Context: an optimization exercise on an open-source flow, tuned for small area, a short achievable clock period and few clock cycles per item. The choices shown serve that exercise and are no tape-out recipe. The RTL was checked by simulation tests, not by an equivalence proof against the original design. Some runs may be left out. An edit can pass the tests and still lose a function that they never use.

==> flow/design.v <==
module ysyx_041461_DIV(
    input  wire   [0:0]  clk          ,
    input  wire   [0:0]  rst          ,
    input  wire   [0:0]  DIV_valid_in ,
    input  wire   [0:0]  DIV_signed   ,
    input  wire   [0:0]  DIV_divw     ,
    input  wire   [63:0] DIV_dividend ,
    input  wire   [63:0] DIV_divisor  ,
    output reg    [0:0]  DIV_valid_out,
    output reg    [63:0] DIV_quotient ,
    output reg    [63:0] DIV_remainder
);
reg  [0:0]  signed_buffer  ;   
reg  [0:0]  divw_buffer    ;     
reg  [63:0] dividend_buffer; 
reg  [63:0] divisor_buffer ;  
reg  [127:0] dividend;
reg  [64:0] divisor;
reg  [63:0] quotient;
wire [64:0] sub_out; 
reg  [63:0] dividend_w;
reg  [32:0] divisor_w;
reg  [31:0] quotient_w;
wire [32:0] subw_out;
reg  [63:0] quotient_out;
reg  [63:0] remainder_out;
reg  [0:0] quotient_positive;
reg  [0:0] remainder_positive;
reg  [6:0] state;
always@(posedge clk or posedge rst) begin
    if(rst == 1'b1) begin
        signed_buffer   <= 1'b0; 
        divw_buffer     <= 1'b0; 
        dividend_buffer <= 64'b0; 
        divisor_buffer  <= 64'b0; 
    end
    else begin
        if(state == 7'b0 && DIV_valid_in == 1'b1) begin
            signed_buffer   <= DIV_signed  ; 
            divw_buffer     <= DIV_divw    ; 
            dividend_buffer <= DIV_dividend; 
            divisor_buffer  <= DIV_divisor ; 
        end
        else begin
            signed_buffer   <= signed_buffer  ;
            divw_buffer     <= divw_buffer    ;
            dividend_buffer <= dividend_buffer;
            divisor_buffer  <= divisor_buffer ;
        end
    end
end
always@(*) begin
    if(signed_buffer == 1'b1) begin
        if(divisor_buffer[63:63] == 1'b1) begin
            divisor = {1'b0, ~divisor_buffer + 1'b1};
        end
        else begin
            divisor = {1'b0, divisor_buffer};
        end
    end
    else begin
        divisor = {1'b0, divisor_buffer};
    end
end
always@(*) begin
    if(signed_buffer == 1'b1) begin
        if(divisor_buffer[31:31] == 1'b1) begin
            divisor_w = {1'b0, ~divisor_buffer[31:0] + 1'b1};
        end
        else begin
            divisor_w = {1'b0, divisor_buffer[31:0]};
        end
    end
    else begin
        divisor_w = {1'b0, divisor_buffer[31:0]};
    end
end
assign sub_out = dividend[127:63] - divisor;
assign subw_out = dividend_w[63:31] - divisor_w;
always@(posedge clk or posedge rst) begin
    if(rst == 1'b1) begin
        dividend <= 128'b0;
    end
    else begin
        if(state == 7'b1) begin
            if(signed_buffer == 1'b1) begin
                if(dividend_buffer[63:63] == 1'b1) begin
                    dividend <= {64'b0, ~dividend_buffer + 1'b1};
                end
                else begin
                    dividend <= {64'b0, dividend_buffer};
                end
            end
            else begin
                dividend <= {64'b0, dividend_buffer};
            end
        end
        else begin
            if(sub_out[64:64] == 1'b1) begin
                dividend <= dividend << 1;
            end
            else begin
                dividend <= {sub_out, dividend[62:0]} << 1;
            end
        end
    end
end
always@(posedge clk or posedge rst) begin
    if(rst == 1'b1) begin
        quotient <= 64'b0;
    end
    else begin
        if(state == 7'b1) begin
            quotient <= 64'b0;
        end
        else begin
            if(sub_out[64:64] == 1'b1) begin
                quotient <= {quotient[63:1], 1'b0} << 1;
            end
            else begin
                quotient <= {quotient[63:1], 1'b1} << 1;
            end
        end
    end
end
always@(posedge clk or posedge rst) begin
    if(rst == 1'b1) begin
        dividend_w <= 64'b0;
    end
    else begin
        if(state == 7'b1) begin
            if(signed_buffer == 1'b1) begin
                if(dividend_buffer[31:31] == 1'b1) begin
                    dividend_w <= {32'b0, ~dividend_buffer[31:0] + 1'b1};
                end
                else begin
                    dividend_w <= {32'b0, dividend_buffer[31:0]};
                end
            end
            else begin
                dividend_w <= {32'b0, dividend_buffer[31:0]};
            end
        end
        else begin
            if(subw_out[32:32] == 1'b1) begin
                dividend_w <= dividend_w << 1;
            end
            else begin
                dividend_w <= {subw_out, dividend_w[30:0]} << 1;
            end
        end
    end
end
always@(posedge clk or posedge rst) begin
    if(rst == 1'b1) begin
        quotient_w <= 32'b0;
    end
    else begin
        if(state == 7'b1) begin
            quotient_w <= 32'b0;
        end
        else begin
            if(subw_out[32:32] == 1'b1) begin
                quotient_w <= {quotient_w[31:1], 1'b0} << 1;
            end
            else begin
                quotient_w <= {quotient_w[31:1], 1'b1} << 1;
            end
        end
    end
end
always@(*) begin
    if(divw_buffer == 1'b0) begin
        if(sub_out[64:64] == 1'b1) begin
            quotient_out = {quotient[63:1], 1'b0};
        end
        else begin
            quotient_out = {quotient[63:1], 1'b1};
        end
    end
    else begin
        if(subw_out[32:32] == 1'b1) begin
            quotient_out = {32'b0, quotient_w[31:1], 1'b0};
        end
        else begin
            quotient_out = {32'b0, quotient_w[31:1], 1'b1};
        end
    end
end
always@(*) begin
    if(divw_buffer == 1'b0) begin
        if(sub_out[64:64] == 1'b1) begin
            remainder_out = dividend[126:63];
        end
        else begin
            remainder_out = sub_out[63:0];
        end
    end
    else begin
        if(subw_out[32:32] == 1'b1) begin
            remainder_out = {32'b0, dividend_w[62:31]};
        end
        else begin
            remainder_out = {32'b0, subw_out[31:0]};
        end
    end
end
always@(*) begin
    if(signed_buffer == 1'b1) begin
        if(divw_buffer == 1'b0) begin
            quotient_positive = ~dividend_buffer[63:63] ^ divisor_buffer[63:63];
            remainder_positive = ~dividend_buffer[63:63];
        end
        else begin
            quotient_positive = ~dividend_buffer[31:31] ^ divisor_buffer[31:31];
            remainder_positive = ~dividend_buffer[31:31];
        end
    end
    else begin
        quotient_positive = 1'b1;
        remainder_positive = 1'b1;
    end
end
always@(*) begin
    if(quotient_positive == 1'b1) begin
        DIV_quotient = quotient_out;
    end
    else begin
        DIV_quotient = ~quotient_out + 1'b1;
    end
end
always@(*) begin
    if(remainder_positive == 1'b1) begin
        DIV_remainder = remainder_out;
    end
    else begin
        DIV_remainder = ~remainder_out + 1'b1;
    end
end
always@(*) begin
    if(state == 7'd33 && divw_buffer == 1'b1) begin
        DIV_valid_out = 1'b1;
    end
    else if(state == 7'd65) begin
        DIV_valid_out = 1'b1;
    end
    else begin
        DIV_valid_out = 1'b0;
    end
end
always@(posedge clk or posedge rst) begin
    if(rst == 1'b1) begin
        state <= 7'b0;
    end
    else begin
        if(state == 7'b0) begin
            if(DIV_valid_in == 1'b1) begin
                state <= state + 1'b1;
            end
            else begin
                state <= state;
            end
        end
        else if(state == 7'd33 && divw_buffer == 1'b1) begin
            state <= 7'b0;
        end
        else if(state == 7'd65) begin
            state <= 7'b0;
        end
        else begin
            state <= state + 1'b1;
        end
    end
end
endmodule
==> flow/run.sh <==
#!/bin/bash
# synth_recipe.tcl (not shown) runs the flow's synth.tcl, then flattens the netlist and writes it again
# the make line also repeats each setting of config.mk as NAME=value (left out here)
make -C /OpenROAD-flow-scripts/flow DESIGN_CONFIG=/design/flow/config.mk WORK_HOME=/design/flow/orfs CLKGATE_MAP_FILE= SYNTH_SCRIPT=/design/flow/synth_recipe.tcl finish
==> flow/config.mk <==
export PLATFORM = sky130hd
export DESIGN_NAME = ysyx_041461_DIV
export DESIGN_NICKNAME = ysyx_041461_DIV
export VERILOG_FILES = /design/flow/design.v
export SDC_FILE = /design/flow/constraint.sdc
export NUM_CORES = 4
export LEC_CHECK = 0
export CAP_MARGIN = 20
export CORE_MARGIN = 2
export CORE_UTILIZATION = 40
export SLEW_MARGIN = 20
==> flow/constraint.sdc <==
create_clock -name core_clock -period 11.0 [get_ports {clk}]
set_input_delay 2.2000 -clock core_clock [delete_from_list [all_inputs] [get_ports {clk}]]
set_output_delay 2.2000 -clock core_clock [all_outputs]
set_load 0.01 [all_outputs]
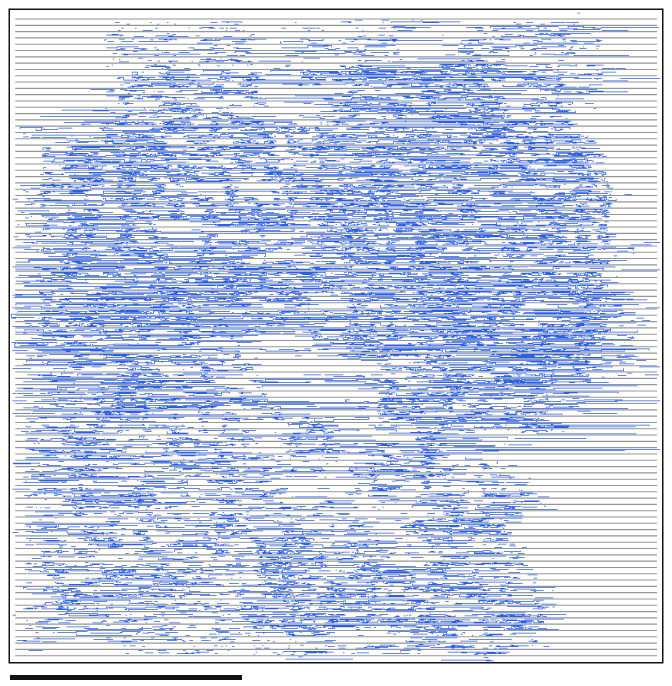
Fig. 1. M1 wires (run 1).
Bar = 100 microns. Supply wires on this layer in gray.
- share of all routed wire: 46%
- wire length on this layer: 48.8 mm
met1 Usage GRT: 0.373
Detailed Route WL: 106000 microns
routed via count: 28900

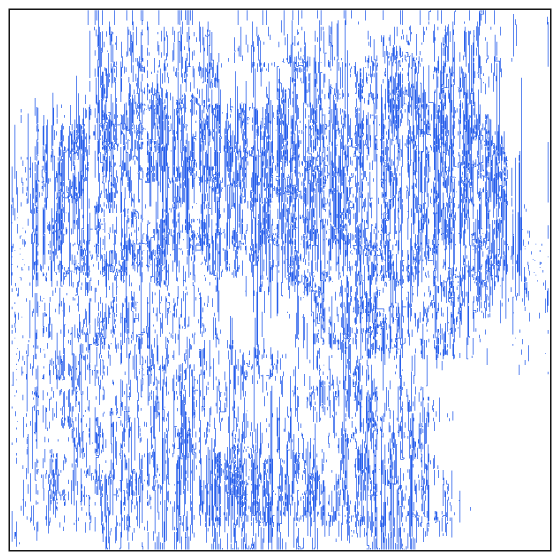
Fig. 2. Metal 2 (run 1).
- longest straight run: 106 microns
- nets with wire on the layer: 3523
- wire length on this layer: 46.2 mm
GR met2 Demand/Resource: 0.397

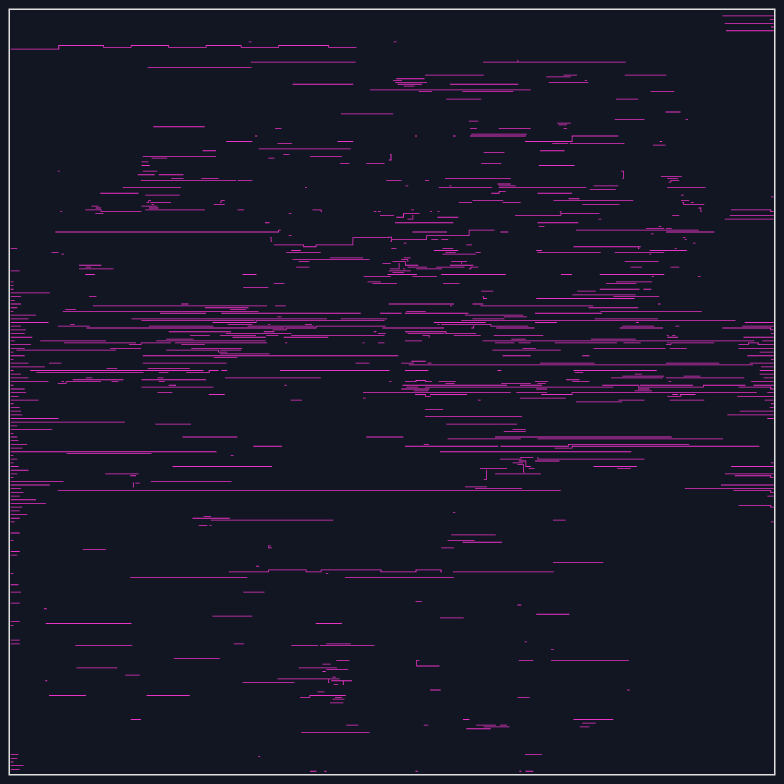
Fig. 3. Signal wires on met3 (run 1).
- wire length on this layer: 8090 microns
- share of all routed wire: 7.6%
met3 Use GR: 0.0529

==> impl_results.md, run 1 <==
- CTS clock-pin slew for the worst setup and hold paths: approximately 0.06 ns
- Syn Inst Count: around 3700
- Seq Cell Count: around 420
- Iter 0 DRT Violations: 2512
- Post-route cell area: between 0.03 and 0.04 sq mm
- Crit-path leading delay family: simple AND/OR/NAND/NOR gates
- CP Launch Type: flop
- Max incr delay on CP: approximately 0.56 ns
- Final core occ: 0.499
- Fin worst setup slack: about 0.25 ns
- Post-DP HPWL: around 80000 microns
- Most common cell in the netlist: nor2_1
- Final ANT Viol Nets: 0
- Worst min path class: flop to flop
- Worst path required time: around 8.8 ns
- Drt wl/cell: ~21 microns
- Multi-input logic area: 0.0197 sq mm
- Detailed Routing Iterations Pass 1: 6
- Fraction of registers with async set/reset: 1.00
- Initial Util: 0.404
- Die area: 0.0791 sq mm
- Period minus WS final: roughly 11 ns
- TritonCTS clock tree: yes
- Ys Warns: 1
- Pin count of the biggest net entering global routing: 175
- GRT overflow: 0
- Dominant kind of cell by area: multi-input gates
- Maximum clock path buffer count: 3
- Initial antenna violation count: 4
- Dpl cell area: 0.0352 sq mm
- Critical-path top delay cell: or4_4
- Area growth syn-to-layout: 23.3%
- Inverter count: 53
- Non-clk buf share: 0.110
- Worst Setup Path Type: flop to primary output
- Count of multi-input gates: 2976
- Outcome: timing/DRC/antenna clean
- Endpoints failing setup: 0
- Slew headroom: 0.311
- # DRC: 0
- TNS Setup: 0 ns
- CTS root buffer: clkbuf_16
- Max Clock Skew: 0.0479 ns
- Critical path data arrival time: between 8 and 9 ns
- Ys flop type: dfrtp_1
- RSZ-0062 raised after global routing: yes
- Vias in the first global route: 27100
- Clock buffers: 62
- Final hold vios: 0
- Die height: between 200 and 300 microns
- Tot GR Track Use: 0.261
- Layout cells sized above 1: 0.141
Testbench counts for the RTL of run 1, summed over its fixed seeds: cycles 79,744, items 1,600.
-- run 1: final timing paths --
| check | slack [ns] | start | cells after the start | endpoint |
|---|---|---|---|---|
| setup / recovery | 0.25 | divisor_buffer[2]$_DFFE_PP0P_ | 33 | DIV_remainder[60] |
| max in group asynchronous | 7.39 | rst[0] | 4 | divisor_buffer[49]$_DFFE_PP0P_ |
| min in group asynchronous | 2.11 | rst[0] | 3 | quotient[31]$_DFF_PP0_ |
| setup reg to reg | 4.20 | divisor_buffer[2]$_DFFE_PP0P_ | 29 | dividend[110]$_DFF_PP0_ |
| hold / removal | 0.42 | dividend[56]$_DFF_PP0_ | 2 | dividend[57]$_DFF_PP0_ |
| hold reg to reg | 0.42 | dividend[56]$_DFF_PP0_ | 2 | dividend[57]$_DFF_PP0_ |
-- run 1: registers in the layout, summed over array words and instances (netlist names) --
signal / cells
dividend: 128
dividend_buffer: 64
divisor_buffer: 64
dividend_w: 63
quotient: 63
quotient_w: 31
state: 7
divw_buffer: 1
signed_buffer: 1
-- run 1: stage by stage --
step,instances
final,5037
after global routing,5037
after CTS,5020
after detailed placement,4910
after global placement,4910
after floorplan,3664
-- run 1: cells by family (layout without fill, tap and decap cells) --
kind of cell / Yosys count / in the layout / share of synthesized area
other cells: 0 / 1 / 0
simple gates: 1390 / 1390 / 0.214
xor+xnor: 346 / 346 / 0.0985
buf+inv: 266 / 608 / 0.0341
compound gates: 879 / 879 / 0.178
mux: 254 / 254 / 0.0883
flops: 422 / 422 / 0.343
fa+ha+maj: 107 / 107 / 0.0440
-- run 1: metal layers --
| metal | global-route usage | vias to the layer above | part of all wire |
|---|---|---|---|
| li1 | - | 13600 | - |
| met1 | 0.373 | 13900 | 0.46 |
| met2 | 0.397 | 1085 | 0.43 |
| met3 | 0.0529 | 179 | 0.076 |
| met4 | 0.0787 | 2 | 0.032 |
| met5 | 0 | - | 0.00012 |
-- run 1: timing repair --
item / CTS / global route
setup buffers: 13 / 16
pin swaps: 24 / 34
resized for setup: 93 / 105
setup endpoints to repair: 71 / 89
hold buffers: 0 / 0
cloned: 0 / 1
hold endpoints to repair: 0 / 0
==> run 1 -> run 2 <==
==> flow/design.v (replaced) <==
module ysyx_041461_DIV(
    input  wire   [0:0]  clk          ,
    input  wire   [0:0]  rst          ,
    input  wire   [0:0]  DIV_valid_in ,
    input  wire   [0:0]  DIV_signed   ,
    input  wire   [0:0]  DIV_divw     ,
    input  wire   [63:0] DIV_dividend ,
    input  wire   [63:0] DIV_divisor  ,
    output reg    [0:0]  DIV_valid_out,
    output wire   [63:0] DIV_quotient ,
    output wire   [63:0] DIV_remainder
);
localparam S_IDLE  = 3'd0;
localparam S_ABS   = 3'd1;
localparam S_LZ    = 3'd2;
localparam S_ALIGN = 3'd3;
localparam S_ITER  = 3'd4;
localparam S_FIX   = 3'd5;
localparam S_DONE  = 3'd6;
reg  [2:0]  state;
reg  [63:0] R;       
reg  [63:0] D;       
reg  [63:0] Q;       
reg  [5:0]  cnt;     
reg  [5:0]  al;      
reg         rneg;    
reg         dneg;    
assign DIV_quotient  = Q;
assign DIV_remainder = R;
wire        a_sb  = DIV_divw ? DIV_dividend[31] : DIV_dividend[63];
wire        b_sb  = DIV_divw ? DIV_divisor[31]  : DIV_divisor[63];
wire        a_neg = DIV_signed & a_sb;
wire        b_neg = DIV_signed & b_sb;
wire [63:0] a_ext = {DIV_divw ? {32{a_neg}} : DIV_dividend[63:32], DIV_dividend[31:0]};
wire [63:0] b_ext = {DIV_divw ? {32{b_neg}} : DIV_divisor[63:32],  DIV_divisor[31:0]};
function [6:0] lzc64(input [63:0] x);
    integer i;
    begin
        lzc64 = 7'd64;
        for (i = 0; i < 64; i = i + 1)
            if (x[i]) lzc64 = 7'd63 - i[6:0];
    end
endfunction
wire [6:0] lz_r = lzc64(R);
wire [6:0] lz_d = lzc64(D);
wire [7:0] sdiff = {1'b0, lz_d} - {1'b0, lz_r};
wire       d_zero = lz_d[6];
wire       no_iter = d_zero | sdiff[7];       
wire [64:0] t = {1'b0, R} - {1'b0, D};
wire        qbit = ~t[64];
wire        need_fix = rneg | (rneg ^ dneg);
wire [5:0]  step = (al[5:4] != 2'd0) ? 6'd16 : (al[3:2] != 2'd0) ? 6'd4 : 6'd1;
wire [5:0]  al_n = al - step;
always @(posedge clk or posedge rst) begin
    if (rst) begin
        state         <= S_IDLE;
        DIV_valid_out <= 1'b0;
    end
    else begin
        DIV_valid_out <= 1'b0;
        case (state)
            S_IDLE:  if (DIV_valid_in) state <= (a_neg | b_neg) ? S_ABS : S_LZ;
            S_ABS:   state <= S_LZ;
            S_LZ:    if (no_iter) begin
                         state <= need_fix ? S_FIX : S_DONE;
                         DIV_valid_out <= ~need_fix;
                     end
                     else state <= (sdiff[5:0] == 6'd0) ? S_ITER : S_ALIGN;
            S_ALIGN: if (al_n == 6'd0) state <= S_ITER;
            S_ITER:  if (cnt == 6'd0) begin
                         state <= need_fix ? S_FIX : S_DONE;
                         DIV_valid_out <= ~need_fix;
                     end
            S_FIX:   begin state <= S_DONE; DIV_valid_out <= 1'b1; end
            default: state <= S_IDLE;
        endcase
    end
end
always @(posedge clk) begin
    case (state)
        S_IDLE: begin
            R    <= a_ext;
            D    <= b_ext;
            rneg <= a_neg;
            dneg <= b_neg;
        end
        S_ABS: begin
            if (rneg) R <= -R;
            if (dneg) D <= -D;
        end
        S_LZ: begin
            Q   <= {64{d_zero}};
            cnt <= sdiff[5:0];
            al  <= sdiff[5:0];
        end
        S_ALIGN: begin
            D  <= (step == 6'd16) ? {D[47:0], 16'b0} :
                  (step == 6'd4)  ? {D[59:0], 4'b0}  : {D[62:0], 1'b0};
            al <= al_n;
        end
        S_ITER: begin
            if (qbit) R <= t[63:0];
            Q   <= {Q[62:0], qbit};
            D   <= {1'b0, D[63:1]};
            cnt <= cnt - 6'd1;
        end
        S_FIX: begin
            if (rneg)        R <= -R;
            if (rneg ^ dneg) Q <= -Q;
        end
        default: ;
    endcase
end
endmodule
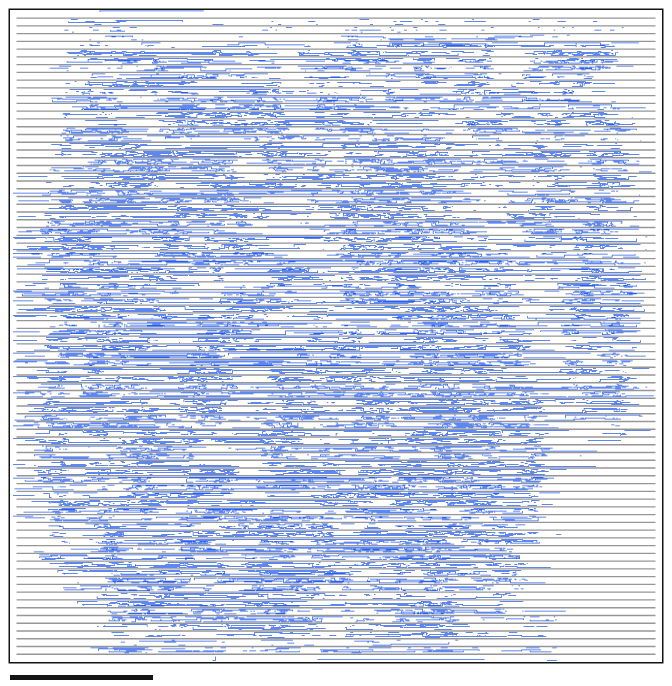
Fig. 4. M1 wires (run 2).
Bar = 50 microns. Supply wires on this layer in gray.
- nets with wire on the layer: 2644
- main direction: horizontal

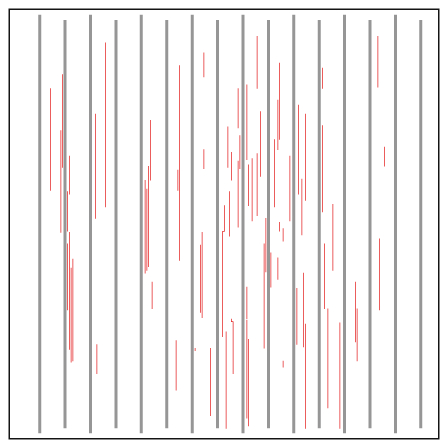
Fig. 5. The metal 4 layer (run 2).
Supply wires on this layer in gray.
- main direction: vertical
- wire length on this layer: 2520 microns
- nets with wire on the layer: 55
- share of all routed wire: 3.1%

==> run 2 against run 1 <==
Still clean on timing, DRC and antenna. Clock-buffer cell count down 26. Routed wire length down 24%. Flip-flop and latch count down 212. Die area down 34%. Sequential share of layout area down 1.8 points. Critical path type is now flop to flop. Worst setup slack better by 5.3 ns. Area after synthesis down 34%. Non-clock buffer count down 170. Highest routed layer is now met4. Critical endpoint is now state[1]$_DFFE_PP0P_. Largest cell class unchanged.
==> impl_results.md, run 2 <==
- Outcome: timing/DRC/antenna clean
- Core footprint: 0.0500 sq mm
- Drt wl/cell: ~24 microns
- Area growth syn-to-layout: 19.7%
- GRT overflow: 0
- CTS hold repair buffers: 0
- Non-clk bufs: ~290
- Non-clk buf share: 0.117
- Fmax: roughly 0.18 GHz
- Placed cell count: between 3000 and 4000
- Layout cells sized above 1: 0.0432
- Pin count of the biggest net entering global routing: 91
- Vias per Instance: 6.39
- Tot GR Track Use: 0.293
- Maximum clock path buffer count: 3
- Post-route cell area: roughly 0.024 sq mm
- Non-Filler Instances: 3314
- CP Launch Type: flop
- CTS root buffer: clkbuf_16
- Final core occ: 0.483
- RSZ-0062 raised after global routing: no
- Seq/Total Area, Yosys: 0.312
- Endpoints failing setup: 0
- Syn Inst Count: between 2000 and 2500
- Detailed Routing Iterations Pass 1: 6
- Most common cell in the netlist: a21oi_1
- Critical path data arrival time: slightly below 6 ns
- Die area: ~0.052 sq mm
- Die height: about 230 microns
- TNS Setup: 0 ns
- Worst path required time: ~11 ns
- Worst Setup Path Type: flop to flop
- Count of multi-input gates: about 2000
- Largest area contributor in the synthesized netlist: edfxtp_1
- Ys flop type: edfxtp_1
- Initial Util: 0.404
- # DRC: 0
- Post-CTS Setup Inserts: 0
- Worst min path class: flop to flop
- TritonCTS clock tree: yes
- Dominant kind of cell by area: multi-input gates
- Max FO, Critical Path: 6
- Final ANT Viol Nets: 0
- Final hold vios: 0
- Initial antenna violation count: 1
- Fraction of registers with async set/reset: 0.0190
- Inverter count: roughly 130
- Max Clock Skew: approximately 0.020 ns
- Iter 0 DRT Violations: ~2700
- Slew Limit Fails: 0
- Largest registers: D x64, Q x64, R x64
- Multi-input combinational area share: 0.531
- Seq/total area: 0.260
- Post_cts resized: 0
- Period minus WS final: roughly 5.4 ns
- Slew headroom: 0.227
- Seq Cell Count: 210
- Ys Warns: 1
- Multi-input logic area: about 0.013 sq mm
- Vias in the first global route: 19900
- Post-DP HPWL: approximately 58000 microns
- Clock buffers: 36
- Fin worst setup slack: roughly 5.6 ns
- Dpl cell area: roughly 0.023 sq mm
- CTS clock-pin slew for the worst setup and hold paths: ~0.060 ns
Testbench counts for the RTL of run 2, summed over its fixed seeds: cycles 19,898, items 1,600.
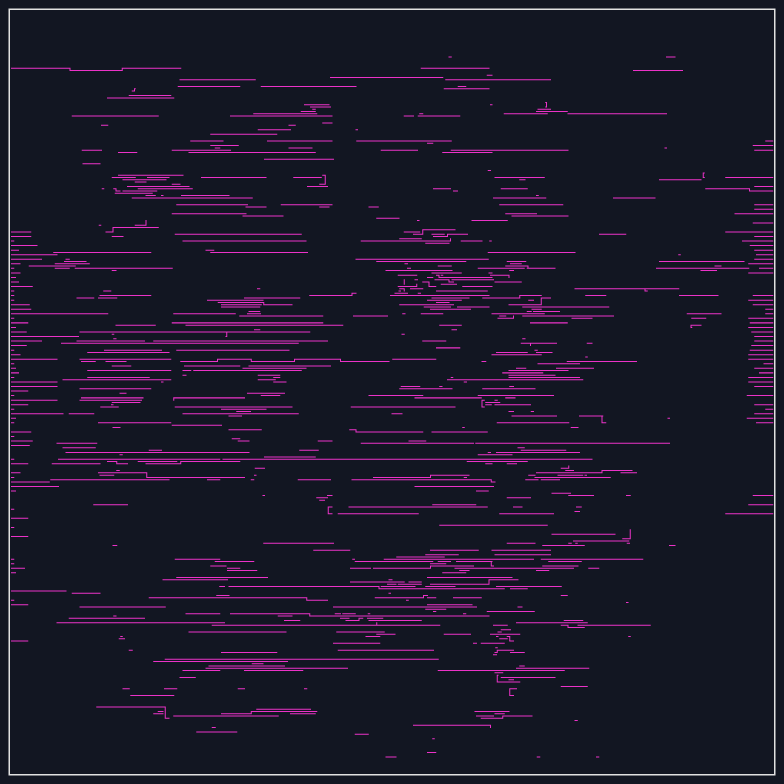
Fig. 6. Signal wires on met3 (run 2).
- longest straight run: 110 microns
- nets with wire on the layer: 446
- wire length on this layer: 7240 microns
- main direction: horizontal
- share of all routed wire: 9.0%
Detailed Route WL: 80400 microns
routed via count: 21200
met3 Use GR: 0.0373

-- run 2: cell count changes after synthesis, moves of 30 or more --
cell | before | now
a221oi_1 | 3 | 61
and2_1 | 108 | 10
dfrtp_1 | 422 | 4
edfxtp_1 | 0 | 206
inv_1 | 53 | 128
mux2_2 | 138 | 0
mux2i_1 | 116 | 60
nand2_1 | 379 | 198
nor2_1 | 444 | 201
nor3_1 | 124 | 72
o21ai_0 | 272 | 212
o22ai_1 | 4 | 34
xnor2_1 | 210 | 123
xor2_1 | 136 | 80
-- run 2: cells by family after synthesis --
group / count (synthesis) / share of synthesized area
simple gates: 737 / 0.179
xor+xnor: 203 / 0.0881
mux: 60 / 0.0298
buf+inv: 303 / 0.0570
compound gates: 876 / 0.280
fa+ha+maj: 87 / 0.0547
flops: 210 / 0.312
-- run 2: layer usage --
layer | routed length (microns) | GRT usage | share of wire
met4 | 2520 | 0.0958 | 0.031
met2 | 35600 | 0.448 | 0.44
met1 | 35100 | 0.425 | 0.44
met5 | 0 | 0 | 0
met3 | 7240 | 0.0373 | 0.090
-- run 2: critical path: stages (launching register included) --
cell and delay [ns]:
edfxtp_1 0.47, inv_1 0.23, ha_1 0.21, inv_1 0.06, ha_1 0.18, nand2b_1 0.07
a211oi_1 0.06, o311ai_0 0.32, a31oi_1 0.15, o311ai_0 0.38, a21boi_0 0.15, o311ai_0 0.42
a31oi_1 0.19, o2111ai_1 0.22, a311oi_1 0.18, ha_1 0.33, a21oi_1 0.11, o21ai_0 0.14
a21o_1 0.20, a21o_1 0.19, xnor2_1 0.25, and3_1 0.24, inv_1 0.05, o21ba_2 0.20
a221o_1 0.32
-- run 2: path summary, 6_finish.rpt --
path | from | end | slack, ns | cells after the start
min in group asynchronous | rst[0] | state[2]$_DFFE_PP0P_ | 1.89 | 2
setup / recovery | D[1]$_DFFE_PP_ | state[1]$_DFFE_PP0P_ | 5.56 | 24
max in group asynchronous | rst[0] | state[1]$_DFFE_PP0P_ | 8.95 | 2
hold / removal | cnt[0]$_DFFE_PP_ | cnt[0]$_DFFE_PP_ | 0.61 | 1
hold reg to reg | cnt[0]$_DFFE_PP_ | cnt[0]$_DFFE_PP_ | 0.61 | 1
setup reg to reg | D[1]$_DFFE_PP_ | state[1]$_DFFE_PP0P_ | 5.56 | 24
==> run 2 -> run 3 <==
--- a/flow/config.mk
+++ b/flow/config.mk
@@ -5,7 +5,9 @@
 export SDC_FILE = /design/flow/constraint.sdc
 export NUM_CORES = 4
 export LEC_CHECK = 0
+export ABC_CLOCK_PERIOD_IN_PS = 3000
 export CAP_MARGIN = 20
 export CORE_MARGIN = 2
 export CORE_UTILIZATION = 40
+export SETUP_SLACK_MARGIN = 5
 export SLEW_MARGIN = 20
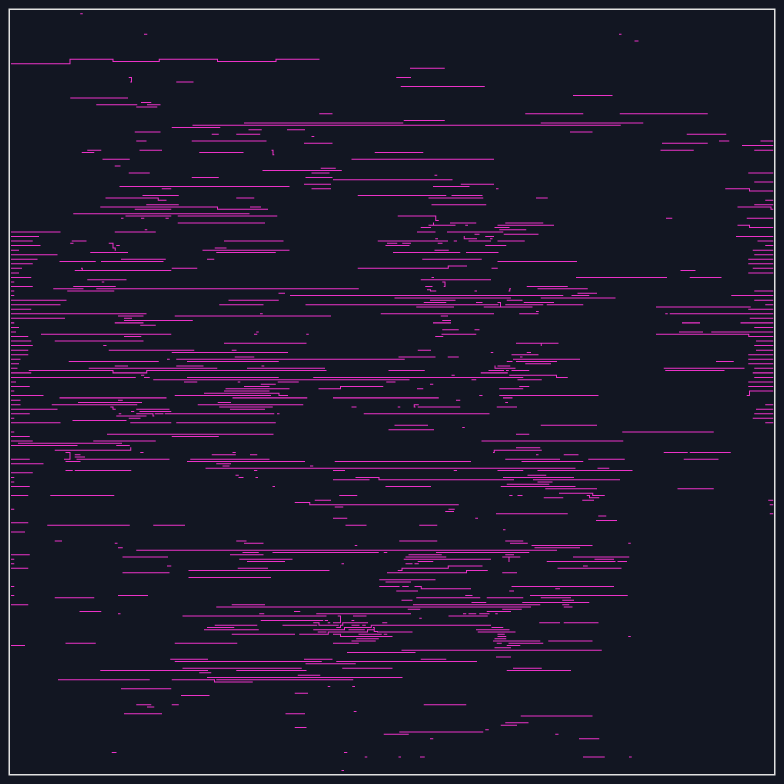
Fig. 7. Signal wires on met3 (run 3).
- main direction: horizontal
- share of all routed wire: 9.6%
- longest straight run: 128 microns
- nets with wire on the layer: 451

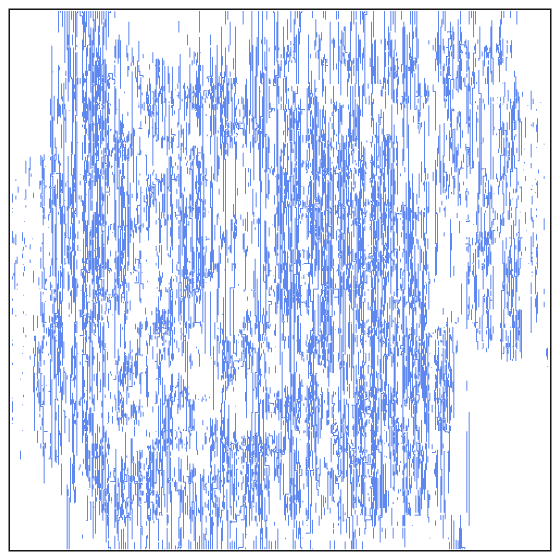
Fig. 8. Metal 2 (run 3).
- wire length on this layer: 34.3 mm
- longest straight run: 80.7 microns
- nets with wire on the layer: 2403
- share of all routed wire: 43%

==> run 3 against run 2 <==
Utilization about the same. Global-route usage is 0.071 points lower. Largest cell class unchanged. Cell count about the same. Non-clock buffer count grew 1. Still clean on timing, DRC and antenna. Cell area is essentially flat. Worst setup slack worse by 0.21 ns. Synthesized cell count unchanged. Hold slack improved by 0.013 ns. Critical endpoint is now R[5]$_DFFE_PP_.
==> impl_results.md, run 3 <==
- Ys Warns: 1
- Critical-path top delay cell: o41ai_1
- Post-CTS Setup Inserts: 0
- CTS clock-pin slew for the worst setup and hold paths: approximately 0.060 ns
- Most used cell, CP: o21ai_0
- Fraction of registers with async set/reset: 0.0190
- Part of the cycle the worst path needs: 0.513
- Max Clock Skew: 0.0152 ns
- Synth cell types: 78
- Endpoints failing setup: 0
- Synth Area in Adders: 0.0547
- Critical path data arrival time: roughly 6 ns
- Largest area contributor in the synthesized netlist: edfxtp_1
- Maximum clock path buffer count: 3
- Die height: about 230 microns
- Slew headroom: 0.233
- Post_cts resized: 0
- Port Buf Inserts: between 200 and 300
- Die area: around 0.052 sq mm
- CTS root buffer: clkbuf_16
- Max incr delay on CP: approximately 0.84 ns
- Nets: 2842
- Mapped Nets: ~2700
- Most common cell in the netlist: a21oi_1
- Worst Setup End Kind: flop
- Slew Limit Fails: 0
- Detailed Routing Iterations Pass 1: 8
- Vias per Instance: between 6 and 7
- Final GP Congestion: around 0.95
- Worst path required time: 11.20 ns
- Area growth syn-to-layout: 19.7%
- Vias in the first global route: 19900
- Crit-path leading delay family: compound AO/OA/AOI/OAI gates
- Drt wl/cell: between 20 and 25 microns
- TritonCTS clock tree: yes
- EDFF count, synth: between 200 and 250
- Core footprint: 0.0500 sq mm
- Max FO, Critical Path: 64
- Seq/Total Area, Yosys: 0.312
- Synth Area in XOR/XNOR: 0.0881
- Iter 0 DRT Violations: 2585
- Commonest non-fill, non-tap cells in the layout: 261 x clkdlybuf4s50_1, 236 x a21oi_1, 210 x o21ai_0, 206 x edfxtp_1, 197 x nand2_1
- Multiplexer share of the synthesized area: 0.0298
- Post-DP HPWL: 57900 microns
- Pin count of the biggest net entering global routing: 91
- Final hold vios: 0
- Simple-Gate Fraction of Synth Area: 0.179
- # DRC: 0
- Worst Setup Path Type: flop to flop
- RSZ-0062 raised after global routing: no
- Fmax: roughly 0.18 GHz
- Initial Util: 0.404
- Outcome: timing/DRC/antenna clean
- CP Cell Sequence: ha_1 -> inv_1 -> fa_1 -> a211oi_1 -> nor2_1 -> o41ai_1 -> a311oi_1 -> o21ai_0 -> a41oi_1 -> a221oi_1 -> o21ai_0 -> a31oi_1 -> o21ai_4 -> buf_4
- Fill count: approximately 4900
- WP buf/inv: 2
- Max-Cap Viols: 0
- Largest registers: D x64, Q x64, R x64
- Slew @ Worst Pin: 1.15 ns
- CTS sink count: 210
- TNS Setup: 0 ns
- Syn Inst Count: ~2500
- Layout cells sized above 1: 0.0420
- Initial antenna violation count: 1
- GRT overflow: 0
- CP Launch Type: flop
- I/O pin total: about 260
- Tot GR Track Use: 0.292
- H-tree depth: 1
- CTS hold repair buffers: 0
- Final ANT Viol Nets: 0
- Post-synthesis compound-gate area fraction: 0.280
- Period minus WS final: around 5.6 ns
- Worst min path class: flop to flop
- Post-synth top cells: 236 x a21oi_1, 212 x o21ai_0, 206 x edfxtp_1
- Syn avg cell area: 8.15 sq um
- Largest family of logic cells by synthesized area: compound AO/OA/AOI/OAI gates
- Ys flop type: edfxtp_1
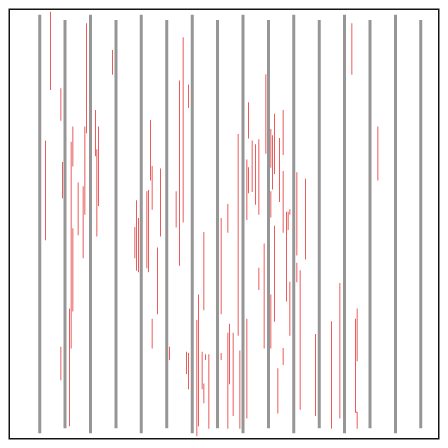
Fig. 9. The metal 4 layer (run 3).
Supply wires on this layer in gray.
- nets with wire on the layer: 70
- wire length on this layer: 3050 microns
- share of all routed wire: 3.8%
- longest straight run: 110 microns
routed via count: 21100
Detailed Route WL: 79700 microns

[run 3: layout make-up]
type | instances | area (sq um) | share of cell area
clock buffer | 37 | 756 | 0.0313
timing repair buffer | 289 | 2820 | 0.117
sequential | 210 | 6290 | 0.260
multi-input combinational | 1963 | 12800 | 0.531
clock inverter | 15 | 149 | 0.00617
antenna | 1 | 2.50 | 0.000104
tap | 672 | 841 | 0.0348
inverter | 129 | 484 | 0.0201
[run 3: worst paths after layout]
| path | start | slack (ns) | end | cells after the start |
|---|---|---|---|---|
| min in group asynchronous | rst[0] | 1.88 | state[2]$_DFFE_PP0P_ | 2 |
| worst min-delay path | cnt[0]$_DFFE_PP_ | 0.63 | cnt[0]$_DFFE_PP_ | 1 |
| max in group asynchronous | rst[0] | 8.96 | state[1]$_DFFE_PP0P_ | 2 |
| worst max-delay path | D[0]$_DFFE_PP_ | 5.36 | R[5]$_DFFE_PP_ | 14 |
| worst max register to register | D[0]$_DFFE_PP_ | 5.36 | R[5]$_DFFE_PP_ | 14 |
| worst min register to register | cnt[0]$_DFFE_PP_ | 0.63 | cnt[0]$_DFFE_PP_ | 1 |
[run 3: cells by family after synthesis]
kind of cell    Yosys count
flops                   210
xor+xnor                203
fa+ha+maj                87
buf+inv                 303
compound gates          876
mux                      60
simple gates            737
[run 3: layer usage]
metal	track usage	share of wire
met5	0	0
met4	0.103	0.038
met3	0.0495	0.096
met2	0.442	0.43
met1	0.418	0.44
[run 3: through the flow]
| stage | instance area, sq um | utilization | hold slack, ns | instances | setup slack, ns |
|---|---|---|---|---|---|
| after floorplan | 20200 | - | 0.575 | 2476 | 5.02 |
| after global placement | 23200 | 0.465 | 0.612 | 3260 | 5.73 |
| after detailed placement | 23200 | 0.465 | 0.616 | 3261 | 5.50 |
| after CTS | 24100 | 0.483 | 0.624 | 3313 | 5.49 |
| after global routing | 24100 | 0.483 | 0.670 | 3316 | 5.03 |
| final | 24100 | 0.483 | 0.625 | 3316 | 5.36 |
==> run 4: a larger rewrite; changed files in full <==
==> flow/design.v <==
module ysyx_041461_DIV(
    input  wire   [0:0]  clk          ,
    input  wire   [0:0]  rst          ,
    input  wire   [0:0]  DIV_valid_in ,
    input  wire   [0:0]  DIV_signed   ,
    input  wire   [0:0]  DIV_divw     ,
    input  wire   [63:0] DIV_dividend ,
    input  wire   [63:0] DIV_divisor  ,
    output reg    [0:0]  DIV_valid_out,
    output wire   [63:0] DIV_quotient ,
    output wire   [63:0] DIV_remainder
);
localparam S_IDLE  = 3'd0;
localparam S_ABS   = 3'd1;
localparam S_LZ    = 3'd2;
localparam S_ALIGN = 3'd3;
localparam S_ITER  = 3'd4;
localparam S_CORR  = 3'd5;
localparam S_FIX   = 3'd6;
localparam S_DONE  = 3'd7;
reg  [2:0]  state;
reg  [64:0] R;       
reg  [63:0] D;       
reg  [63:0] Q;       
reg  [5:0]  cnt;     
reg  [5:0]  al;      
reg         rneg;    
reg         dneg;    
assign DIV_quotient  = Q;
assign DIV_remainder = R[63:0];
wire        a_sb  = DIV_divw ? DIV_dividend[31] : DIV_dividend[63];
wire        b_sb  = DIV_divw ? DIV_divisor[31]  : DIV_divisor[63];
wire        a_neg = DIV_signed & a_sb;
wire        b_neg = DIV_signed & b_sb;
wire [63:0] a_ext = {DIV_divw ? {32{a_neg}} : DIV_dividend[63:32], DIV_dividend[31:0]};
wire [63:0] b_ext = {DIV_divw ? {32{b_neg}} : DIV_divisor[63:32],  DIV_divisor[31:0]};
function [2:0] lz4(input [3:0] x);
    lz4 = x[3] ? 3'd0 : x[2] ? 3'd1 : x[1] ? 3'd2 : x[0] ? 3'd3 : 3'd4;
endfunction
function [4:0] lz16(input [15:0] x);
    reg [2:0] a, b, c, d;
    begin
        a = lz4(x[15:12]); b = lz4(x[11:8]); c = lz4(x[7:4]); d = lz4(x[3:0]);
        lz16 = !a[2] ? {3'd0, a[1:0]} : !b[2] ? {3'd1, b[1:0]} :
               !c[2] ? {3'd2, c[1:0]} : !d[2] ? {3'd3, d[1:0]} : 5'd16;
    end
endfunction
function [6:0] lz64(input [63:0] x);
    reg [4:0] a, b, c, d;
    begin
        a = lz16(x[63:48]); b = lz16(x[47:32]); c = lz16(x[31:16]); d = lz16(x[15:0]);
        lz64 = !a[4] ? {3'd0, a[3:0]} : !b[4] ? {3'd1, b[3:0]} :
               !c[4] ? {3'd2, c[3:0]} : !d[4] ? {3'd3, d[3:0]} : 7'd64;
    end
endfunction
function [64:0] add65(input [64:0] a, input [64:0] b, input cin);
    reg [64:0] g, p, G, P;
    integer i, l, j;
    begin
        g = a & b;
        p = a ^ b;
        G = g;
        P = p;
        G[0] = g[0] | (p[0] & cin);
        for (l = 0; l < 7; l = l + 1)
            for (i = 0; i < 65; i = i + 1)
                if ((i >> l) & 1) begin
                    j = ((i >> l) << l) - 1;
                    G[i] = G[i] | (P[i] & G[j]);
                    P[i] = P[i] & P[j];
                end
        add65 = p ^ {G[63:0], cin};
    end
endfunction
wire [6:0] lz_r = lz64(R[63:0]);
wire [6:0] lz_d = lz64(D);
wire [7:0] sdiff = {1'b0, lz_d} - {1'b0, lz_r};
wire       d_zero = lz_d[6];
wire       no_iter = d_zero | sdiff[7];       
wire        sub = ~R[64];
wire [64:0] sum = add65(R, {1'b0, D} ^ {65{sub}}, sub);
wire        need_fix = rneg | dneg;
wire [5:0]  step = (al[5:4] != 2'd0) ? 6'd16 : (al[3:2] != 2'd0) ? 6'd4 : 6'd1;
wire [5:0]  al_n = al - step;
always @(posedge clk or posedge rst) begin
    if (rst) begin
        state         <= S_IDLE;
        DIV_valid_out <= 1'b0;
    end
    else begin
        DIV_valid_out <= 1'b0;
        case (state)
            S_IDLE:  if (DIV_valid_in) state <= (a_neg | b_neg) ? S_ABS : S_LZ;
            S_ABS:   state <= S_LZ;
            S_LZ:    if (no_iter) begin
                         state <= need_fix ? S_FIX : S_DONE;
                         DIV_valid_out <= ~need_fix;
                     end
                     else state <= (sdiff[5:0] == 6'd0) ? S_ITER : S_ALIGN;
            S_ALIGN: if (al_n == 6'd0) state <= S_ITER;
            S_ITER:  if (cnt == 6'd0) begin
                         if (sum[64]) state <= S_CORR;
                         else begin
                             state <= need_fix ? S_FIX : S_DONE;
                             DIV_valid_out <= ~need_fix;
                         end
                     end
            S_CORR:  begin
                         state <= need_fix ? S_FIX : S_DONE;
                         DIV_valid_out <= ~need_fix;
                     end
            S_FIX:   begin state <= S_DONE; DIV_valid_out <= 1'b1; end
            default: state <= S_IDLE;
        endcase
    end
end
always @(posedge clk) begin
    case (state)
        S_IDLE: begin
            R    <= {1'b0, a_ext};
            D    <= b_ext;
            rneg <= a_neg;
            dneg <= b_neg;
        end
        S_ABS: begin
            if (rneg) R <= {1'b0, -R[63:0]};
            if (dneg) D <= -D;
        end
        S_LZ: begin
            Q   <= {64{d_zero}};
            cnt <= sdiff[5:0];
            al  <= sdiff[5:0];
        end
        S_ALIGN: begin
            D  <= (step == 6'd16) ? {D[47:0], 16'b0} :
                  (step == 6'd4)  ? {D[59:0], 4'b0}  : {D[62:0], 1'b0};
            al <= al_n;
        end
        S_ITER: begin
            R   <= sum;
            Q   <= {Q[62:0], ~sum[64]};
            if (cnt != 6'd0) D <= {1'b0, D[63:1]};
            cnt <= cnt - 6'd1;
        end
        S_CORR: begin
            R   <= sum;
        end
        S_FIX: begin
            if (rneg)        R <= {1'b0, -R[63:0]};
            if (rneg ^ dneg) Q <= -Q;
        end
        default: ;
    endcase
end
endmodule
==> flow/config.mk <==
export PLATFORM = sky130hd
export DESIGN_NAME = ysyx_041461_DIV
export DESIGN_NICKNAME = ysyx_041461_DIV
export VERILOG_FILES = /design/flow/design.v
export SDC_FILE = /design/flow/constraint.sdc
export NUM_CORES = 4
export LEC_CHECK = 0
export CAP_MARGIN = 20
export CORE_MARGIN = 2
export CORE_UTILIZATION = 40
export SLEW_MARGIN = 20
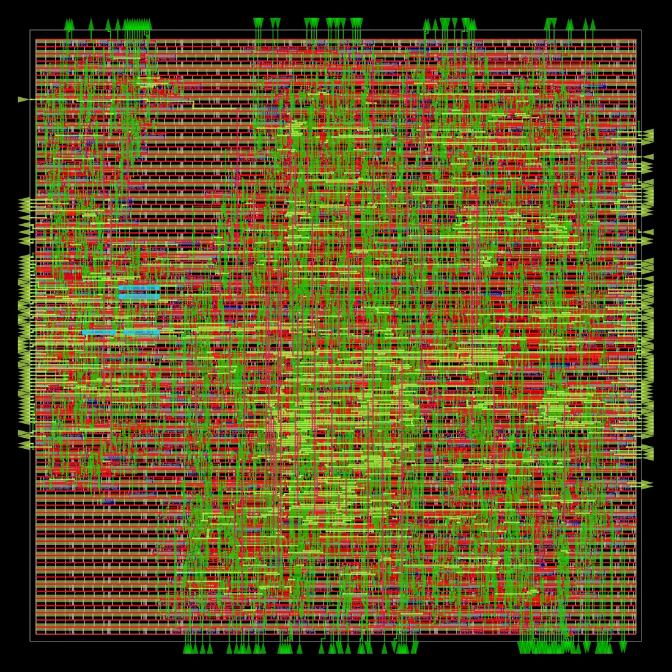
Fig. 10. The routed nets (run 4).
WL met3: 7670 microns
DR top layer: met5
Tot GR Track Use: 0.290

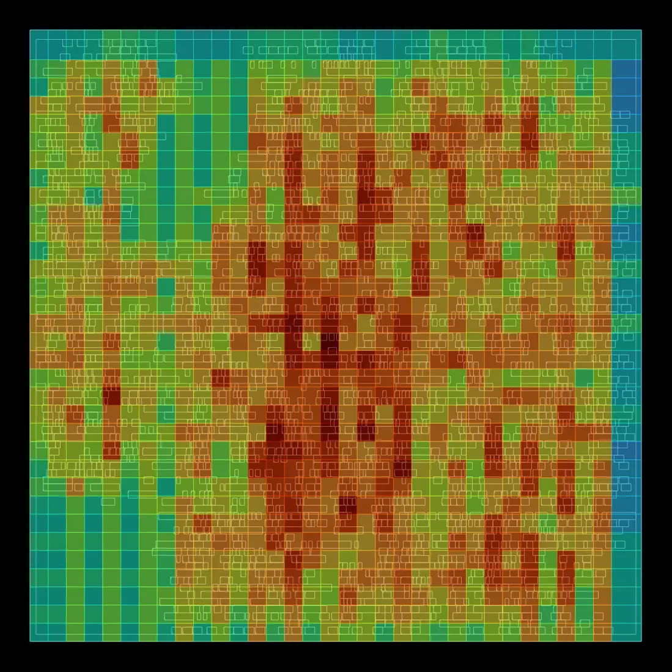
Fig. 11. Congestion heat map (run 4).
met1 Usage GRT: 0.397
final core occ: 0.473

==> run 4 against run 3 <==
Cell count increased by 0.69%. First-iteration DRC count shrank 10%. Area after synthesis increased by 3.1%. Synthesized cell count rose by 3.7%. Critical path depth shrank 2. Register-to-register slack better by 0.39 ns. Global-route usage fell by 0.15 points. Fmax increased by 7.4%. Flip-flop and latch count rose by 1. Hold slack better by 0.0079 ns. Worst setup slack improved by 0.39 ns. Critical endpoint is now state[1]$_DFFE_PP0P_. Largest cell class unchanged.
==> impl_results.md, run 4 <==
- Final hold vios: 0
- Placed cell count: 3285
- Fin worst setup slack: 5.74 ns
- Max Clock Skew: around 0.018 ns
- Vias per Instance: around 6.3
- Ys flop type: edfxtp_1
- H-tree depth: 1
- I/O pin total: approximately 260
- Critical-path top delay cell: a31oi_1
- Vias in the first global route: a little over 20000
- Maximum clock path buffer count: 3
- Outcome: timing/DRC/antenna clean
- Fmax: between 0.15 and 0.2 GHz
- Post-DP HPWL: about 57000 microns
- Post-synth top cells: 252 x o21ai_0, 250 x a21oi_1, 233 x nand2_1
- CP Cell Sequence: buf_4 -> o21ai_0 -> fa_1 -> a211oi_1 -> o211ai_1 -> a32oi_1 -> a21oi_1 -> nor3_2 -> o2111ai_1 -> a31oi_1 -> o221ai_1 -> a21o_1
- Max FO, Critical Path: 64
- Worst min path class: flop to flop
- CTS hold repair buffers: 0
- Post-route cell area: around 0.024 sq mm
- Period minus WS final: roughly 5.3 ns
- Endpoints failing setup: 0
- Initial Util: 0.405
- Detailed Route WL: slightly above 80000 microns
- TNS Setup: 0 ns
- Seq/Total Area, Yosys: 0.303
- Most common cell in the netlist: o21ai_0
- Crit-path leading delay family: compound AO/OA/AOI/OAI gates
- Synth cell types: 81
- Layout cells sized above 1: 0.0474
- CP Launch Type: flop
- # DRC: 0
- Max-Cap Viols: 0
- Pin count of the biggest net entering global routing: 72
- Slew headroom: 0.281
- Post_cts resized: 0
- CTS sink count: approximately 210
- Non-Filler Instances: approximately 3300
- EDFF count, synth: 207
- Commonest non-fill, non-tap cells in the layout: 261 x clkdlybuf4s50_1, 252 x o21ai_0, 249 x a21oi_1, 232 x nand2_1, 207 x edfxtp_1
- Worst Hold Slack: between 0.6 and 0.7 ns
- Sequential Area: roughly 0.0063 sq mm
- Critical path data arrival time: roughly 5.7 ns
- Final ANT Viol Nets: 0
- Detailed Routing Iterations Pass 1: 8
- Post-CTS Setup Inserts: 0
- Max incr delay on CP: ~0.83 ns
- CTS root buffer: clkbuf_16
- GRT overflow: 0
- Largest registers: R x65, D x64, Q x64
- TritonCTS clock tree: yes
- Dpl cell area: around 0.023 sq mm
- Initial antenna violation count: 4
- Syn Inst Count: between 2000 and 3000
- Port Buf Inserts: ~260
- Largest Register: R
- Iter 0 DRT Violations: 2325
- Nets: roughly 2900
- Post-place setup slack: approximately 5.8 ns
- Multi-input logic area: roughly 0.013 sq mm
- Final GP Congestion: about 0.94
- Max reg flops: 65
- RSZ-0062 raised after global routing: no
- Part of the cycle the worst path needs: 0.478
- Worst Setup End Kind: flop
- Drt wl/cell: 24.2 microns
- Largest area contributor in the synthesized netlist: edfxtp_1
- Routed via count: 21000
- Fill count: about 5000
- Ys Warns: 1
- Syn avg cell area: ~8.1 sq um
- Slew @ Worst Pin: 1.07 ns
- Area growth syn-to-layout: 16.8%
- Worst path required time: around 11 ns
- CTS clock-pin slew for the worst setup and hold paths: roughly 0.06 ns
- Core footprint: around 0.051 sq mm
Testbench counts for the RTL of run 4, summed over its fixed seeds: cycles 20,287, items 1,600.
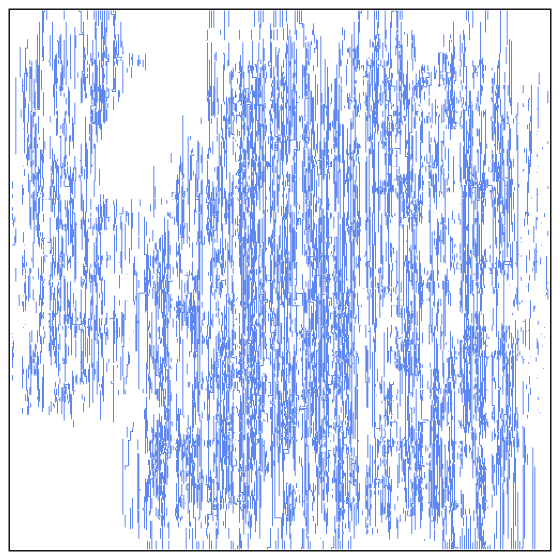
Fig. 12. Metal 2 (run 4).
- wire length on this layer: 36.8 mm
- share of all routed wire: 46%

==> run 4: changes by cell type after synthesis, sizes merged, moves of 26 or more <==
cell,previous run,this run
a221oi,61,18
nand2,198,234
buf,21,84
inv,129,66
mux2i,60,33
xnor2,123,168
o21ai,214,262
o211ai,39,6
a22oi,17,43
==> run 4: final timing paths <==
path,start,end,slack (ns),depth (start not counted)
min reg2reg,cnt[0]$_DFFE_PP_,cnt[0]$_DFFE_PP_,0.63,1
max in group asynchronous,rst[0],state[1]$_DFFE_PP0P_,9.00,2
min in group asynchronous,rst[0],state[0]$_DFFE_PP0P_,1.82,2
min,cnt[0]$_DFFE_PP_,cnt[0]$_DFFE_PP_,0.63,1
max,R[64]$_DFFE_PP_,state[1]$_DFFE_PP0P_,5.74,12
max reg2reg,R[64]$_DFFE_PP_,state[1]$_DFFE_PP0P_,5.74,12
==> run 4: kinds of logic after synthesis <==
family                     Yosys count  share of synthesized area
AOI/OAI and AO/OA                  857                      0.256
and+or+nand+nor                    781                      0.183
buffers and inverters              322                     0.0706
xor gates and xnor gates           272                      0.114
DFF                                211                      0.303
adders and majority gates           90                     0.0566
muxes                               34                     0.0164
==> run 4: cell type report <==
type | count | area share
Antenna cell | 2 | 0.000206
Inverter | 67 | 0.0103
Timing Repair Buffer | 293 | 0.117
Tap cell | 680 | 0.0350
Clock inverter | 11 | 0.00427
Multi-Input combinational cell | 2034 | 0.539
Clock buffer | 41 | 0.0338
Sequential cell | 211 | 0.260
==> run 4: per-layer routing <==
metal / up-vias / global-route usage / routed length, microns
met5: - / 0 / 50
met4: 8 / 0.0887 / 2460
met3: 160 / 0.0529 / 7670
met2: 1181 / 0.465 / 36800
met1: 10000 / 0.397 / 33700
li1: 9619 / - / -
==> run 4: metrics by stage <==
step | utilization
finish | 0.473
global route | 0.473
CTS | 0.473
detailed placement | 0.455
global placement | 0.455
floorplan | -
==> run 4 -> run 5 <==
--- a/flow/design.v
+++ b/flow/design.v
@@ -23,7 +23,6 @@
 reg  [63:0] D;       
 reg  [63:0] Q;       
 reg  [5:0]  cnt;     
-reg  [5:0]  al;      
 reg         rneg;    
 reg         dneg;    
 assign DIV_quotient  = Q;
@@ -72,14 +71,17 @@
         add65 = p ^ {G[63:0], cin};
     end
 endfunction
+wire       need_fix = rneg | dneg;
 wire [6:0] lz_r = lz64(R[63:0]);
 wire [6:0] lz_d = lz64(D);
-wire [7:0] sdiff = {1'b0, lz_d} - {1'b0, lz_r};
+wire [5:0] sdiff = lz_d[5:0] - lz_r[5:0];
 wire       d_zero = lz_d[6];
-wire       no_iter = d_zero | sdiff[7];       
+wire       no_iter = d_zero | (lz_d < lz_r);   
+wire       s_zero = lz_d == lz_r;
+wire       do_lz = (state == S_LZ) | ((state == S_ABS) & ~need_fix);
 wire        sub = ~R[64];
 wire [64:0] sum = add65(R, {1'b0, D} ^ {65{sub}}, sub);
-wire        need_fix = rneg | dneg;
+wire [5:0]  al   = Q[5:0];
 wire [5:0]  step = (al[5:4] != 2'd0) ? 6'd16 : (al[3:2] != 2'd0) ? 6'd4 : 6'd1;
 wire [5:0]  al_n = al - step;
 always @(posedge clk or posedge rst) begin
@@ -90,13 +92,14 @@
     else begin
         DIV_valid_out <= 1'b0;
         case (state)
-            S_IDLE:  if (DIV_valid_in) state <= (a_neg | b_neg) ? S_ABS : S_LZ;
-            S_ABS:   state <= S_LZ;
-            S_LZ:    if (no_iter) begin
+            S_IDLE:  if (DIV_valid_in) state <= S_ABS;
+            S_ABS,
+            S_LZ:    if (state == S_ABS && need_fix) state <= S_LZ;
+                     else if (no_iter) begin
                          state <= need_fix ? S_FIX : S_DONE;
                          DIV_valid_out <= ~need_fix;
                      end
-                     else state <= (sdiff[5:0] == 6'd0) ? S_ITER : S_ALIGN;
+                     else state <= s_zero ? S_ITER : S_ALIGN;
             S_ALIGN: if (al_n == 6'd0) state <= S_ITER;
             S_ITER:  if (cnt == 6'd0) begin
                          if (sum[64]) state <= S_CORR;
@@ -122,19 +125,21 @@
             rneg <= a_neg;
             dneg <= b_neg;
         end
-        S_ABS: begin
-            if (rneg) R <= {1'b0, -R[63:0]};
-            if (dneg) D <= -D;
-        end
+        S_ABS,
         S_LZ: begin
-            Q   <= {64{d_zero}};
-            cnt <= sdiff[5:0];
-            al  <= sdiff[5:0];
+            if (do_lz) begin
+                Q   <= {{58{d_zero}}, d_zero ? 6'h3f : no_iter ? 6'h00 : sdiff};
+                cnt <= sdiff;
+            end
+            else begin
+                if (rneg) R <= {1'b0, -R[63:0]};
+                if (dneg) D <= -D;
+            end
         end
         S_ALIGN: begin
             D  <= (step == 6'd16) ? {D[47:0], 16'b0} :
                   (step == 6'd4)  ? {D[59:0], 4'b0}  : {D[62:0], 1'b0};
-            al <= al_n;
+            Q[5:0] <= al_n;
         end
         S_ITER: begin
             R   <= sum;
--- a/flow/config.mk
+++ b/flow/config.mk
@@ -5,7 +5,8 @@
 export SDC_FILE = /design/flow/constraint.sdc
 export NUM_CORES = 4
 export LEC_CHECK = 0
-export CAP_MARGIN = 20
+export CAP_MARGIN = 60
 export CORE_MARGIN = 2
 export CORE_UTILIZATION = 40
-export SLEW_MARGIN = 20
+export SETUP_SLACK_MARGIN = 5
+export SLEW_MARGIN = 60
==> run 5 against run 4 <==
Clock-buffer cell count fell by 5. Critical path type unchanged. Synthesized cell count is 2.7% higher. Utilization is 0.56 points higher. Via count up 2.9%. First-iteration DRC count grew 6.3%. Cell area increased by 3.6%. Clock skew down 0.0048 ns.
==> impl_results.md, run 5 <==
- Seq/Total Area, Yosys: 0.288
- Tot GR Track Use: 0.286
- Ys Warns: 1
- Worst Hold End: Q[63]$_DFFE_PP_
- Reg2reg end: Q[0]$_DFFE_PP_
- Fmax: between 0.2 and 0.25 GHz
- I/O pin total: between 200 and 300
- Sequential Area: 0.00614 sq mm
- Layout cells sized above 1: 0.0757
- GRT overflow: 0
- H-tree depth: 1
- WL met3: between 7000 and 8000 microns
- Max incr delay on CP: roughly 0.56 ns
- Largest registers: R x65, D x64, Q x64
- Critical-path top delay cell: a2111oi_0
- CP Launch Type: flop
- Worst path required time: 11.33 ns
- Critical path data arrival time: approximately 5.3 ns
- CP Cell Sequence: buf_4 -> buf_6 -> buf_12 -> xnor2_1 -> ha_1 -> a21oi_1 -> o21ai_0 -> a221o_1 -> a221oi_1 -> buf_1 -> o22ai_1 -> o21bai_1 -> a2111oi_0 -> nor3_2 -> buf_2 -> buf_2 -> a221o_1
- RSZ-0062 raised after global routing: no
- Largest area contributor in the synthesized netlist: edfxtp_1
- Commonest non-fill, non-tap cells in the layout: 271 x a21oi_1, 260 x clkdlybuf4s50_1, 226 x o21ai_0, 222 x nand2_1, 201 x edfxtp_1
- Worst Setup End Kind: flop
- DR WL met2: 37200 microns
- Routed via count: roughly 22000
- Final GP Congestion: 0.970
- RR Startpoint: R[64]$_DFFE_PP_
- Initial Util: 0.405
- Post-synth top cells: 271 x a21oi_1, 229 x o21ai_0, 224 x nand2_1
- Max FO, Critical Path: 33
- Most common cell in the netlist: a21oi_1
- Final hold vios: 0
- Post-place setup slack: 5.95 ns
- Nets: about 2900
- CTS hold repair buffers: 0
- Post-CTS Setup Inserts: 0
- Mapped Nets: 2860
- Slew @ Worst Pin: 0.631 ns
- First-pass GRT wire length: approximately 130000 microns
- Fin worst setup slack: a little over 6 ns
- Hold path start: Q[62]$_DFFE_PP_
- Ys flop type: edfxtp_1
- Multi-input logic area: about 0.014 sq mm
- Slew Limit Fails: 0
- Post-route cell area: 0.0252 sq mm
- Post_cts resized: 0
- Pin count of the biggest net entering global routing: just over 70
- Fill count: just over 5000
- Largest Register: R
- DR top layer: met5
- Endpoints failing setup: 0
- Die height: about 230 microns
- TritonCTS clock tree: yes
- Slew headroom: 0.580
- Initial antenna violation count: 3
- Iter 0 DRT Violations: roughly 2500
- Detailed Route WL: 82600 microns
- Outcome: timing/DRC/antenna clean
- TNS Setup: 0 ns
- Syn Inst Count: 2637
- Worst Setup Path Type: flop to flop
- CTS root buffer: clkbuf_16
- Max Clock Skew: around 0.014 ns
- DRT met1 WL: 35100 microns
- Worst min path class: flop to flop
- CTS clock-pin slew for the worst setup and hold paths: 0.06 ns
- FF-to-FF path depth: 17
- # DRC: 0
- Fraction of registers with async set/reset: 0.0195
- Max reg flops: 65
- Hold depth: 2
- Die area: 0.0552 sq mm
- Port Buf Inserts: approximately 260
- EDFF count, synth: approximately 200
- Setup slack, reg-to-reg: between 6 and 7 ns
- Maximum clock path buffer count: 3
- Vias per Instance: around 6.3
- Area growth syn-to-layout: 18.1%
- Vias in the first global route: 20400
- Dpl cell area: between 0.02 and 0.025 sq mm
- Final ANT Viol Nets: 0
- Synth cell types: 90
- Detailed Routing Iterations Pass 1: 7
- Syn avg cell area: 8.09 sq um
- Post-DP HPWL: about 59000 microns
- CTS sink count: slightly above 200
Testbench counts for the RTL of run 5, summed over its fixed seeds: cycles 20,287, items 1,600.
-- run 5: cell types whose count changed in the layout (fill, tap and decap cells not counted), moves of 13 or more --
cell,previous run,this run
a21o_1,18,32
a21oi_1,249,271
mux2_2,1,16
mux2i_1,33,15
nand3_1,51,68
nor4_1,51,31
nor4_2,4,17
o211ai_1,6,63
o21ai_0,252,226
o22ai_1,37,17
xor2_1,104,90
-- run 5: cells by family after synthesis --
family | count (synthesis) | synth area share
AOI/OAI and AO/OA | 897 | 0.265
and+or+nand+nor | 810 | 0.193
buffers and inverters | 336 | 0.0729
xor gates and xnor gates | 268 | 0.110
DFF | 205 | 0.288
adders and majority gates | 90 | 0.0553
muxes | 31 | 0.0155
-- run 5: area by class of cell --
cell class / count / area share
clock buffer: 36 / 0.0290
clock inverter: 15 / 0.00601
inverter: 65 / 0.00979
multi-input combinational: 2096 / 0.552
sequential: 205 / 0.244
tap: 688 / 0.0342
timing repair buffer: 318 / 0.125
-- run 5: routing by layer --
layer,global-route usage,vias to the layer above
met5,0,-
met4,0.0965,4
met3,0.0488,177
met2,0.452,1151
met1,0.395,10300
li1,-,9941
-- run 5: how the worst max path moves through the flow --
stage | from | to | depth (start not counted)
2_1_floorplan | state[0]$_DFFE_PP0P_ | Q[10]$_DFFE_PP_ | 5
3_3_place_gp | R[64]$_DFFE_PP_ | Q[0]$_DFFE_PP_ | 13
3_5_place_dp | R[12]$_DFFE_PP_ | state[2]$_DFFE_PP0P_ | 18
4_1_cts | R[12]$_DFFE_PP_ | state[2]$_DFFE_PP0P_ | 18
5_1_grt | R[64]$_DFFE_PP_ | Q[0]$_DFFE_PP_ | 17
6_report | R[64]$_DFFE_PP_ | Q[0]$_DFFE_PP_ | 17
-- run 5: stage by stage --
stage / std cells / utilization / hold WS, ns
after floorplan: 2637 / - / 0.642
after global placement: 3351 / 0.452 / 0.627
after detailed placement: 3367 / 0.460 / 0.630
after CTS: 3418 / 0.476 / 0.645
after global routing: 3423 / 0.478 / 0.679
final: 3423 / 0.478 / 0.641
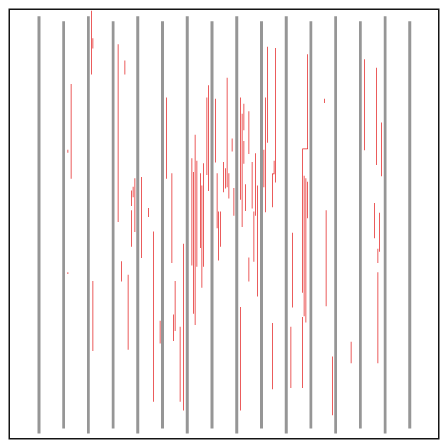
Fig. 13. The metal 4 layer (run 5).
Supply wires on this layer in gray.
- nets with wire on the layer: 61
- wire length on this layer: 2970 microns
- main direction: vertical
- longest straight run: 104 microns
- share of all routed wire: 3.6%

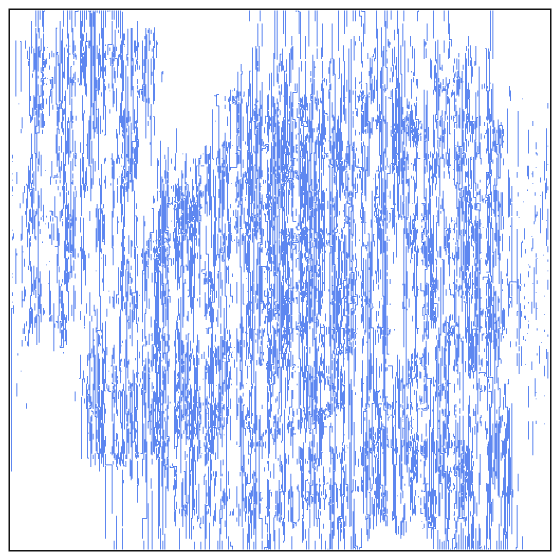
Fig. 14. Metal 2 (run 5).
- nets with wire on the layer: 2400
- share of all routed wire: 45%
- main direction: vertical
- wire length on this layer: 37.2 mm
- longest straight run: 77.3 microns

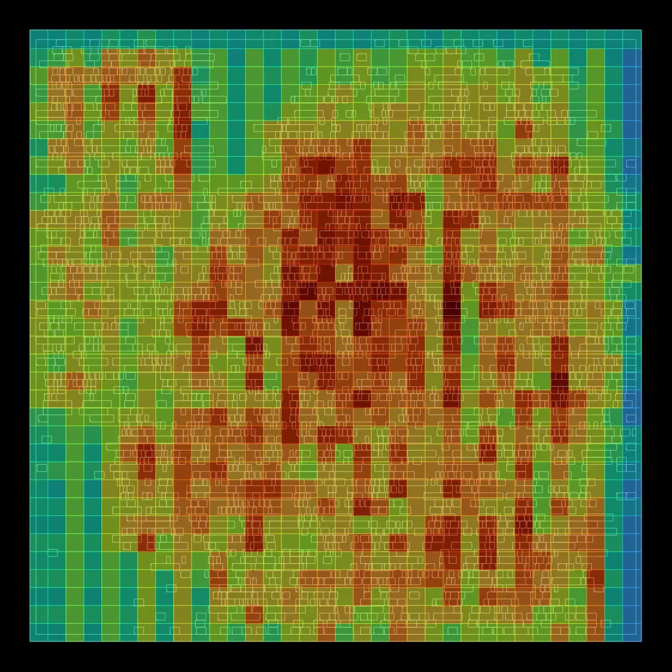
Fig. 15. Congestion heat map (run 5).
GR peak layer: met2
drt wl/cell: 24.1 microns
met3 Use GR: 0.0488

==> run 5 -> run 6 <==
--- a/flow/config.mk
+++ b/flow/config.mk
@@ -5,8 +5,8 @@
 export SDC_FILE = /design/flow/constraint.sdc
 export NUM_CORES = 4
 export LEC_CHECK = 0
-export CAP_MARGIN = 60
+export CAP_MARGIN = 85
 export CORE_MARGIN = 2
 export CORE_UTILIZATION = 40
 export SETUP_SLACK_MARGIN = 5
-export SLEW_MARGIN = 60
+export SLEW_MARGIN = 85
==> run 6 against run 5 <==
Highest routed layer unchanged. Die area did not move. Global-route usage rose by 3.0 points. Clock-buffer cell count rose by 1. Worst setup slack got worse by 1.3 ns. Clock skew rose by 0.019 ns. Routed wire length rose by 19%. Sequential share of layout area fell by 6.7 points. Critical path type unchanged. Synthesized cell count did not move.
==> impl_results.md, run 6 <==
- Mapped Nets: 2860
- TritonCTS clock tree: yes
- Max incr delay on CP: roughly 0.47 ns
- CTS hold repair buffers: 0
- Most common cell in the netlist: a21oi_1
- Worst path required time: 11.34 ns
- Die height: 235 microns
- CP Launch Type: flop
- Tot GR Track Use: 0.316
- Endpoints failing setup: 0
- Period minus WS final: 6.25 ns
- Max FO, Critical Path: 4
- Vias in the first global route: approximately 25000
- Initial Util: 0.405
- Vias per Instance: between 6 and 7
- Worst Hold Slack: between 0.5 and 0.6 ns
- WP buf/inv: 26
- CTS clock-pin slew for the worst setup and hold paths: 0.06 ns
- I/O pin total: around 260
- Ys Warns: 1
- Worst min path class: flop to flop
- Critical-path top delay cell: clkdlybuf4s50_1
- Area growth syn-to-layout: 63.4%
- H-tree depth: 1
- Critical path data arrival time: ~6.6 ns
- Crit-path leading delay family: buffers and inverters
- Final GP Congestion: 0.970
- RSZ-0062 raised after global routing: yes
- Post-DP HPWL: 71300 microns
- Ys flop type: edfxtp_1
- Iter 0 DRT Violations: approximately 3200
- EDFF count, synth: ~200
- Core footprint: 0.0527 sq mm
- Worst Setup End Kind: flop
- Rows: 84
- Fraction of registers with async set/reset: 0.0195
- Outcome: timing/DRC/antenna clean
- Initial antenna violation count: 2
- CTS sink count: 205
- Part of the cycle the worst path needs: 0.568
- Synth cell types: 90
- Most used cell, CP: clkbuf_2
- # DRC: 0
- GRT overflow: 0
- Seq/Total Area, Yosys: 0.288
- Layout cells sized above 1: 0.321
- Largest area contributor in the synthesized netlist: edfxtp_1
- Largest registers: R x65, D x64, Q x64
- Syn Inst Count: around 2600
- Final ANT Viol Nets: 0
- CTS root buffer: clkbuf_16
- Slew headroom: 0.746
- Post-synth top cells: 271 x a21oi_1, 229 x o21ai_0, 224 x nand2_1
- Max Clock Skew: approximately 0.032 ns
- Pin count of the biggest net entering global routing: 31
- Final hold vios: 0
- Port Buf Inserts: ~260
- Maximum clock path buffer count: 3
- First-pass GRT wire length: ~140000 microns
- Max reg flops: 65
-- run 6: cells by family after synthesis --
logic type | after synthesis | synth area share
and+or+nand+nor | 810 | 0.193
DFF | 205 | 0.288
xor gates and xnor gates | 268 | 0.110
AOI/OAI and AO/OA | 897 | 0.265
buffers and inverters | 336 | 0.0729
adders and majority gates | 90 | 0.0553
muxes | 31 | 0.0155
-- run 6: final timing paths --
path,startpoint,to,slack [ns],cells past startpoint
setup / recovery,R[64]$_DFFE_PP_,Q[0]$_DFFE_PP_,4.75,37
hold / removal,Q[16]$_DFFE_PP_,Q[17]$_DFFE_PP_,0.59,2
setup reg to reg,R[64]$_DFFE_PP_,Q[0]$_DFFE_PP_,4.75,37
hold reg to reg,Q[16]$_DFFE_PP_,Q[17]$_DFFE_PP_,0.59,2
max in group asynchronous,rst[0],state[0]$_DFFE_PP0P_,9.05,2
min in group asynchronous,rst[0],DIV_valid_out$_DFF_PP0_,1.78,2
-- run 6: final cells by class --
class | count | area (sq um)
Clock inverter | 17 | 183
Inverter | 65 | 256
Tap cell | 688 | 861
Sequential cell | 205 | 6140
Clock buffer | 37 | 756
Fill cell | 4058 | 17800
Timing Repair Buffer | 1192 | 9160
Antenna cell | 1 | 2.50
Multi-Input combinational cell | 2096 | 17500
-- run 6: per-stage QoR --
step	setup WS (ns)	utilization	std cells
after floorplan	5.36	-	2637
after global placement	5.78	0.452	3351
after detailed placement	2.95	0.585	4087
after CTS	4.90	0.610	4165
after global routing	4.59	0.662	4301
final	4.75	0.662	4301
-- run 6: layer usage --
metal	vias to the layer above	global-route usage	share of wire	wire length, microns
li1	11700	-	-	-
met1	12600	0.406	0.38	37500
met2	1656	0.523	0.46	44900
met3	462	0.0553	0.096	9400
met4	2	0.132	0.062	6100
met5	-	0	0.00011	11
-- run 6: what timing repair did --
| action | 4_1_cts | 5_1_grt |
|---|---|---|
| resized for setup | 71 | 113 |
| endpoints found under the setup margin | 16 | 52 |
| gates cloned | 1 | 0 |
| buffers inserted | 23 | 44 |
| pin swaps | 20 | 31 |
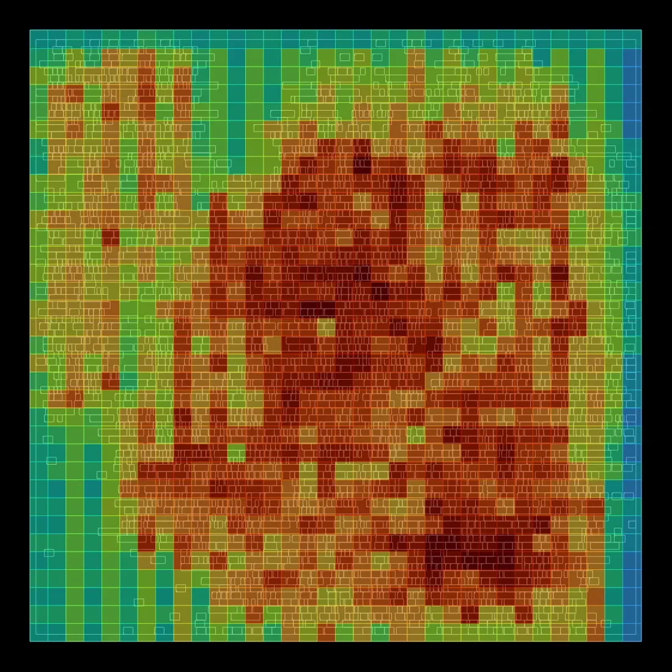
Fig. 16. Congestion heat map (run 6).
GR met2 Demand/Resource: 0.523
met3 Use GR: 0.0553
drt wl/cell: 22.8 microns
final core occ: 0.662
met1 Usage GRT: 0.406

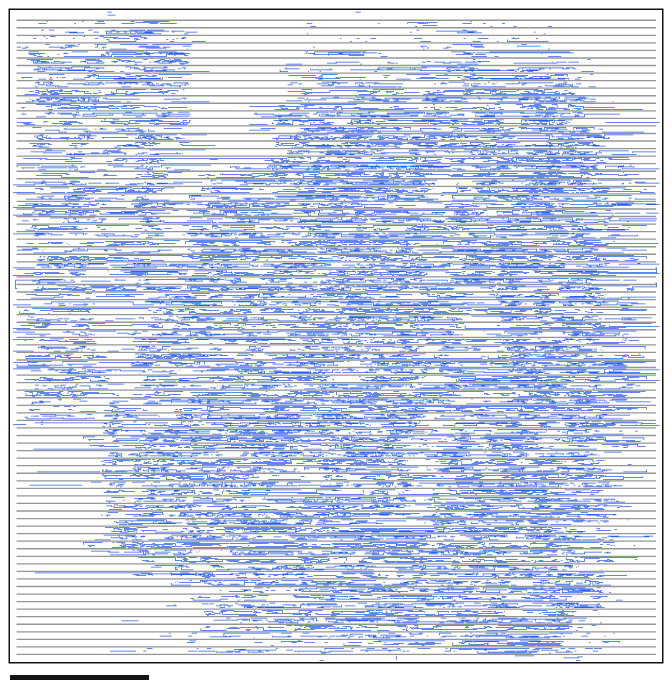
Fig. 17. M1 wires (run 6).
Bar = 50 microns. Supply wires on this layer in gray.
- longest straight run: 61.2 microns
- share of all routed wire: 38%
- main direction: horizontal
- nets with wire on the layer: 3542
- wire length on this layer: 37.5 mm
Detailed Route WL: 98000 microns
routed via count: 26400

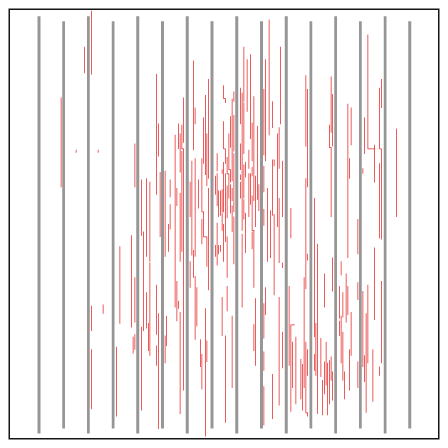
Fig. 18. The metal 4 layer (run 6).
Supply wires on this layer in gray.
- share of all routed wire: 6.2%
- main direction: vertical
- longest straight run: 133 microns
- wire length on this layer: 6100 microns

==> run 6 -> run 7 <==
--- a/flow/design.v
+++ b/flow/design.v
@@ -76,14 +76,14 @@
 wire [6:0] lz_d = lz64(D);
 wire [5:0] sdiff = lz_d[5:0] - lz_r[5:0];
 wire       d_zero = lz_d[6];
-wire       no_iter = d_zero | (lz_d < lz_r);   
 wire       s_zero = lz_d == lz_r;
 wire       do_lz = (state == S_LZ) | ((state == S_ABS) & ~need_fix);
 wire        sub = ~R[64];
 wire [64:0] sum = add65(R, {1'b0, D} ^ {65{sub}}, sub);
-wire [5:0]  al   = Q[5:0];
-wire [5:0]  step = (al[5:4] != 2'd0) ? 6'd16 : (al[3:2] != 2'd0) ? 6'd4 : 6'd1;
-wire [5:0]  al_n = al - step;
+wire        no_iter = d_zero | sum[64];         
+wire [5:0]  step = (cnt[5:4] != 2'd0) ? 6'd16 : (cnt[3:2] != 2'd0) ? 6'd4 : 6'd1;
+wire        al_last = cnt == step;
+wire [5:0]  shifted = Q[5:0] + step;
 always @(posedge clk or posedge rst) begin
     if (rst) begin
         state         <= S_IDLE;
@@ -100,7 +100,7 @@
                          DIV_valid_out <= ~need_fix;
                      end
                      else state <= s_zero ? S_ITER : S_ALIGN;
-            S_ALIGN: if (al_n == 6'd0) state <= S_ITER;
+            S_ALIGN: if (al_last) state <= S_ITER;
             S_ITER:  if (cnt == 6'd0) begin
                          if (sum[64]) state <= S_CORR;
                          else begin
@@ -128,7 +128,7 @@
         S_ABS,
         S_LZ: begin
             if (do_lz) begin
-                Q   <= {{58{d_zero}}, d_zero ? 6'h3f : no_iter ? 6'h00 : sdiff};
+                Q   <= {64{d_zero}};
                 cnt <= sdiff;
             end
             else begin
@@ -139,7 +139,8 @@
         S_ALIGN: begin
             D  <= (step == 6'd16) ? {D[47:0], 16'b0} :
                   (step == 6'd4)  ? {D[59:0], 4'b0}  : {D[62:0], 1'b0};
-            Q[5:0] <= al_n;
+            Q[5:0] <= al_last ? 6'd0 : shifted;
+            cnt    <= al_last ? shifted : cnt - step;
         end
         S_ITER: begin
             R   <= sum;
--- a/flow/config.mk
+++ b/flow/config.mk
@@ -5,8 +5,8 @@
 export SDC_FILE = /design/flow/constraint.sdc
 export NUM_CORES = 4
 export LEC_CHECK = 0
-export CAP_MARGIN = 85
+export CAP_MARGIN = 60
 export CORE_MARGIN = 2
 export CORE_UTILIZATION = 40
 export SETUP_SLACK_MARGIN = 5
-export SLEW_MARGIN = 85
+export SLEW_MARGIN = 60
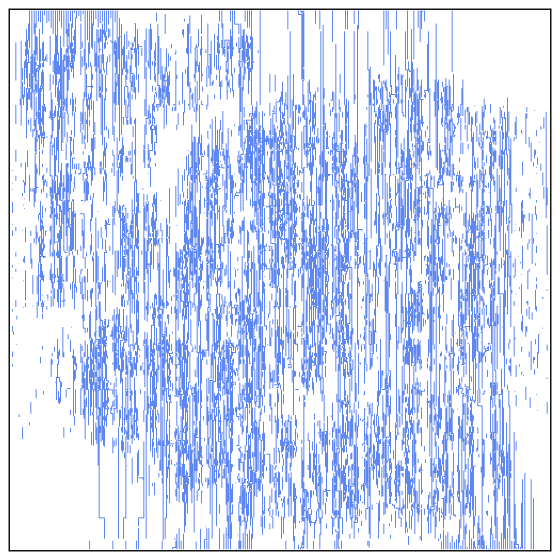
Fig. 19. Metal 2 (run 7).
- longest straight run: 75.1 microns
- share of all routed wire: 45%
Detailed Route WL: 80500 microns
GR met2 Demand/Resource: 0.448
routed via count: 21200

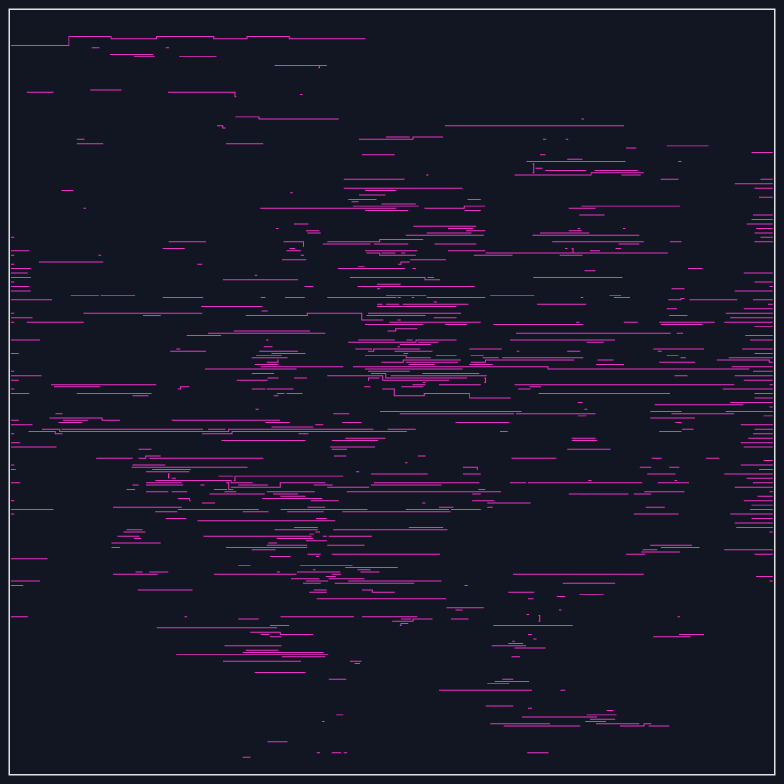
Fig. 20. Signal wires on met3 (run 7).
- share of all routed wire: 7.9%
- nets with wire on the layer: 383
- wire length on this layer: 6380 microns
- longest straight run: 66.7 microns
- main direction: horizontal

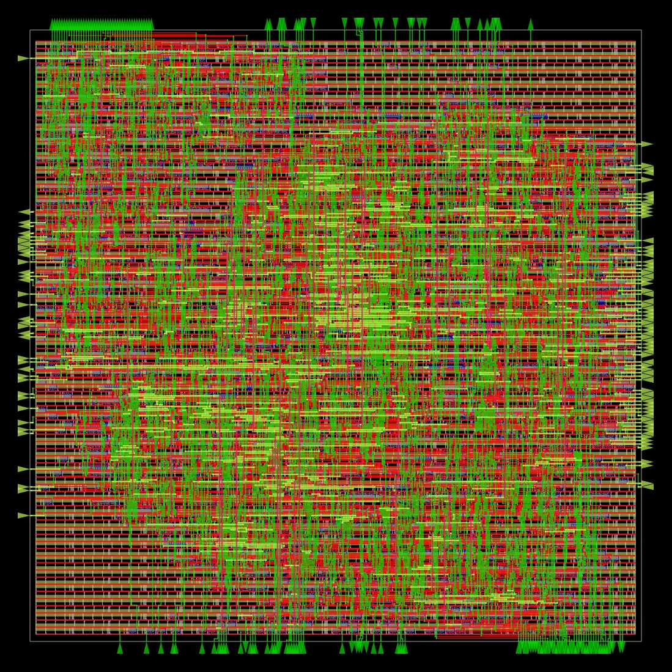
Fig. 21. The routed nets (run 7).
DR WL met2: 36500 microns
DRT met1 WL: 35200 microns
DR top layer: met4

==> run 7 against run 6 <==
Still clean on timing, DRC and antenna. Fmax increased by 33%. Cell area decreased by 28%. Global-route usage decreased by 3.1 points. Worst setup slack improved by 1.5 ns. Die area decreased by 1.7%. Cell count decreased by 22%. Critical path type unchanged.
==> impl_results.md, run 7 <==
- Outcome: timing/DRC/antenna clean
- Largest registers: R x65, D x64, Q x64
- Dpl cell area: ~0.024 sq mm
- Post-CTS Setup Inserts: 0
- Syn avg cell area: 8.09 sq um
- Met3 Use GR: 0.0359
- CTS root buffer: clkbuf_16
- Post-DP HPWL: roughly 57000 microns
- Die area: roughly 0.054 sq mm
- Largest family of logic cells by synthesized area: compound AO/OA/AOI/OAI gates
- Worst Setup End Kind: flop
- Area growth syn-to-layout: 18.9%
- Die height: 233 microns
- Multiplexer share of the synthesized area: 0.0219
- Worst Setup Path Type: flop to flop
- Simple-Gate Fraction of Synth Area: 0.181
- Hold depth: 1
- Commonest non-fill, non-tap cells in the layout: 261 x clkdlybuf4s50_1, 246 x a21oi_1, 239 x nand2_1, 212 x o21ai_0, 201 x edfxtp_1
- Slew @ Worst Pin: approximately 0.62 ns
- Worst min path class: flop to flop
- Worst path required time: approximately 11 ns
- TNS Setup: 0 ns
- Nets: just under 3000
- Final hold vios: 0
- Max reg flops: 65
- H-tree depth: 1
- Vias per Instance: around 6.3
- FF-to-FF path depth: 14
- Max FO, Critical Path: 42
- First-pass GRT wire length: 121000 microns
- Ys flop type: edfxtp_1
- Final GP Congestion: about 0.95
- RSZ-0062 raised after global routing: no
- Max Clock Skew: 0.0356 ns
- CTS clock-pin slew for the worst setup and hold paths: ~0.060 ns
- Rows: 83
- Max-Cap Viols: 0
- CP Launch Type: flop
- Period minus WS final: ~4.7 ns
- Mapped Nets: ~2800
- Final core occ: 0.484
- TritonCTS clock tree: yes
- Fraction of registers with async set/reset: 0.0195
- Synth Area in Adders: 0.0575
- I/O pin total: ~260
- EDFF count, synth: 201
- CTS hold repair buffers: 0
- Pin count of the biggest net entering global routing: 80
- Drt wl/cell: ~24 microns
- GRT overflow: 0
- Largest Register: R
- Ys Warns: 1
- Iter 0 DRT Violations: roughly 2600
Testbench counts for the RTL of run 7, summed over its fixed seeds: cycles 20,075, items 1,600.
run 7: area by class of cell:
cell class                      count  area, sq um  share of cell area
Multi-Input combinational cell   2051        13600               0.546
Clock buffer                       29          704              0.0283
Timing Repair Buffer              306         3070               0.123
Sequential cell                   205         6140               0.247
Tap cell                          680          851              0.0342
Inverter                           71          268              0.0108
Clock inverter                     21          274              0.0110
run 7: per-layer routing:
metal  part of all wire  vias to the layer above
met2               0.45                     1051
met3              0.079                      150
met1               0.44                    10200
li1                   -                     9716
met5                  0                        -
met4              0.031                        0
run 7: critical path: stages (launching register included):
cell	delay (ns)
edfxtp_1	0.35
buf_8	0.24
buf_16	0.28
xnor2_1	0.15
ha_1	0.35
o211a_1	0.20
a21oi_1	0.09
o31a_1	0.42
a2111oi_4	0.48
nor2_1	0.19
or4_1	0.58
a31o_2	0.37
nand2b_1	0.20
a2111oi_0	0.49
nor3_1	0.12
run 7: worst paths after layout:
kind,slack (ns),startpoint,end
hold / removal,0.65,Q[6]$_DFFE_PP_,Q[7]$_DFFE_PP_
min in group asynchronous,1.85,rst[0],state[0]$_DFFE_PP0P_
setup / recovery,6.30,R[64]$_DFFE_PP_,state[2]$_DFFE_PP0P_
max in group asynchronous,8.88,rst[0],state[0]$_DFFE_PP0P_
hold reg to reg,0.65,Q[6]$_DFFE_PP_,Q[7]$_DFFE_PP_
setup reg to reg,6.30,R[64]$_DFFE_PP_,state[2]$_DFFE_PP0P_
run 7: stage by stage:
step           instances  worst slack, ns
2_1_floorplan       2589             5.59
3_3_place_gp        3301             5.78
3_5_place_dp        3301             6.35
4_1_cts             3351             6.35
5_1_grt             3363             6.13
6_report            3363             6.30
run 7: kinds of logic (layout without fill, tap and decap cells):
group	count (synthesis)	count (layout)
multiplexers	44	44
flip-flops	205	205
buffers and inverters	333	427
adder cells (fa/ha/maj)	92	92
AND/OR/NAND/NOR	789	789
AO/OA/AOI/OAI	849	849
XOR/XNOR	277	277
==> run 7 -> run 8 <==
--- a/flow/config.mk
+++ b/flow/config.mk
@@ -7,6 +7,6 @@
 export LEC_CHECK = 0
 export CAP_MARGIN = 60
 export CORE_MARGIN = 2
-export CORE_UTILIZATION = 40
+export CORE_UTILIZATION = 60
 export SETUP_SLACK_MARGIN = 5
 export SLEW_MARGIN = 60
==> run 8 against run 7 <==
Still clean. Flip-flop and latch count stayed put. Utilization increased by 22 points. Critical endpoint is now cnt[5]$_DFFE_PP_.
==> impl_results.md, run 8 <==
- Final ANT Viol Nets: 0
- Iter 0 DRT Violations: around 3000
- TritonCTS clock tree: yes
- CTS hold repair buffers: 0
- Post-synth top cells: 248 x a21oi_1, 242 x nand2_1, 215 x o21ai_0
- Post-synthesis compound-gate area fraction: 0.260
- Die area: 0.0364 sq mm
- Nets: around 2900
- Crit-path leading delay family: simple AND/OR/NAND/NOR gates
- Endpoints failing setup: 0
- CTS sink count: just over 200
- Critical-path top delay cell: or4_1
- TNS Setup: 0 ns
- Die height: ~190 microns
- Final hold vios: 0
- WL met3: around 9200 microns
- Layout cells sized above 1: 0.0633
- Fmax: 0.212 GHz
- Period minus WS final: between 4 and 5 ns
- Worst path required time: 11.30 ns
- Commonest non-fill, non-tap cells in the layout: 261 x clkdlybuf4s50_1, 246 x a21oi_1, 238 x nand2_1, 212 x o21ai_0, 201 x edfxtp_1
- CP Cell Sequence: or4_1 -> or2_2 -> nor3_1 -> nor3_1 -> a31oi_1 -> o32ai_1 -> a22o_1 -> ha_1 -> nor2b_1 -> o21ai_0 -> nand2b_1 -> a21o_1 -> a21oi_1 -> xnor2_1 -> o21ai_0
- Post-CTS Setup Inserts: 0
- GRT overflow: 0
- Simple-Gate Fraction of Synth Area: 0.181
- DR WL met2: roughly 33000 microns
- DRT met1 WL: between 20000 and 30000 microns
- Detailed Routing Iterations Pass 1: 6
- CTS clock-pin slew for the worst setup and hold paths: approximately 0.06 ns
- Post_cts resized: 0
- CP Launch Type: flop
- Critical path data arrival time: roughly 5.0 ns
- Post-route cell area: 0.0243 sq mm
- Vias per Instance: between 6 and 7
- Largest Register: R
- Ys Warns: 1
- Core footprint: 0.0345 sq mm
- Final GP Congestion: 0.981
- Synth Area in XOR/XNOR: 0.116
- # DRC: 0
- Worst min path class: flop to flop
- First-pass GRT wire length: between 100000 and 150000 microns
- Synth Area in Adders: 0.0575
- RSZ-0062 raised after global routing: no
- Mapped Nets: ~2800
- Maximum clock path buffer count: 3
- Max incr delay on CP: around 0.7 ns
- Part of the cycle the worst path needs: 0.429
- Largest area contributor in the synthesized netlist: edfxtp_1
- Most common cell in the netlist: a21oi_1
- Initial antenna violation count: 3
- CTS root buffer: clkbuf_16
- Dpl cell area: about 0.023 sq mm
- Syn Inst Count: roughly 2600
- Fraction of registers with async set/reset: 0.0195
- Largest registers: R x65, D x64, Q x64
- Slew Limit Fails: 0
- Largest family of logic cells by synthesized area: compound AO/OA/AOI/OAI gates
- Fill count: roughly 2900
- Seq/Total Area, Yosys: 0.293
- Outcome: timing/DRC/antenna clean
- H-tree depth: 1
- Max-Cap Viols: 0
- Ys flop type: edfxtp_1
- Area growth syn-to-layout: 16.2%
- Synth cell types: 86
- Pin count of the biggest net entering global routing: 74
- Drt wl/cell: ~23 microns
- Syn avg cell area: between 8 and 9 sq um
- Max reg flops: 65
[run 8: changes by cell type in the layout (fill, tap and decap cells not counted), moves of 3 or more]
cell	previous run	this run
buf_4	26	35
buf_8	4	1
bufinv_16	6	0
clkbuf_1	1	7
clkinvlp_4	4	1
nor4_2	10	13
[run 8: layout make-up]
class,count,area [sq um],share of cell area
sequential,205,6140,0.252
tap,455,569,0.0234
timing repair buffer,311,3060,0.126
clock buffer,33,677,0.0278
inverter,71,268,0.0110
antenna,1,2.50,0.000103
multi-input combinational,2051,13600,0.557
clock inverter,13,70.1,0.00288
[run 8: routing by layer]
metal  vias up  global-route usage
li1       9706                   -
met3       228              0.0753
met4         4               0.146
met1     10100               0.527
met2      1504               0.606
met5         -                   0
[run 8: cell families after synthesis]
kind of cell,after synthesis
and+or+nand+nor,789
AOI/OAI and AO/OA,849
xor gates and xnor gates,277
muxes,44
adders and majority gates,92
buffers and inverters,333
DFF,205
[run 8: metrics by stage]
stage / hold WS [ns] / util / std cells / setup WS, ns
2_1_floorplan: 0.646 / - / 2589 / 5.59
3_3_place_gp: 0.617 / 0.674 / 3076 / 5.95
3_5_place_dp: 0.628 / 0.681 / 3085 / 6.43
4_1_cts: 0.646 / 0.702 / 3131 / 6.42
5_1_grt: 0.685 / 0.706 / 3140 / 6.17
6_report: 0.648 / 0.706 / 3140 / 6.28
[run 8: worst paths after layout]
| kind | startpoint | endpoint | slack [ns] | cells after the start |
|---|---|---|---|---|
| setup / recovery | D[7]$_DFFE_PP_ | cnt[5]$_DFFE_PP_ | 6.28 | 15 |
| hold / removal | Q[54]$_DFFE_PP_ | Q[55]$_DFFE_PP_ | 0.65 | 2 |
| setup reg to reg | D[7]$_DFFE_PP_ | cnt[5]$_DFFE_PP_ | 6.28 | 15 |
| hold reg to reg | Q[54]$_DFFE_PP_ | Q[55]$_DFFE_PP_ | 0.65 | 2 |
| max in group asynchronous | rst[0] | state[1]$_DFFE_PP0P_ | 8.92 | 2 |
| min in group asynchronous | rst[0] | state[0]$_DFFE_PP0P_ | 1.86 | 2 |
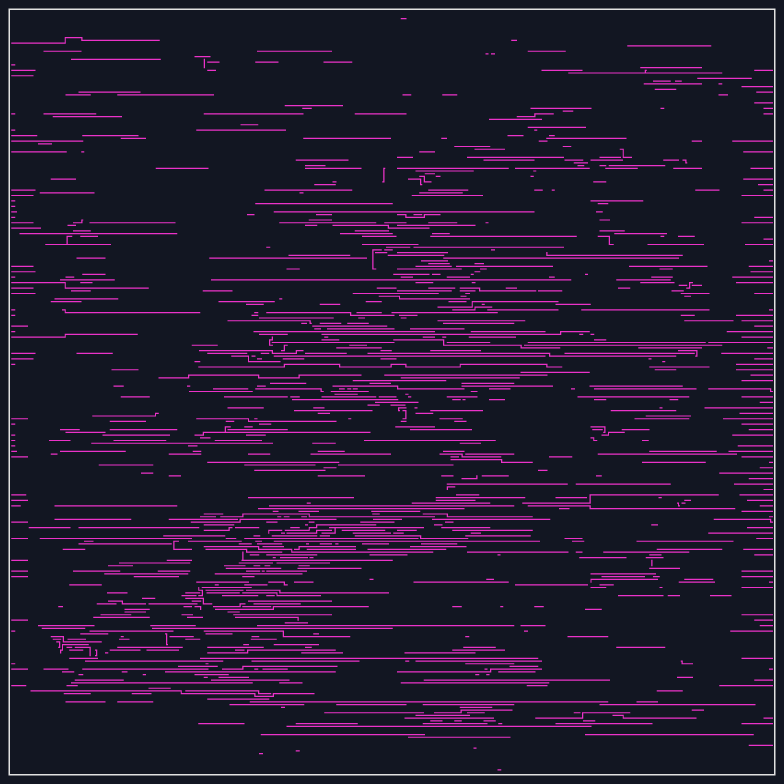
Fig. 22. Signal wires on met3 (run 8).
- longest straight run: 89.7 microns
- main direction: horizontal
- nets with wire on the layer: 509
- wire length on this layer: 9170 microns
- share of all routed wire: 13%
Detailed Route WL: 73100 microns
met3 Use GR: 0.0753
routed via count: 21600

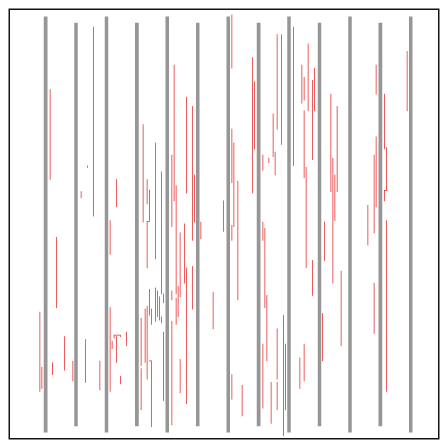
Fig. 23. The metal 4 layer (run 8).
Supply wires on this layer in gray.
- nets with wire on the layer: 84
- main direction: vertical

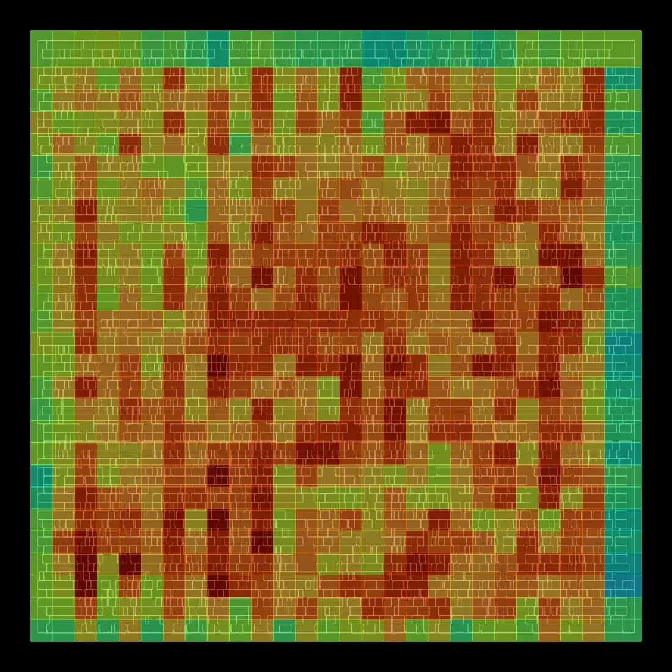
Fig. 24. Congestion heat map (run 8).
Tot GR Track Use: 0.387
final core occ: 0.706

==> run 8 -> run 9 <==
--- a/flow/config.mk
+++ b/flow/config.mk
@@ -7,6 +7,7 @@
 export LEC_CHECK = 0
 export CAP_MARGIN = 60
 export CORE_MARGIN = 2
-export CORE_UTILIZATION = 60
+export CORE_UTILIZATION = 70
+export PLACE_DENSITY = 0.75
 export SETUP_SLACK_MARGIN = 5
 export SLEW_MARGIN = 60
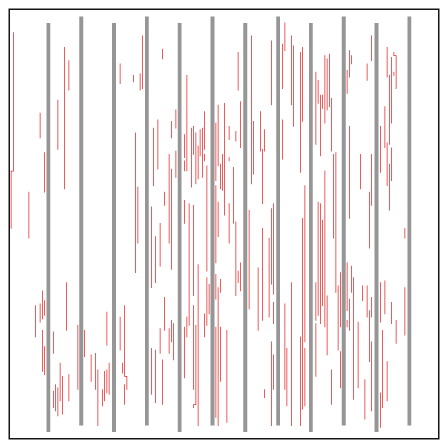
Fig. 25. The metal 4 layer (run 9).
Supply wires on this layer in gray.
- wire length on this layer: 4230 microns
- nets with wire on the layer: 165
- longest straight run: 78.9 microns
Detailed Route WL: 73500 microns
routed via count: 22500

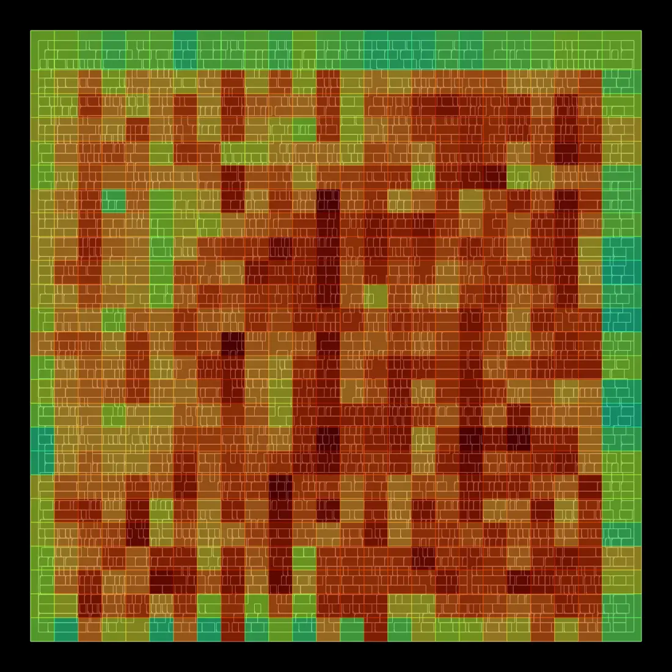
Fig. 26. Congestion heat map (run 9).
met1 Usage GRT: 0.576
GR met2 Demand/Resource: 0.702
drt wl/cell: 24.0 microns

==> run 9 against run 8 <==
Still clean on timing, DRC and antenna. Routed wire length increased by 0.63%. Fmax increased by 0.27%. Worst setup slack improved by 0.013 ns. Die area decreased by 14%. Synthesized cell count unchanged. Critical path depth increased by 3. First-iteration DRC count increased by 37%. Non-clock buffer count decreased by 8. Critical path type unchanged. Critical endpoint unchanged. Highest routed layer is now met4.
==> impl_results.md, run 9 <==
- Worst Hold End: Q[44]$_DFFE_PP_
- Endpoints failing setup: 0
- Final hold vios: 0
- CTS sink count: between 200 and 250
- Post-DP HPWL: approximately 50000 microns
- Hold path start: Q[43]$_DFFE_PP_
- Fmax: around 0.21 GHz
- Final ANT Viol Nets: 0
- Ys Warns: 1
- Max incr delay on CP: about 0.74 ns
- Crit-path leading delay family: compound AO/OA/AOI/OAI gates
- Outcome: timing/DRC/antenna clean
- Initial antenna violation count: 0
- Worst Setup Path Type: flop to flop
- Worst Setup End Kind: flop
- WP buf/inv: 1
- Vias per Instance: around 7.4
- EDFF count, synth: about 200
- Post-CTS Setup Inserts: 0
- Post_cts resized: 0
- Syn avg cell area: 8.09 sq um
- Vias in the first global route: between 20000 and 25000
- I/O pin total: between 200 and 300
- Hold depth: 2
- FF-to-FF path depth: 18
- TNS Setup: 0 ns
- First-pass GRT wire length: approximately 110000 microns
- Die area: 0.0313 sq mm
- Maximum clock path buffer count: 3
- Nets: 2882
- H-tree depth: 1
- Part of the cycle the worst path needs: 0.428
- Initial Util: 0.709
- Largest Register: R
- Largest registers: R x65, D x64, Q x64
- Syn Inst Count: between 2000 and 3000
- Final GP Congestion: 1.02
- TritonCTS clock tree: yes
- Die height: approximately 180 microns
- Slew @ Worst Pin: approximately 0.6 ns
- Detailed Routing Iterations Pass 1: 6
- Pin count of the biggest net entering global routing: 87
- Placed cell count: approximately 3000
- RSZ-0062 raised after global routing: no
- Most used cell, CP: ha_1
- Fraction of registers with async set/reset: 0.0195
- Post-synth top cells: 248 x a21oi_1, 242 x nand2_1, 215 x o21ai_0
- Setup slack, reg-to-reg: around 6.3 ns
- Area growth syn-to-layout: 15.9%
- Port Buf Inserts: roughly 260
- Iter 0 DRT Violations: approximately 4000
- Layout cells sized above 1: 0.0617
- Mapped Nets: approximately 2800
- CTS hold repair buffers: 0
- Most common cell in the netlist: a21oi_1
- Non-Filler Instances: slightly above 3000
- Max-Cap Viols: 0
- RR Startpoint: D[0]$_DFFE_PP_
- GRT overflow: 0
- Seq/Total Area, Yosys: 0.293
- Largest area contributor in the synthesized netlist: edfxtp_1
- Critical-path top delay cell: edfxtp_1
- CP Launch Type: flop
- Reg2reg end: cnt[5]$_DFFE_PP_
- CTS clock-pin slew for the worst setup and hold paths: 0.06 ns
- Max FO, Critical Path: 11
- Antenna fix cells: 0
- Period minus WS final: between 4 and 5 ns
- CTS root buffer: clkbuf_16
- Max Clock Skew: ~0.013 ns
- Commonest non-fill, non-tap cells in the layout: 261 x clkdlybuf4s50_1, 246 x a21oi_1, 238 x nand2_1, 211 x o21ai_0, 201 x edfxtp_1
- Worst path required time: between 10 and 15 ns
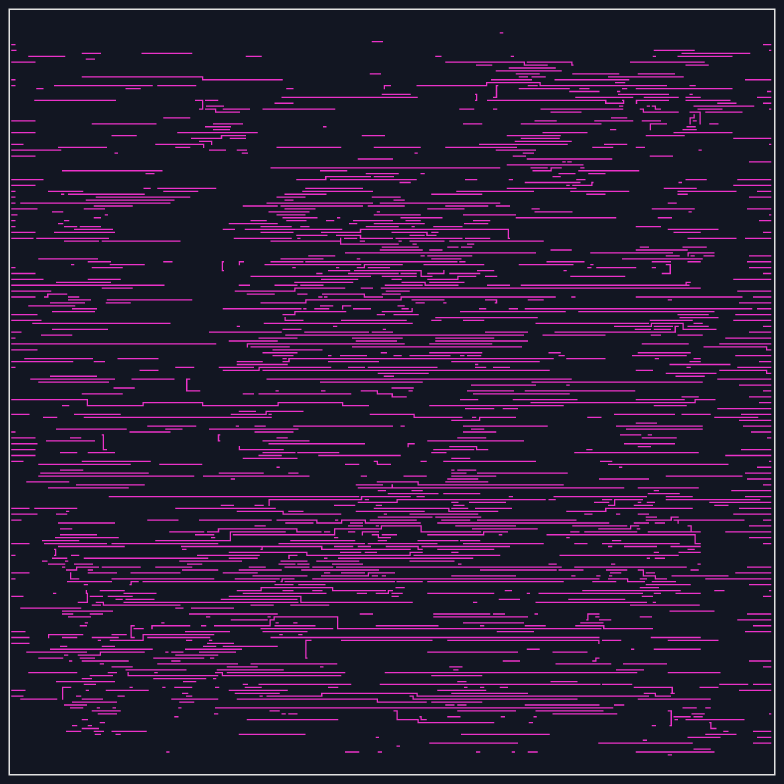
Fig. 27. Signal wires on met3 (run 9).
- main direction: horizontal
- longest straight run: 92.0 microns
- nets with wire on the layer: 670
- share of all routed wire: 15%
met3 Use GR: 0.109

run 9: cell counts after synthesis:
Identical to the previous run, type by type.
run 9: worst max path at each step:
| stage | cells past startpoint | end | start | slack [ns] |
|---|---|---|---|---|
| 2_1_floorplan | 6 | R[0]$_DFFE_PP_ | state[2]$_DFFE_PP0P_ | 5.59 |
| 3_3_place_gp | 11 | D[53]$_DFFE_PP_ | state[0]$_DFFE_PP0P_ | 5.70 |
| 3_5_place_dp | 16 | cnt[5]$_DFFE_PP_ | D[19]$_DFFE_PP_ | 6.55 |
| 4_1_cts | 16 | cnt[4]$_DFFE_PP_ | R[24]$_DFFE_PP_ | 6.51 |
| 5_1_grt | 18 | cnt[5]$_DFFE_PP_ | D[0]$_DFFE_PP_ | 6.14 |
| 6_report | 18 | cnt[5]$_DFFE_PP_ | D[0]$_DFFE_PP_ | 6.29 |
run 9: kinds of logic after synthesis:
logic type / after synthesis / synth area share
buffers and inverters: 333 / 0.0714
and+or+nand+nor: 789 / 0.181
adders and majority gates: 92 / 0.0575
xor gates and xnor gates: 277 / 0.116
DFF: 205 / 0.293
AOI/OAI and AO/OA: 849 / 0.260
muxes: 44 / 0.0219
run 9: routing by layer:
metal	GRT usage	wire [microns]
met3	0.109	11000
met1	0.576	25700
met4	0.242	4230
met2	0.702	32600
met5	0	0
run 9: final cells by class:
| type | count | area (sq um) |
|---|---|---|
| clock inverter | 12 | 108 |
| inverter | 71 | 267 |
| multi-input combinational | 2051 | 13600 |
| timing repair buffer | 303 | 3010 |
| sequential | 205 | 6140 |
| fill | 1874 | 5280 |
| tap | 390 | 488 |
| clock buffer | 32 | 652 |
run 9: per-stage QoR:
step / utilization / hold WS, ns / setup slack [ns] / instance area, sq um
3_5_place_dp: 0.791 / 0.621 / 6.55 / 23400
3_3_place_gp: 0.782 / 0.631 / 5.70 / 23100
2_1_floorplan: - / 0.646 / 5.59 / 20900
4_1_cts: 0.816 / 0.650 / 6.51 / 24100
6_report: 0.821 / 0.655 / 6.29 / 24300
5_1_grt: 0.821 / 0.698 / 6.14 / 24300
==> run 9 -> run 10 <==
--- a/flow/design.v
+++ b/flow/design.v
@@ -25,6 +25,7 @@
 reg  [5:0]  cnt;     
 reg         rneg;    
 reg         dneg;    
+reg         qfin;    
 assign DIV_quotient  = Q;
 assign DIV_remainder = R[63:0];
 wire        a_sb  = DIV_divw ? DIV_dividend[31] : DIV_dividend[63];
@@ -81,6 +82,7 @@
 wire        sub = ~R[64];
 wire [64:0] sum = add65(R, {1'b0, D} ^ {65{sub}}, sub);
 wire        no_iter = d_zero | sum[64];         
+wire        qneg = rneg ^ dneg;
 wire [5:0]  step = (cnt[5:4] != 2'd0) ? 6'd16 : (cnt[3:2] != 2'd0) ? 6'd4 : 6'd1;
 wire        al_last = cnt == step;
 wire [5:0]  shifted = Q[5:0] + step;
@@ -96,8 +98,8 @@
             S_ABS,
             S_LZ:    if (state == S_ABS && need_fix) state <= S_LZ;
                      else if (no_iter) begin
-                         state <= need_fix ? S_FIX : S_DONE;
-                         DIV_valid_out <= ~need_fix;
+                         state <= rneg ? S_FIX : S_DONE;
+                         DIV_valid_out <= ~rneg;
                      end
                      else state <= s_zero ? S_ITER : S_ALIGN;
             S_ALIGN: if (al_last) state <= S_ITER;
@@ -128,8 +130,9 @@
         S_ABS,
         S_LZ: begin
             if (do_lz) begin
-                Q   <= {64{d_zero}};
-                cnt <= sdiff;
+                Q    <= {{63{d_zero & ~qneg}}, d_zero};
+                cnt  <= sdiff;
+                qfin <= no_iter;
             end
             else begin
                 if (rneg) R <= {1'b0, -R[63:0]};
@@ -153,7 +156,7 @@
         end
         S_FIX: begin
             if (rneg)        R <= {1'b0, -R[63:0]};
-            if (rneg ^ dneg) Q <= -Q;
+            if (qneg & ~qfin) Q <= -Q;
         end
         default: ;
     endcase
--- a/flow/config.mk
+++ b/flow/config.mk
@@ -7,7 +7,6 @@
 export LEC_CHECK = 0
 export CAP_MARGIN = 60
 export CORE_MARGIN = 2
-export CORE_UTILIZATION = 70
-export PLACE_DENSITY = 0.75
+export CORE_UTILIZATION = 60
 export SETUP_SLACK_MARGIN = 5
 export SLEW_MARGIN = 60
==> run 10 against run 9 <==
Register-to-register slack got worse by 0.68 ns. Cell count grew 3.0%. Hold slack better by 0.0029 ns. Critical path depth increased by 2. Die area grew 17%. Sequential share of layout area down 0.14 points. Utilization is 11 points lower. Fmax down 13%. Worst setup slack worse by 0.68 ns. Critical endpoint unchanged. Largest cell class unchanged.
==> impl_results.md, run 10 <==
- EDFF count, synth: 202
- Multi-input logic area: 0.0137 sq mm
- Worst Setup Path Type: flop to flop
- Ys flop type: edfxtp_1
- First-pass GRT wire length: 111000 microns
- Part of the cycle the worst path needs: 0.490
- CTS root buffer: clkbuf_16
- Port Buf Inserts: approximately 260
- Largest area contributor in the synthesized netlist: edfxtp_1
- Antenna fix cells: 0
- GRT overflow: 0
- Initial antenna violation count: 0
- Synth cell types: 84
- Nets: between 2000 and 3000
- Vias per Instance: just under 7
- Hold path start: state[1]$_DFFE_PP0P_
- Slew headroom: 0.576
- Placed cell count: between 3000 and 4000
- Worst Setup End Kind: flop
- CTS hold repair buffers: 0
- Iter 0 DRT Violations: 3062
- Post-place setup slack: 5.87 ns
- Ys Warns: 1
- Layout cells sized above 1: 0.0581
- Detailed Routing Iterations Pass 1: 7
- Worst Hold Slack: around 0.66 ns
- Max-Cap Viols: 0
- I/O pin total: 262
- Post-route cell area: ~0.025 sq mm
- Fraction of registers with async set/reset: 0.0194
- Fin worst setup slack: 5.62 ns
- Seq/Total Area, Yosys: 0.291
- FF-to-FF path depth: 20
- Max Clock Skew: 0.0180 ns
- Initial Util: 0.611
- Maximum clock path buffer count: 3
- Sequential Area: 0.00617 sq mm
- Routed via count: 21600
- Fill count: approximately 2800
- Post-DP HPWL: ~50000 microns
- Mapped Nets: 2845
- # DRC: 0
- Max FO, Critical Path: 7
- CTS sink count: roughly 200
- Dpl cell area: between 0.02 and 0.025 sq mm
- Hold depth: 2
- Endpoints failing setup: 0
- CTS clock-pin slew for the worst setup and hold paths: 0.06 ns
- Setup slack, reg-to-reg: between 5 and 6 ns
- Worst Hold End: D[31]$_DFFE_PP_
- Largest Register: R
- CP Launch Type: flop
- Non-Filler Instances: 3156
- Largest registers: R x65, D x64, Q x64
- Post_cts resized: 0
- Slew @ Worst Pin: 0.631 ns
- Post-CTS Setup Inserts: 0
- Worst min path class: flop to flop
- Critical path data arrival time: 5.67 ns
- Commonest non-fill, non-tap cells in the layout: 273 x a21oi_1, 261 x clkdlybuf4s50_1, 225 x nand2_1, 216 x nor2_1, 202 x edfxtp_1
- Die area: approximately 0.037 sq mm
- Outcome: timing/DRC/antenna clean
Testbench counts for the RTL of run 10, summed over its fixed seeds: cycles 19,976, items 1,600.
==> run 10: cell count changes in the layout (fill, tap and decap cells not counted), moves of 13 or more <==
cell      change
nor3_1       +17
o21ai_0      -30
o211ai_1     -22
nand3_1      -35
nor2_1       +24
nand2_1      -13
a21oi_1      +27
mux2i_1      +25
a211oi_1     +17
==> run 10: routing by layer <==
metal  vias to the layer above  global-route usage  part of all wire
met2                      1483               0.570              0.44
met3                       254              0.0819              0.12
li1                       9741                   -                 -
met5                         -                   0                 0
met1                     10100               0.523              0.40
met4                         0               0.162             0.042
==> run 10: worst max path at each step <==
stage / endpoint / slack, ns
after CTS: cnt[5]$_DFFE_PP_ / 5.82
after detailed placement: cnt[5]$_DFFE_PP_ / 5.87
after global routing: cnt[5]$_DFFE_PP_ / 5.50
after global placement: DIV_valid_out$_DFF_PP0_ / 5.56
final: cnt[5]$_DFFE_PP_ / 5.62
after floorplan: R[0]$_DFFE_PP_ / 5.83
==> run 10: cell families (layout without fill, tap and decap cells) <==
group | after synthesis | count (layout) | synth area share
muxes | 63 | 63 | 0.0303
buffers and inverters | 344 | 425 | 0.0728
DFF | 206 | 206 | 0.291
and+or+nand+nor | 792 | 792 | 0.180
xor gates and xnor gates | 279 | 279 | 0.116
AOI/OAI and AO/OA | 844 | 844 | 0.253
adders and majority gates | 92 | 92 | 0.0569
==> run 10: area by class of cell <==
type,instances,share of cell area
tap,455,0.0232
multi-input combinational,2070,0.558
sequential,206,0.252
clock buffer,40,0.0303
timing repair buffer,304,0.123
clock inverter,7,0.00168
inverter,74,0.0114
==> run 10: worst max-delay path, stage by stage, from the launching register on <==
cell	delay, ns
edfxtp_1	0.47
inv_1	0.12
ha_1	0.25
ha_1	0.29
or4_1	0.42
a211oi_1	0.40
o31ai_1	0.16
a2111oi_1	0.63
nor2_1	0.20
o32a_1	0.21
o21ai_1	0.40
inv_1	0.10
ha_1	0.30
nor2b_1	0.13
o21ai_0	0.14
nand2b_1	0.11
a21o_1	0.19
a21oi_1	0.17
xor2_1	0.19
xnor2_1	0.14
o21ai_0	0.09
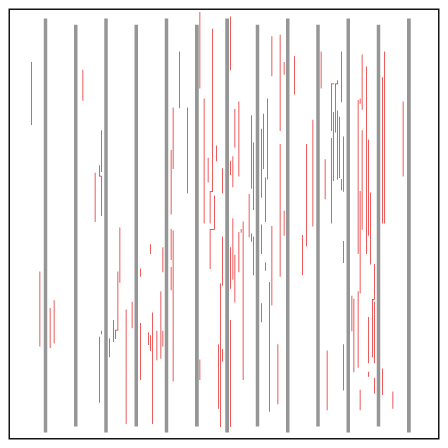
Fig. 28. The metal 4 layer (run 10).
Supply wires on this layer in gray.
- share of all routed wire: 4.2%
- main direction: vertical
- longest straight run: 83.6 microns
- nets with wire on the layer: 91

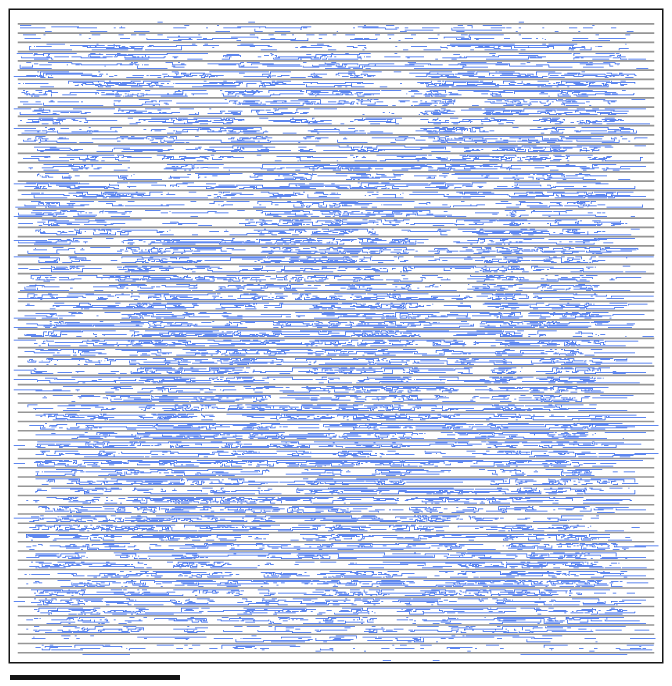
Fig. 29. M1 wires (run 10).
Bar = 50 microns. Supply wires on this layer in gray.
- wire length on this layer: 28.7 mm
- share of all routed wire: 40%

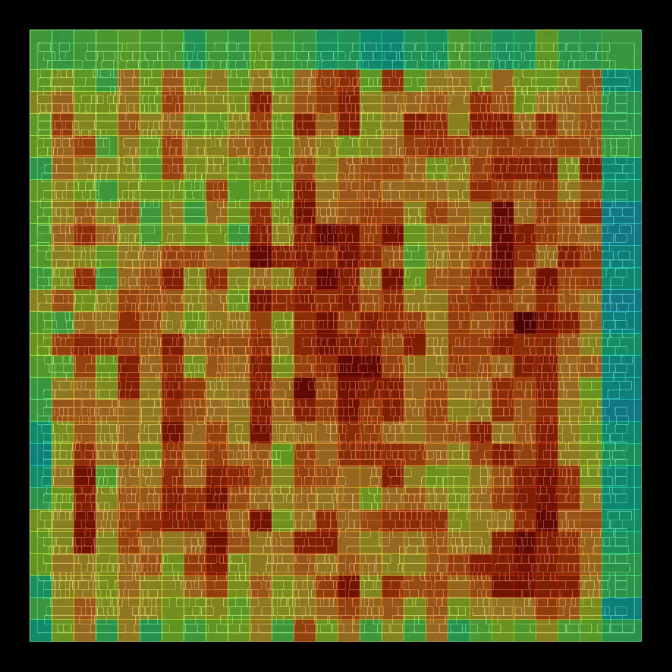
Fig. 30. Congestion heat map (run 10).
met1 Usage GRT: 0.523
met3 Use GR: 0.0819
final core occ: 0.709
Tot GR Track Use: 0.378


==> screenshots <==
M1 wires.
Bar = 50 microns. Supply wires on this layer in gray.
panel A
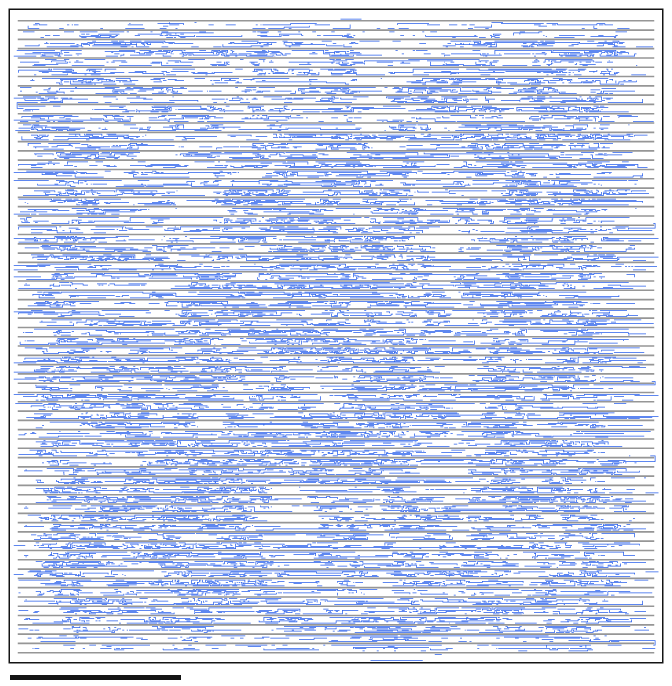
panel B
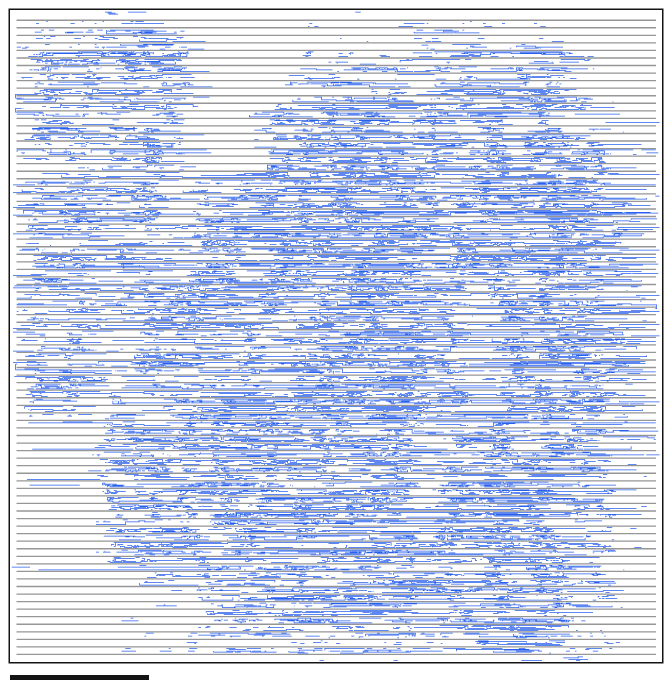
panel C
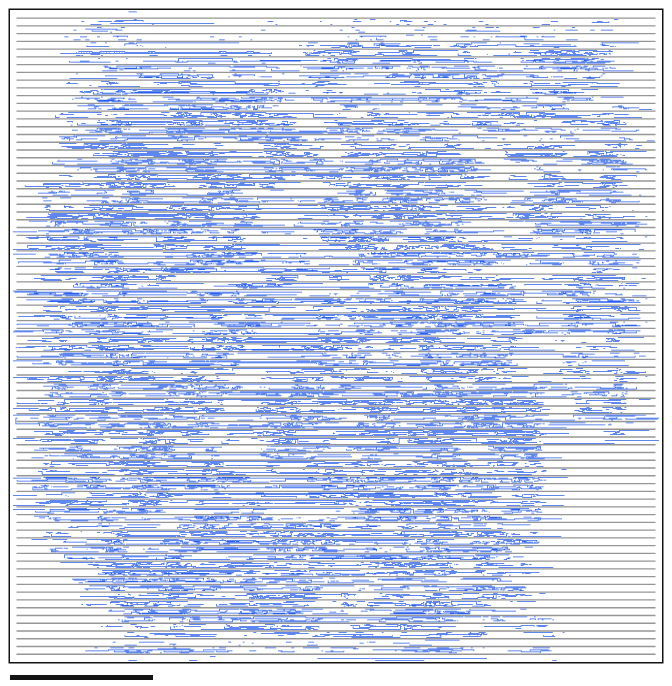
Panel A is run 8.
Panel C is run 3.
Panel B is run 5.
- smallest die: panel A


==> notes/layouts.md <==
Pictures saved along the way, in no particular order.

The routed nets.
image #1
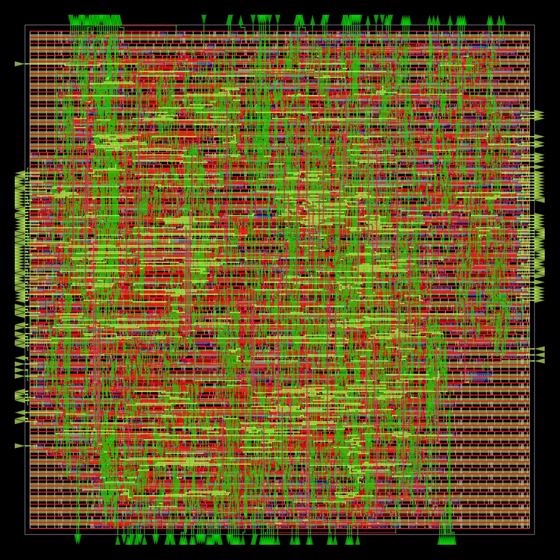
image #2
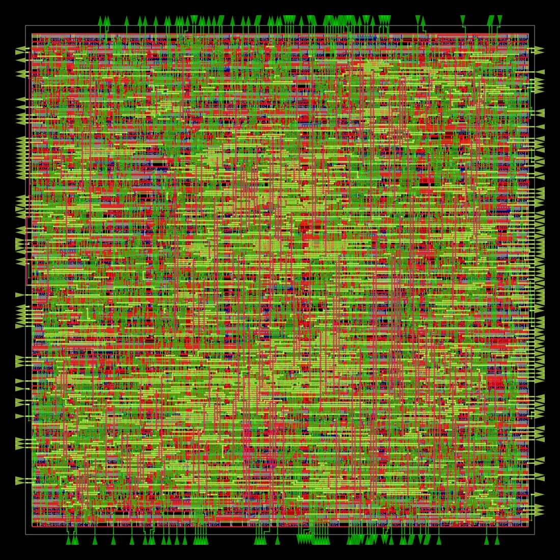
image #3
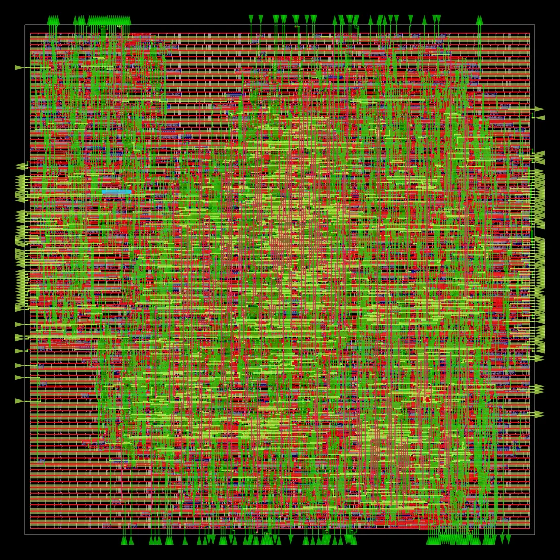
image #4
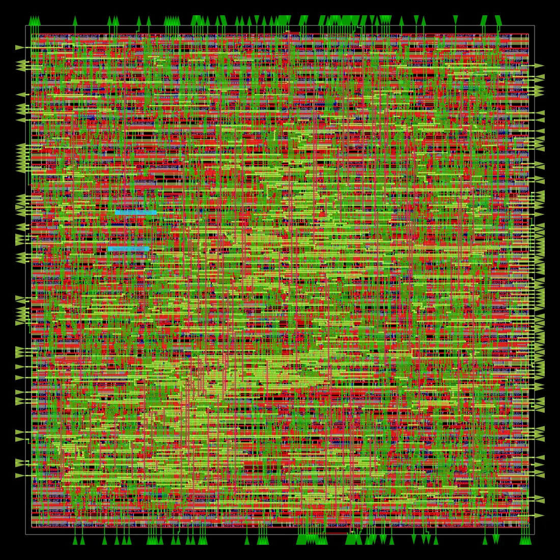
image #5
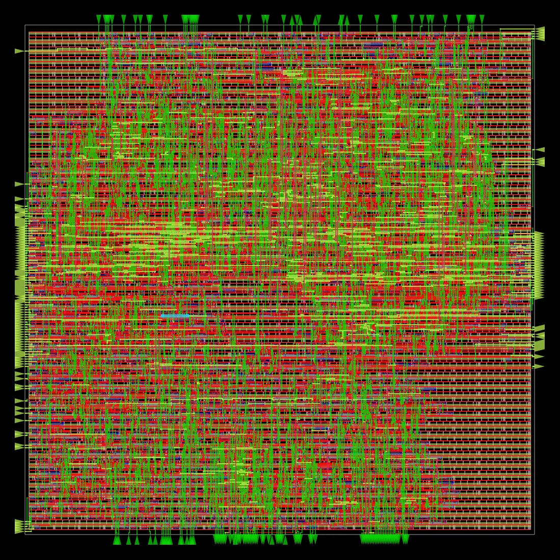
Image #2 is run 9.
Image #1 is run 2.
Image #3 is run 6.
Image #4 is run 8.
Image #5 is run 1.

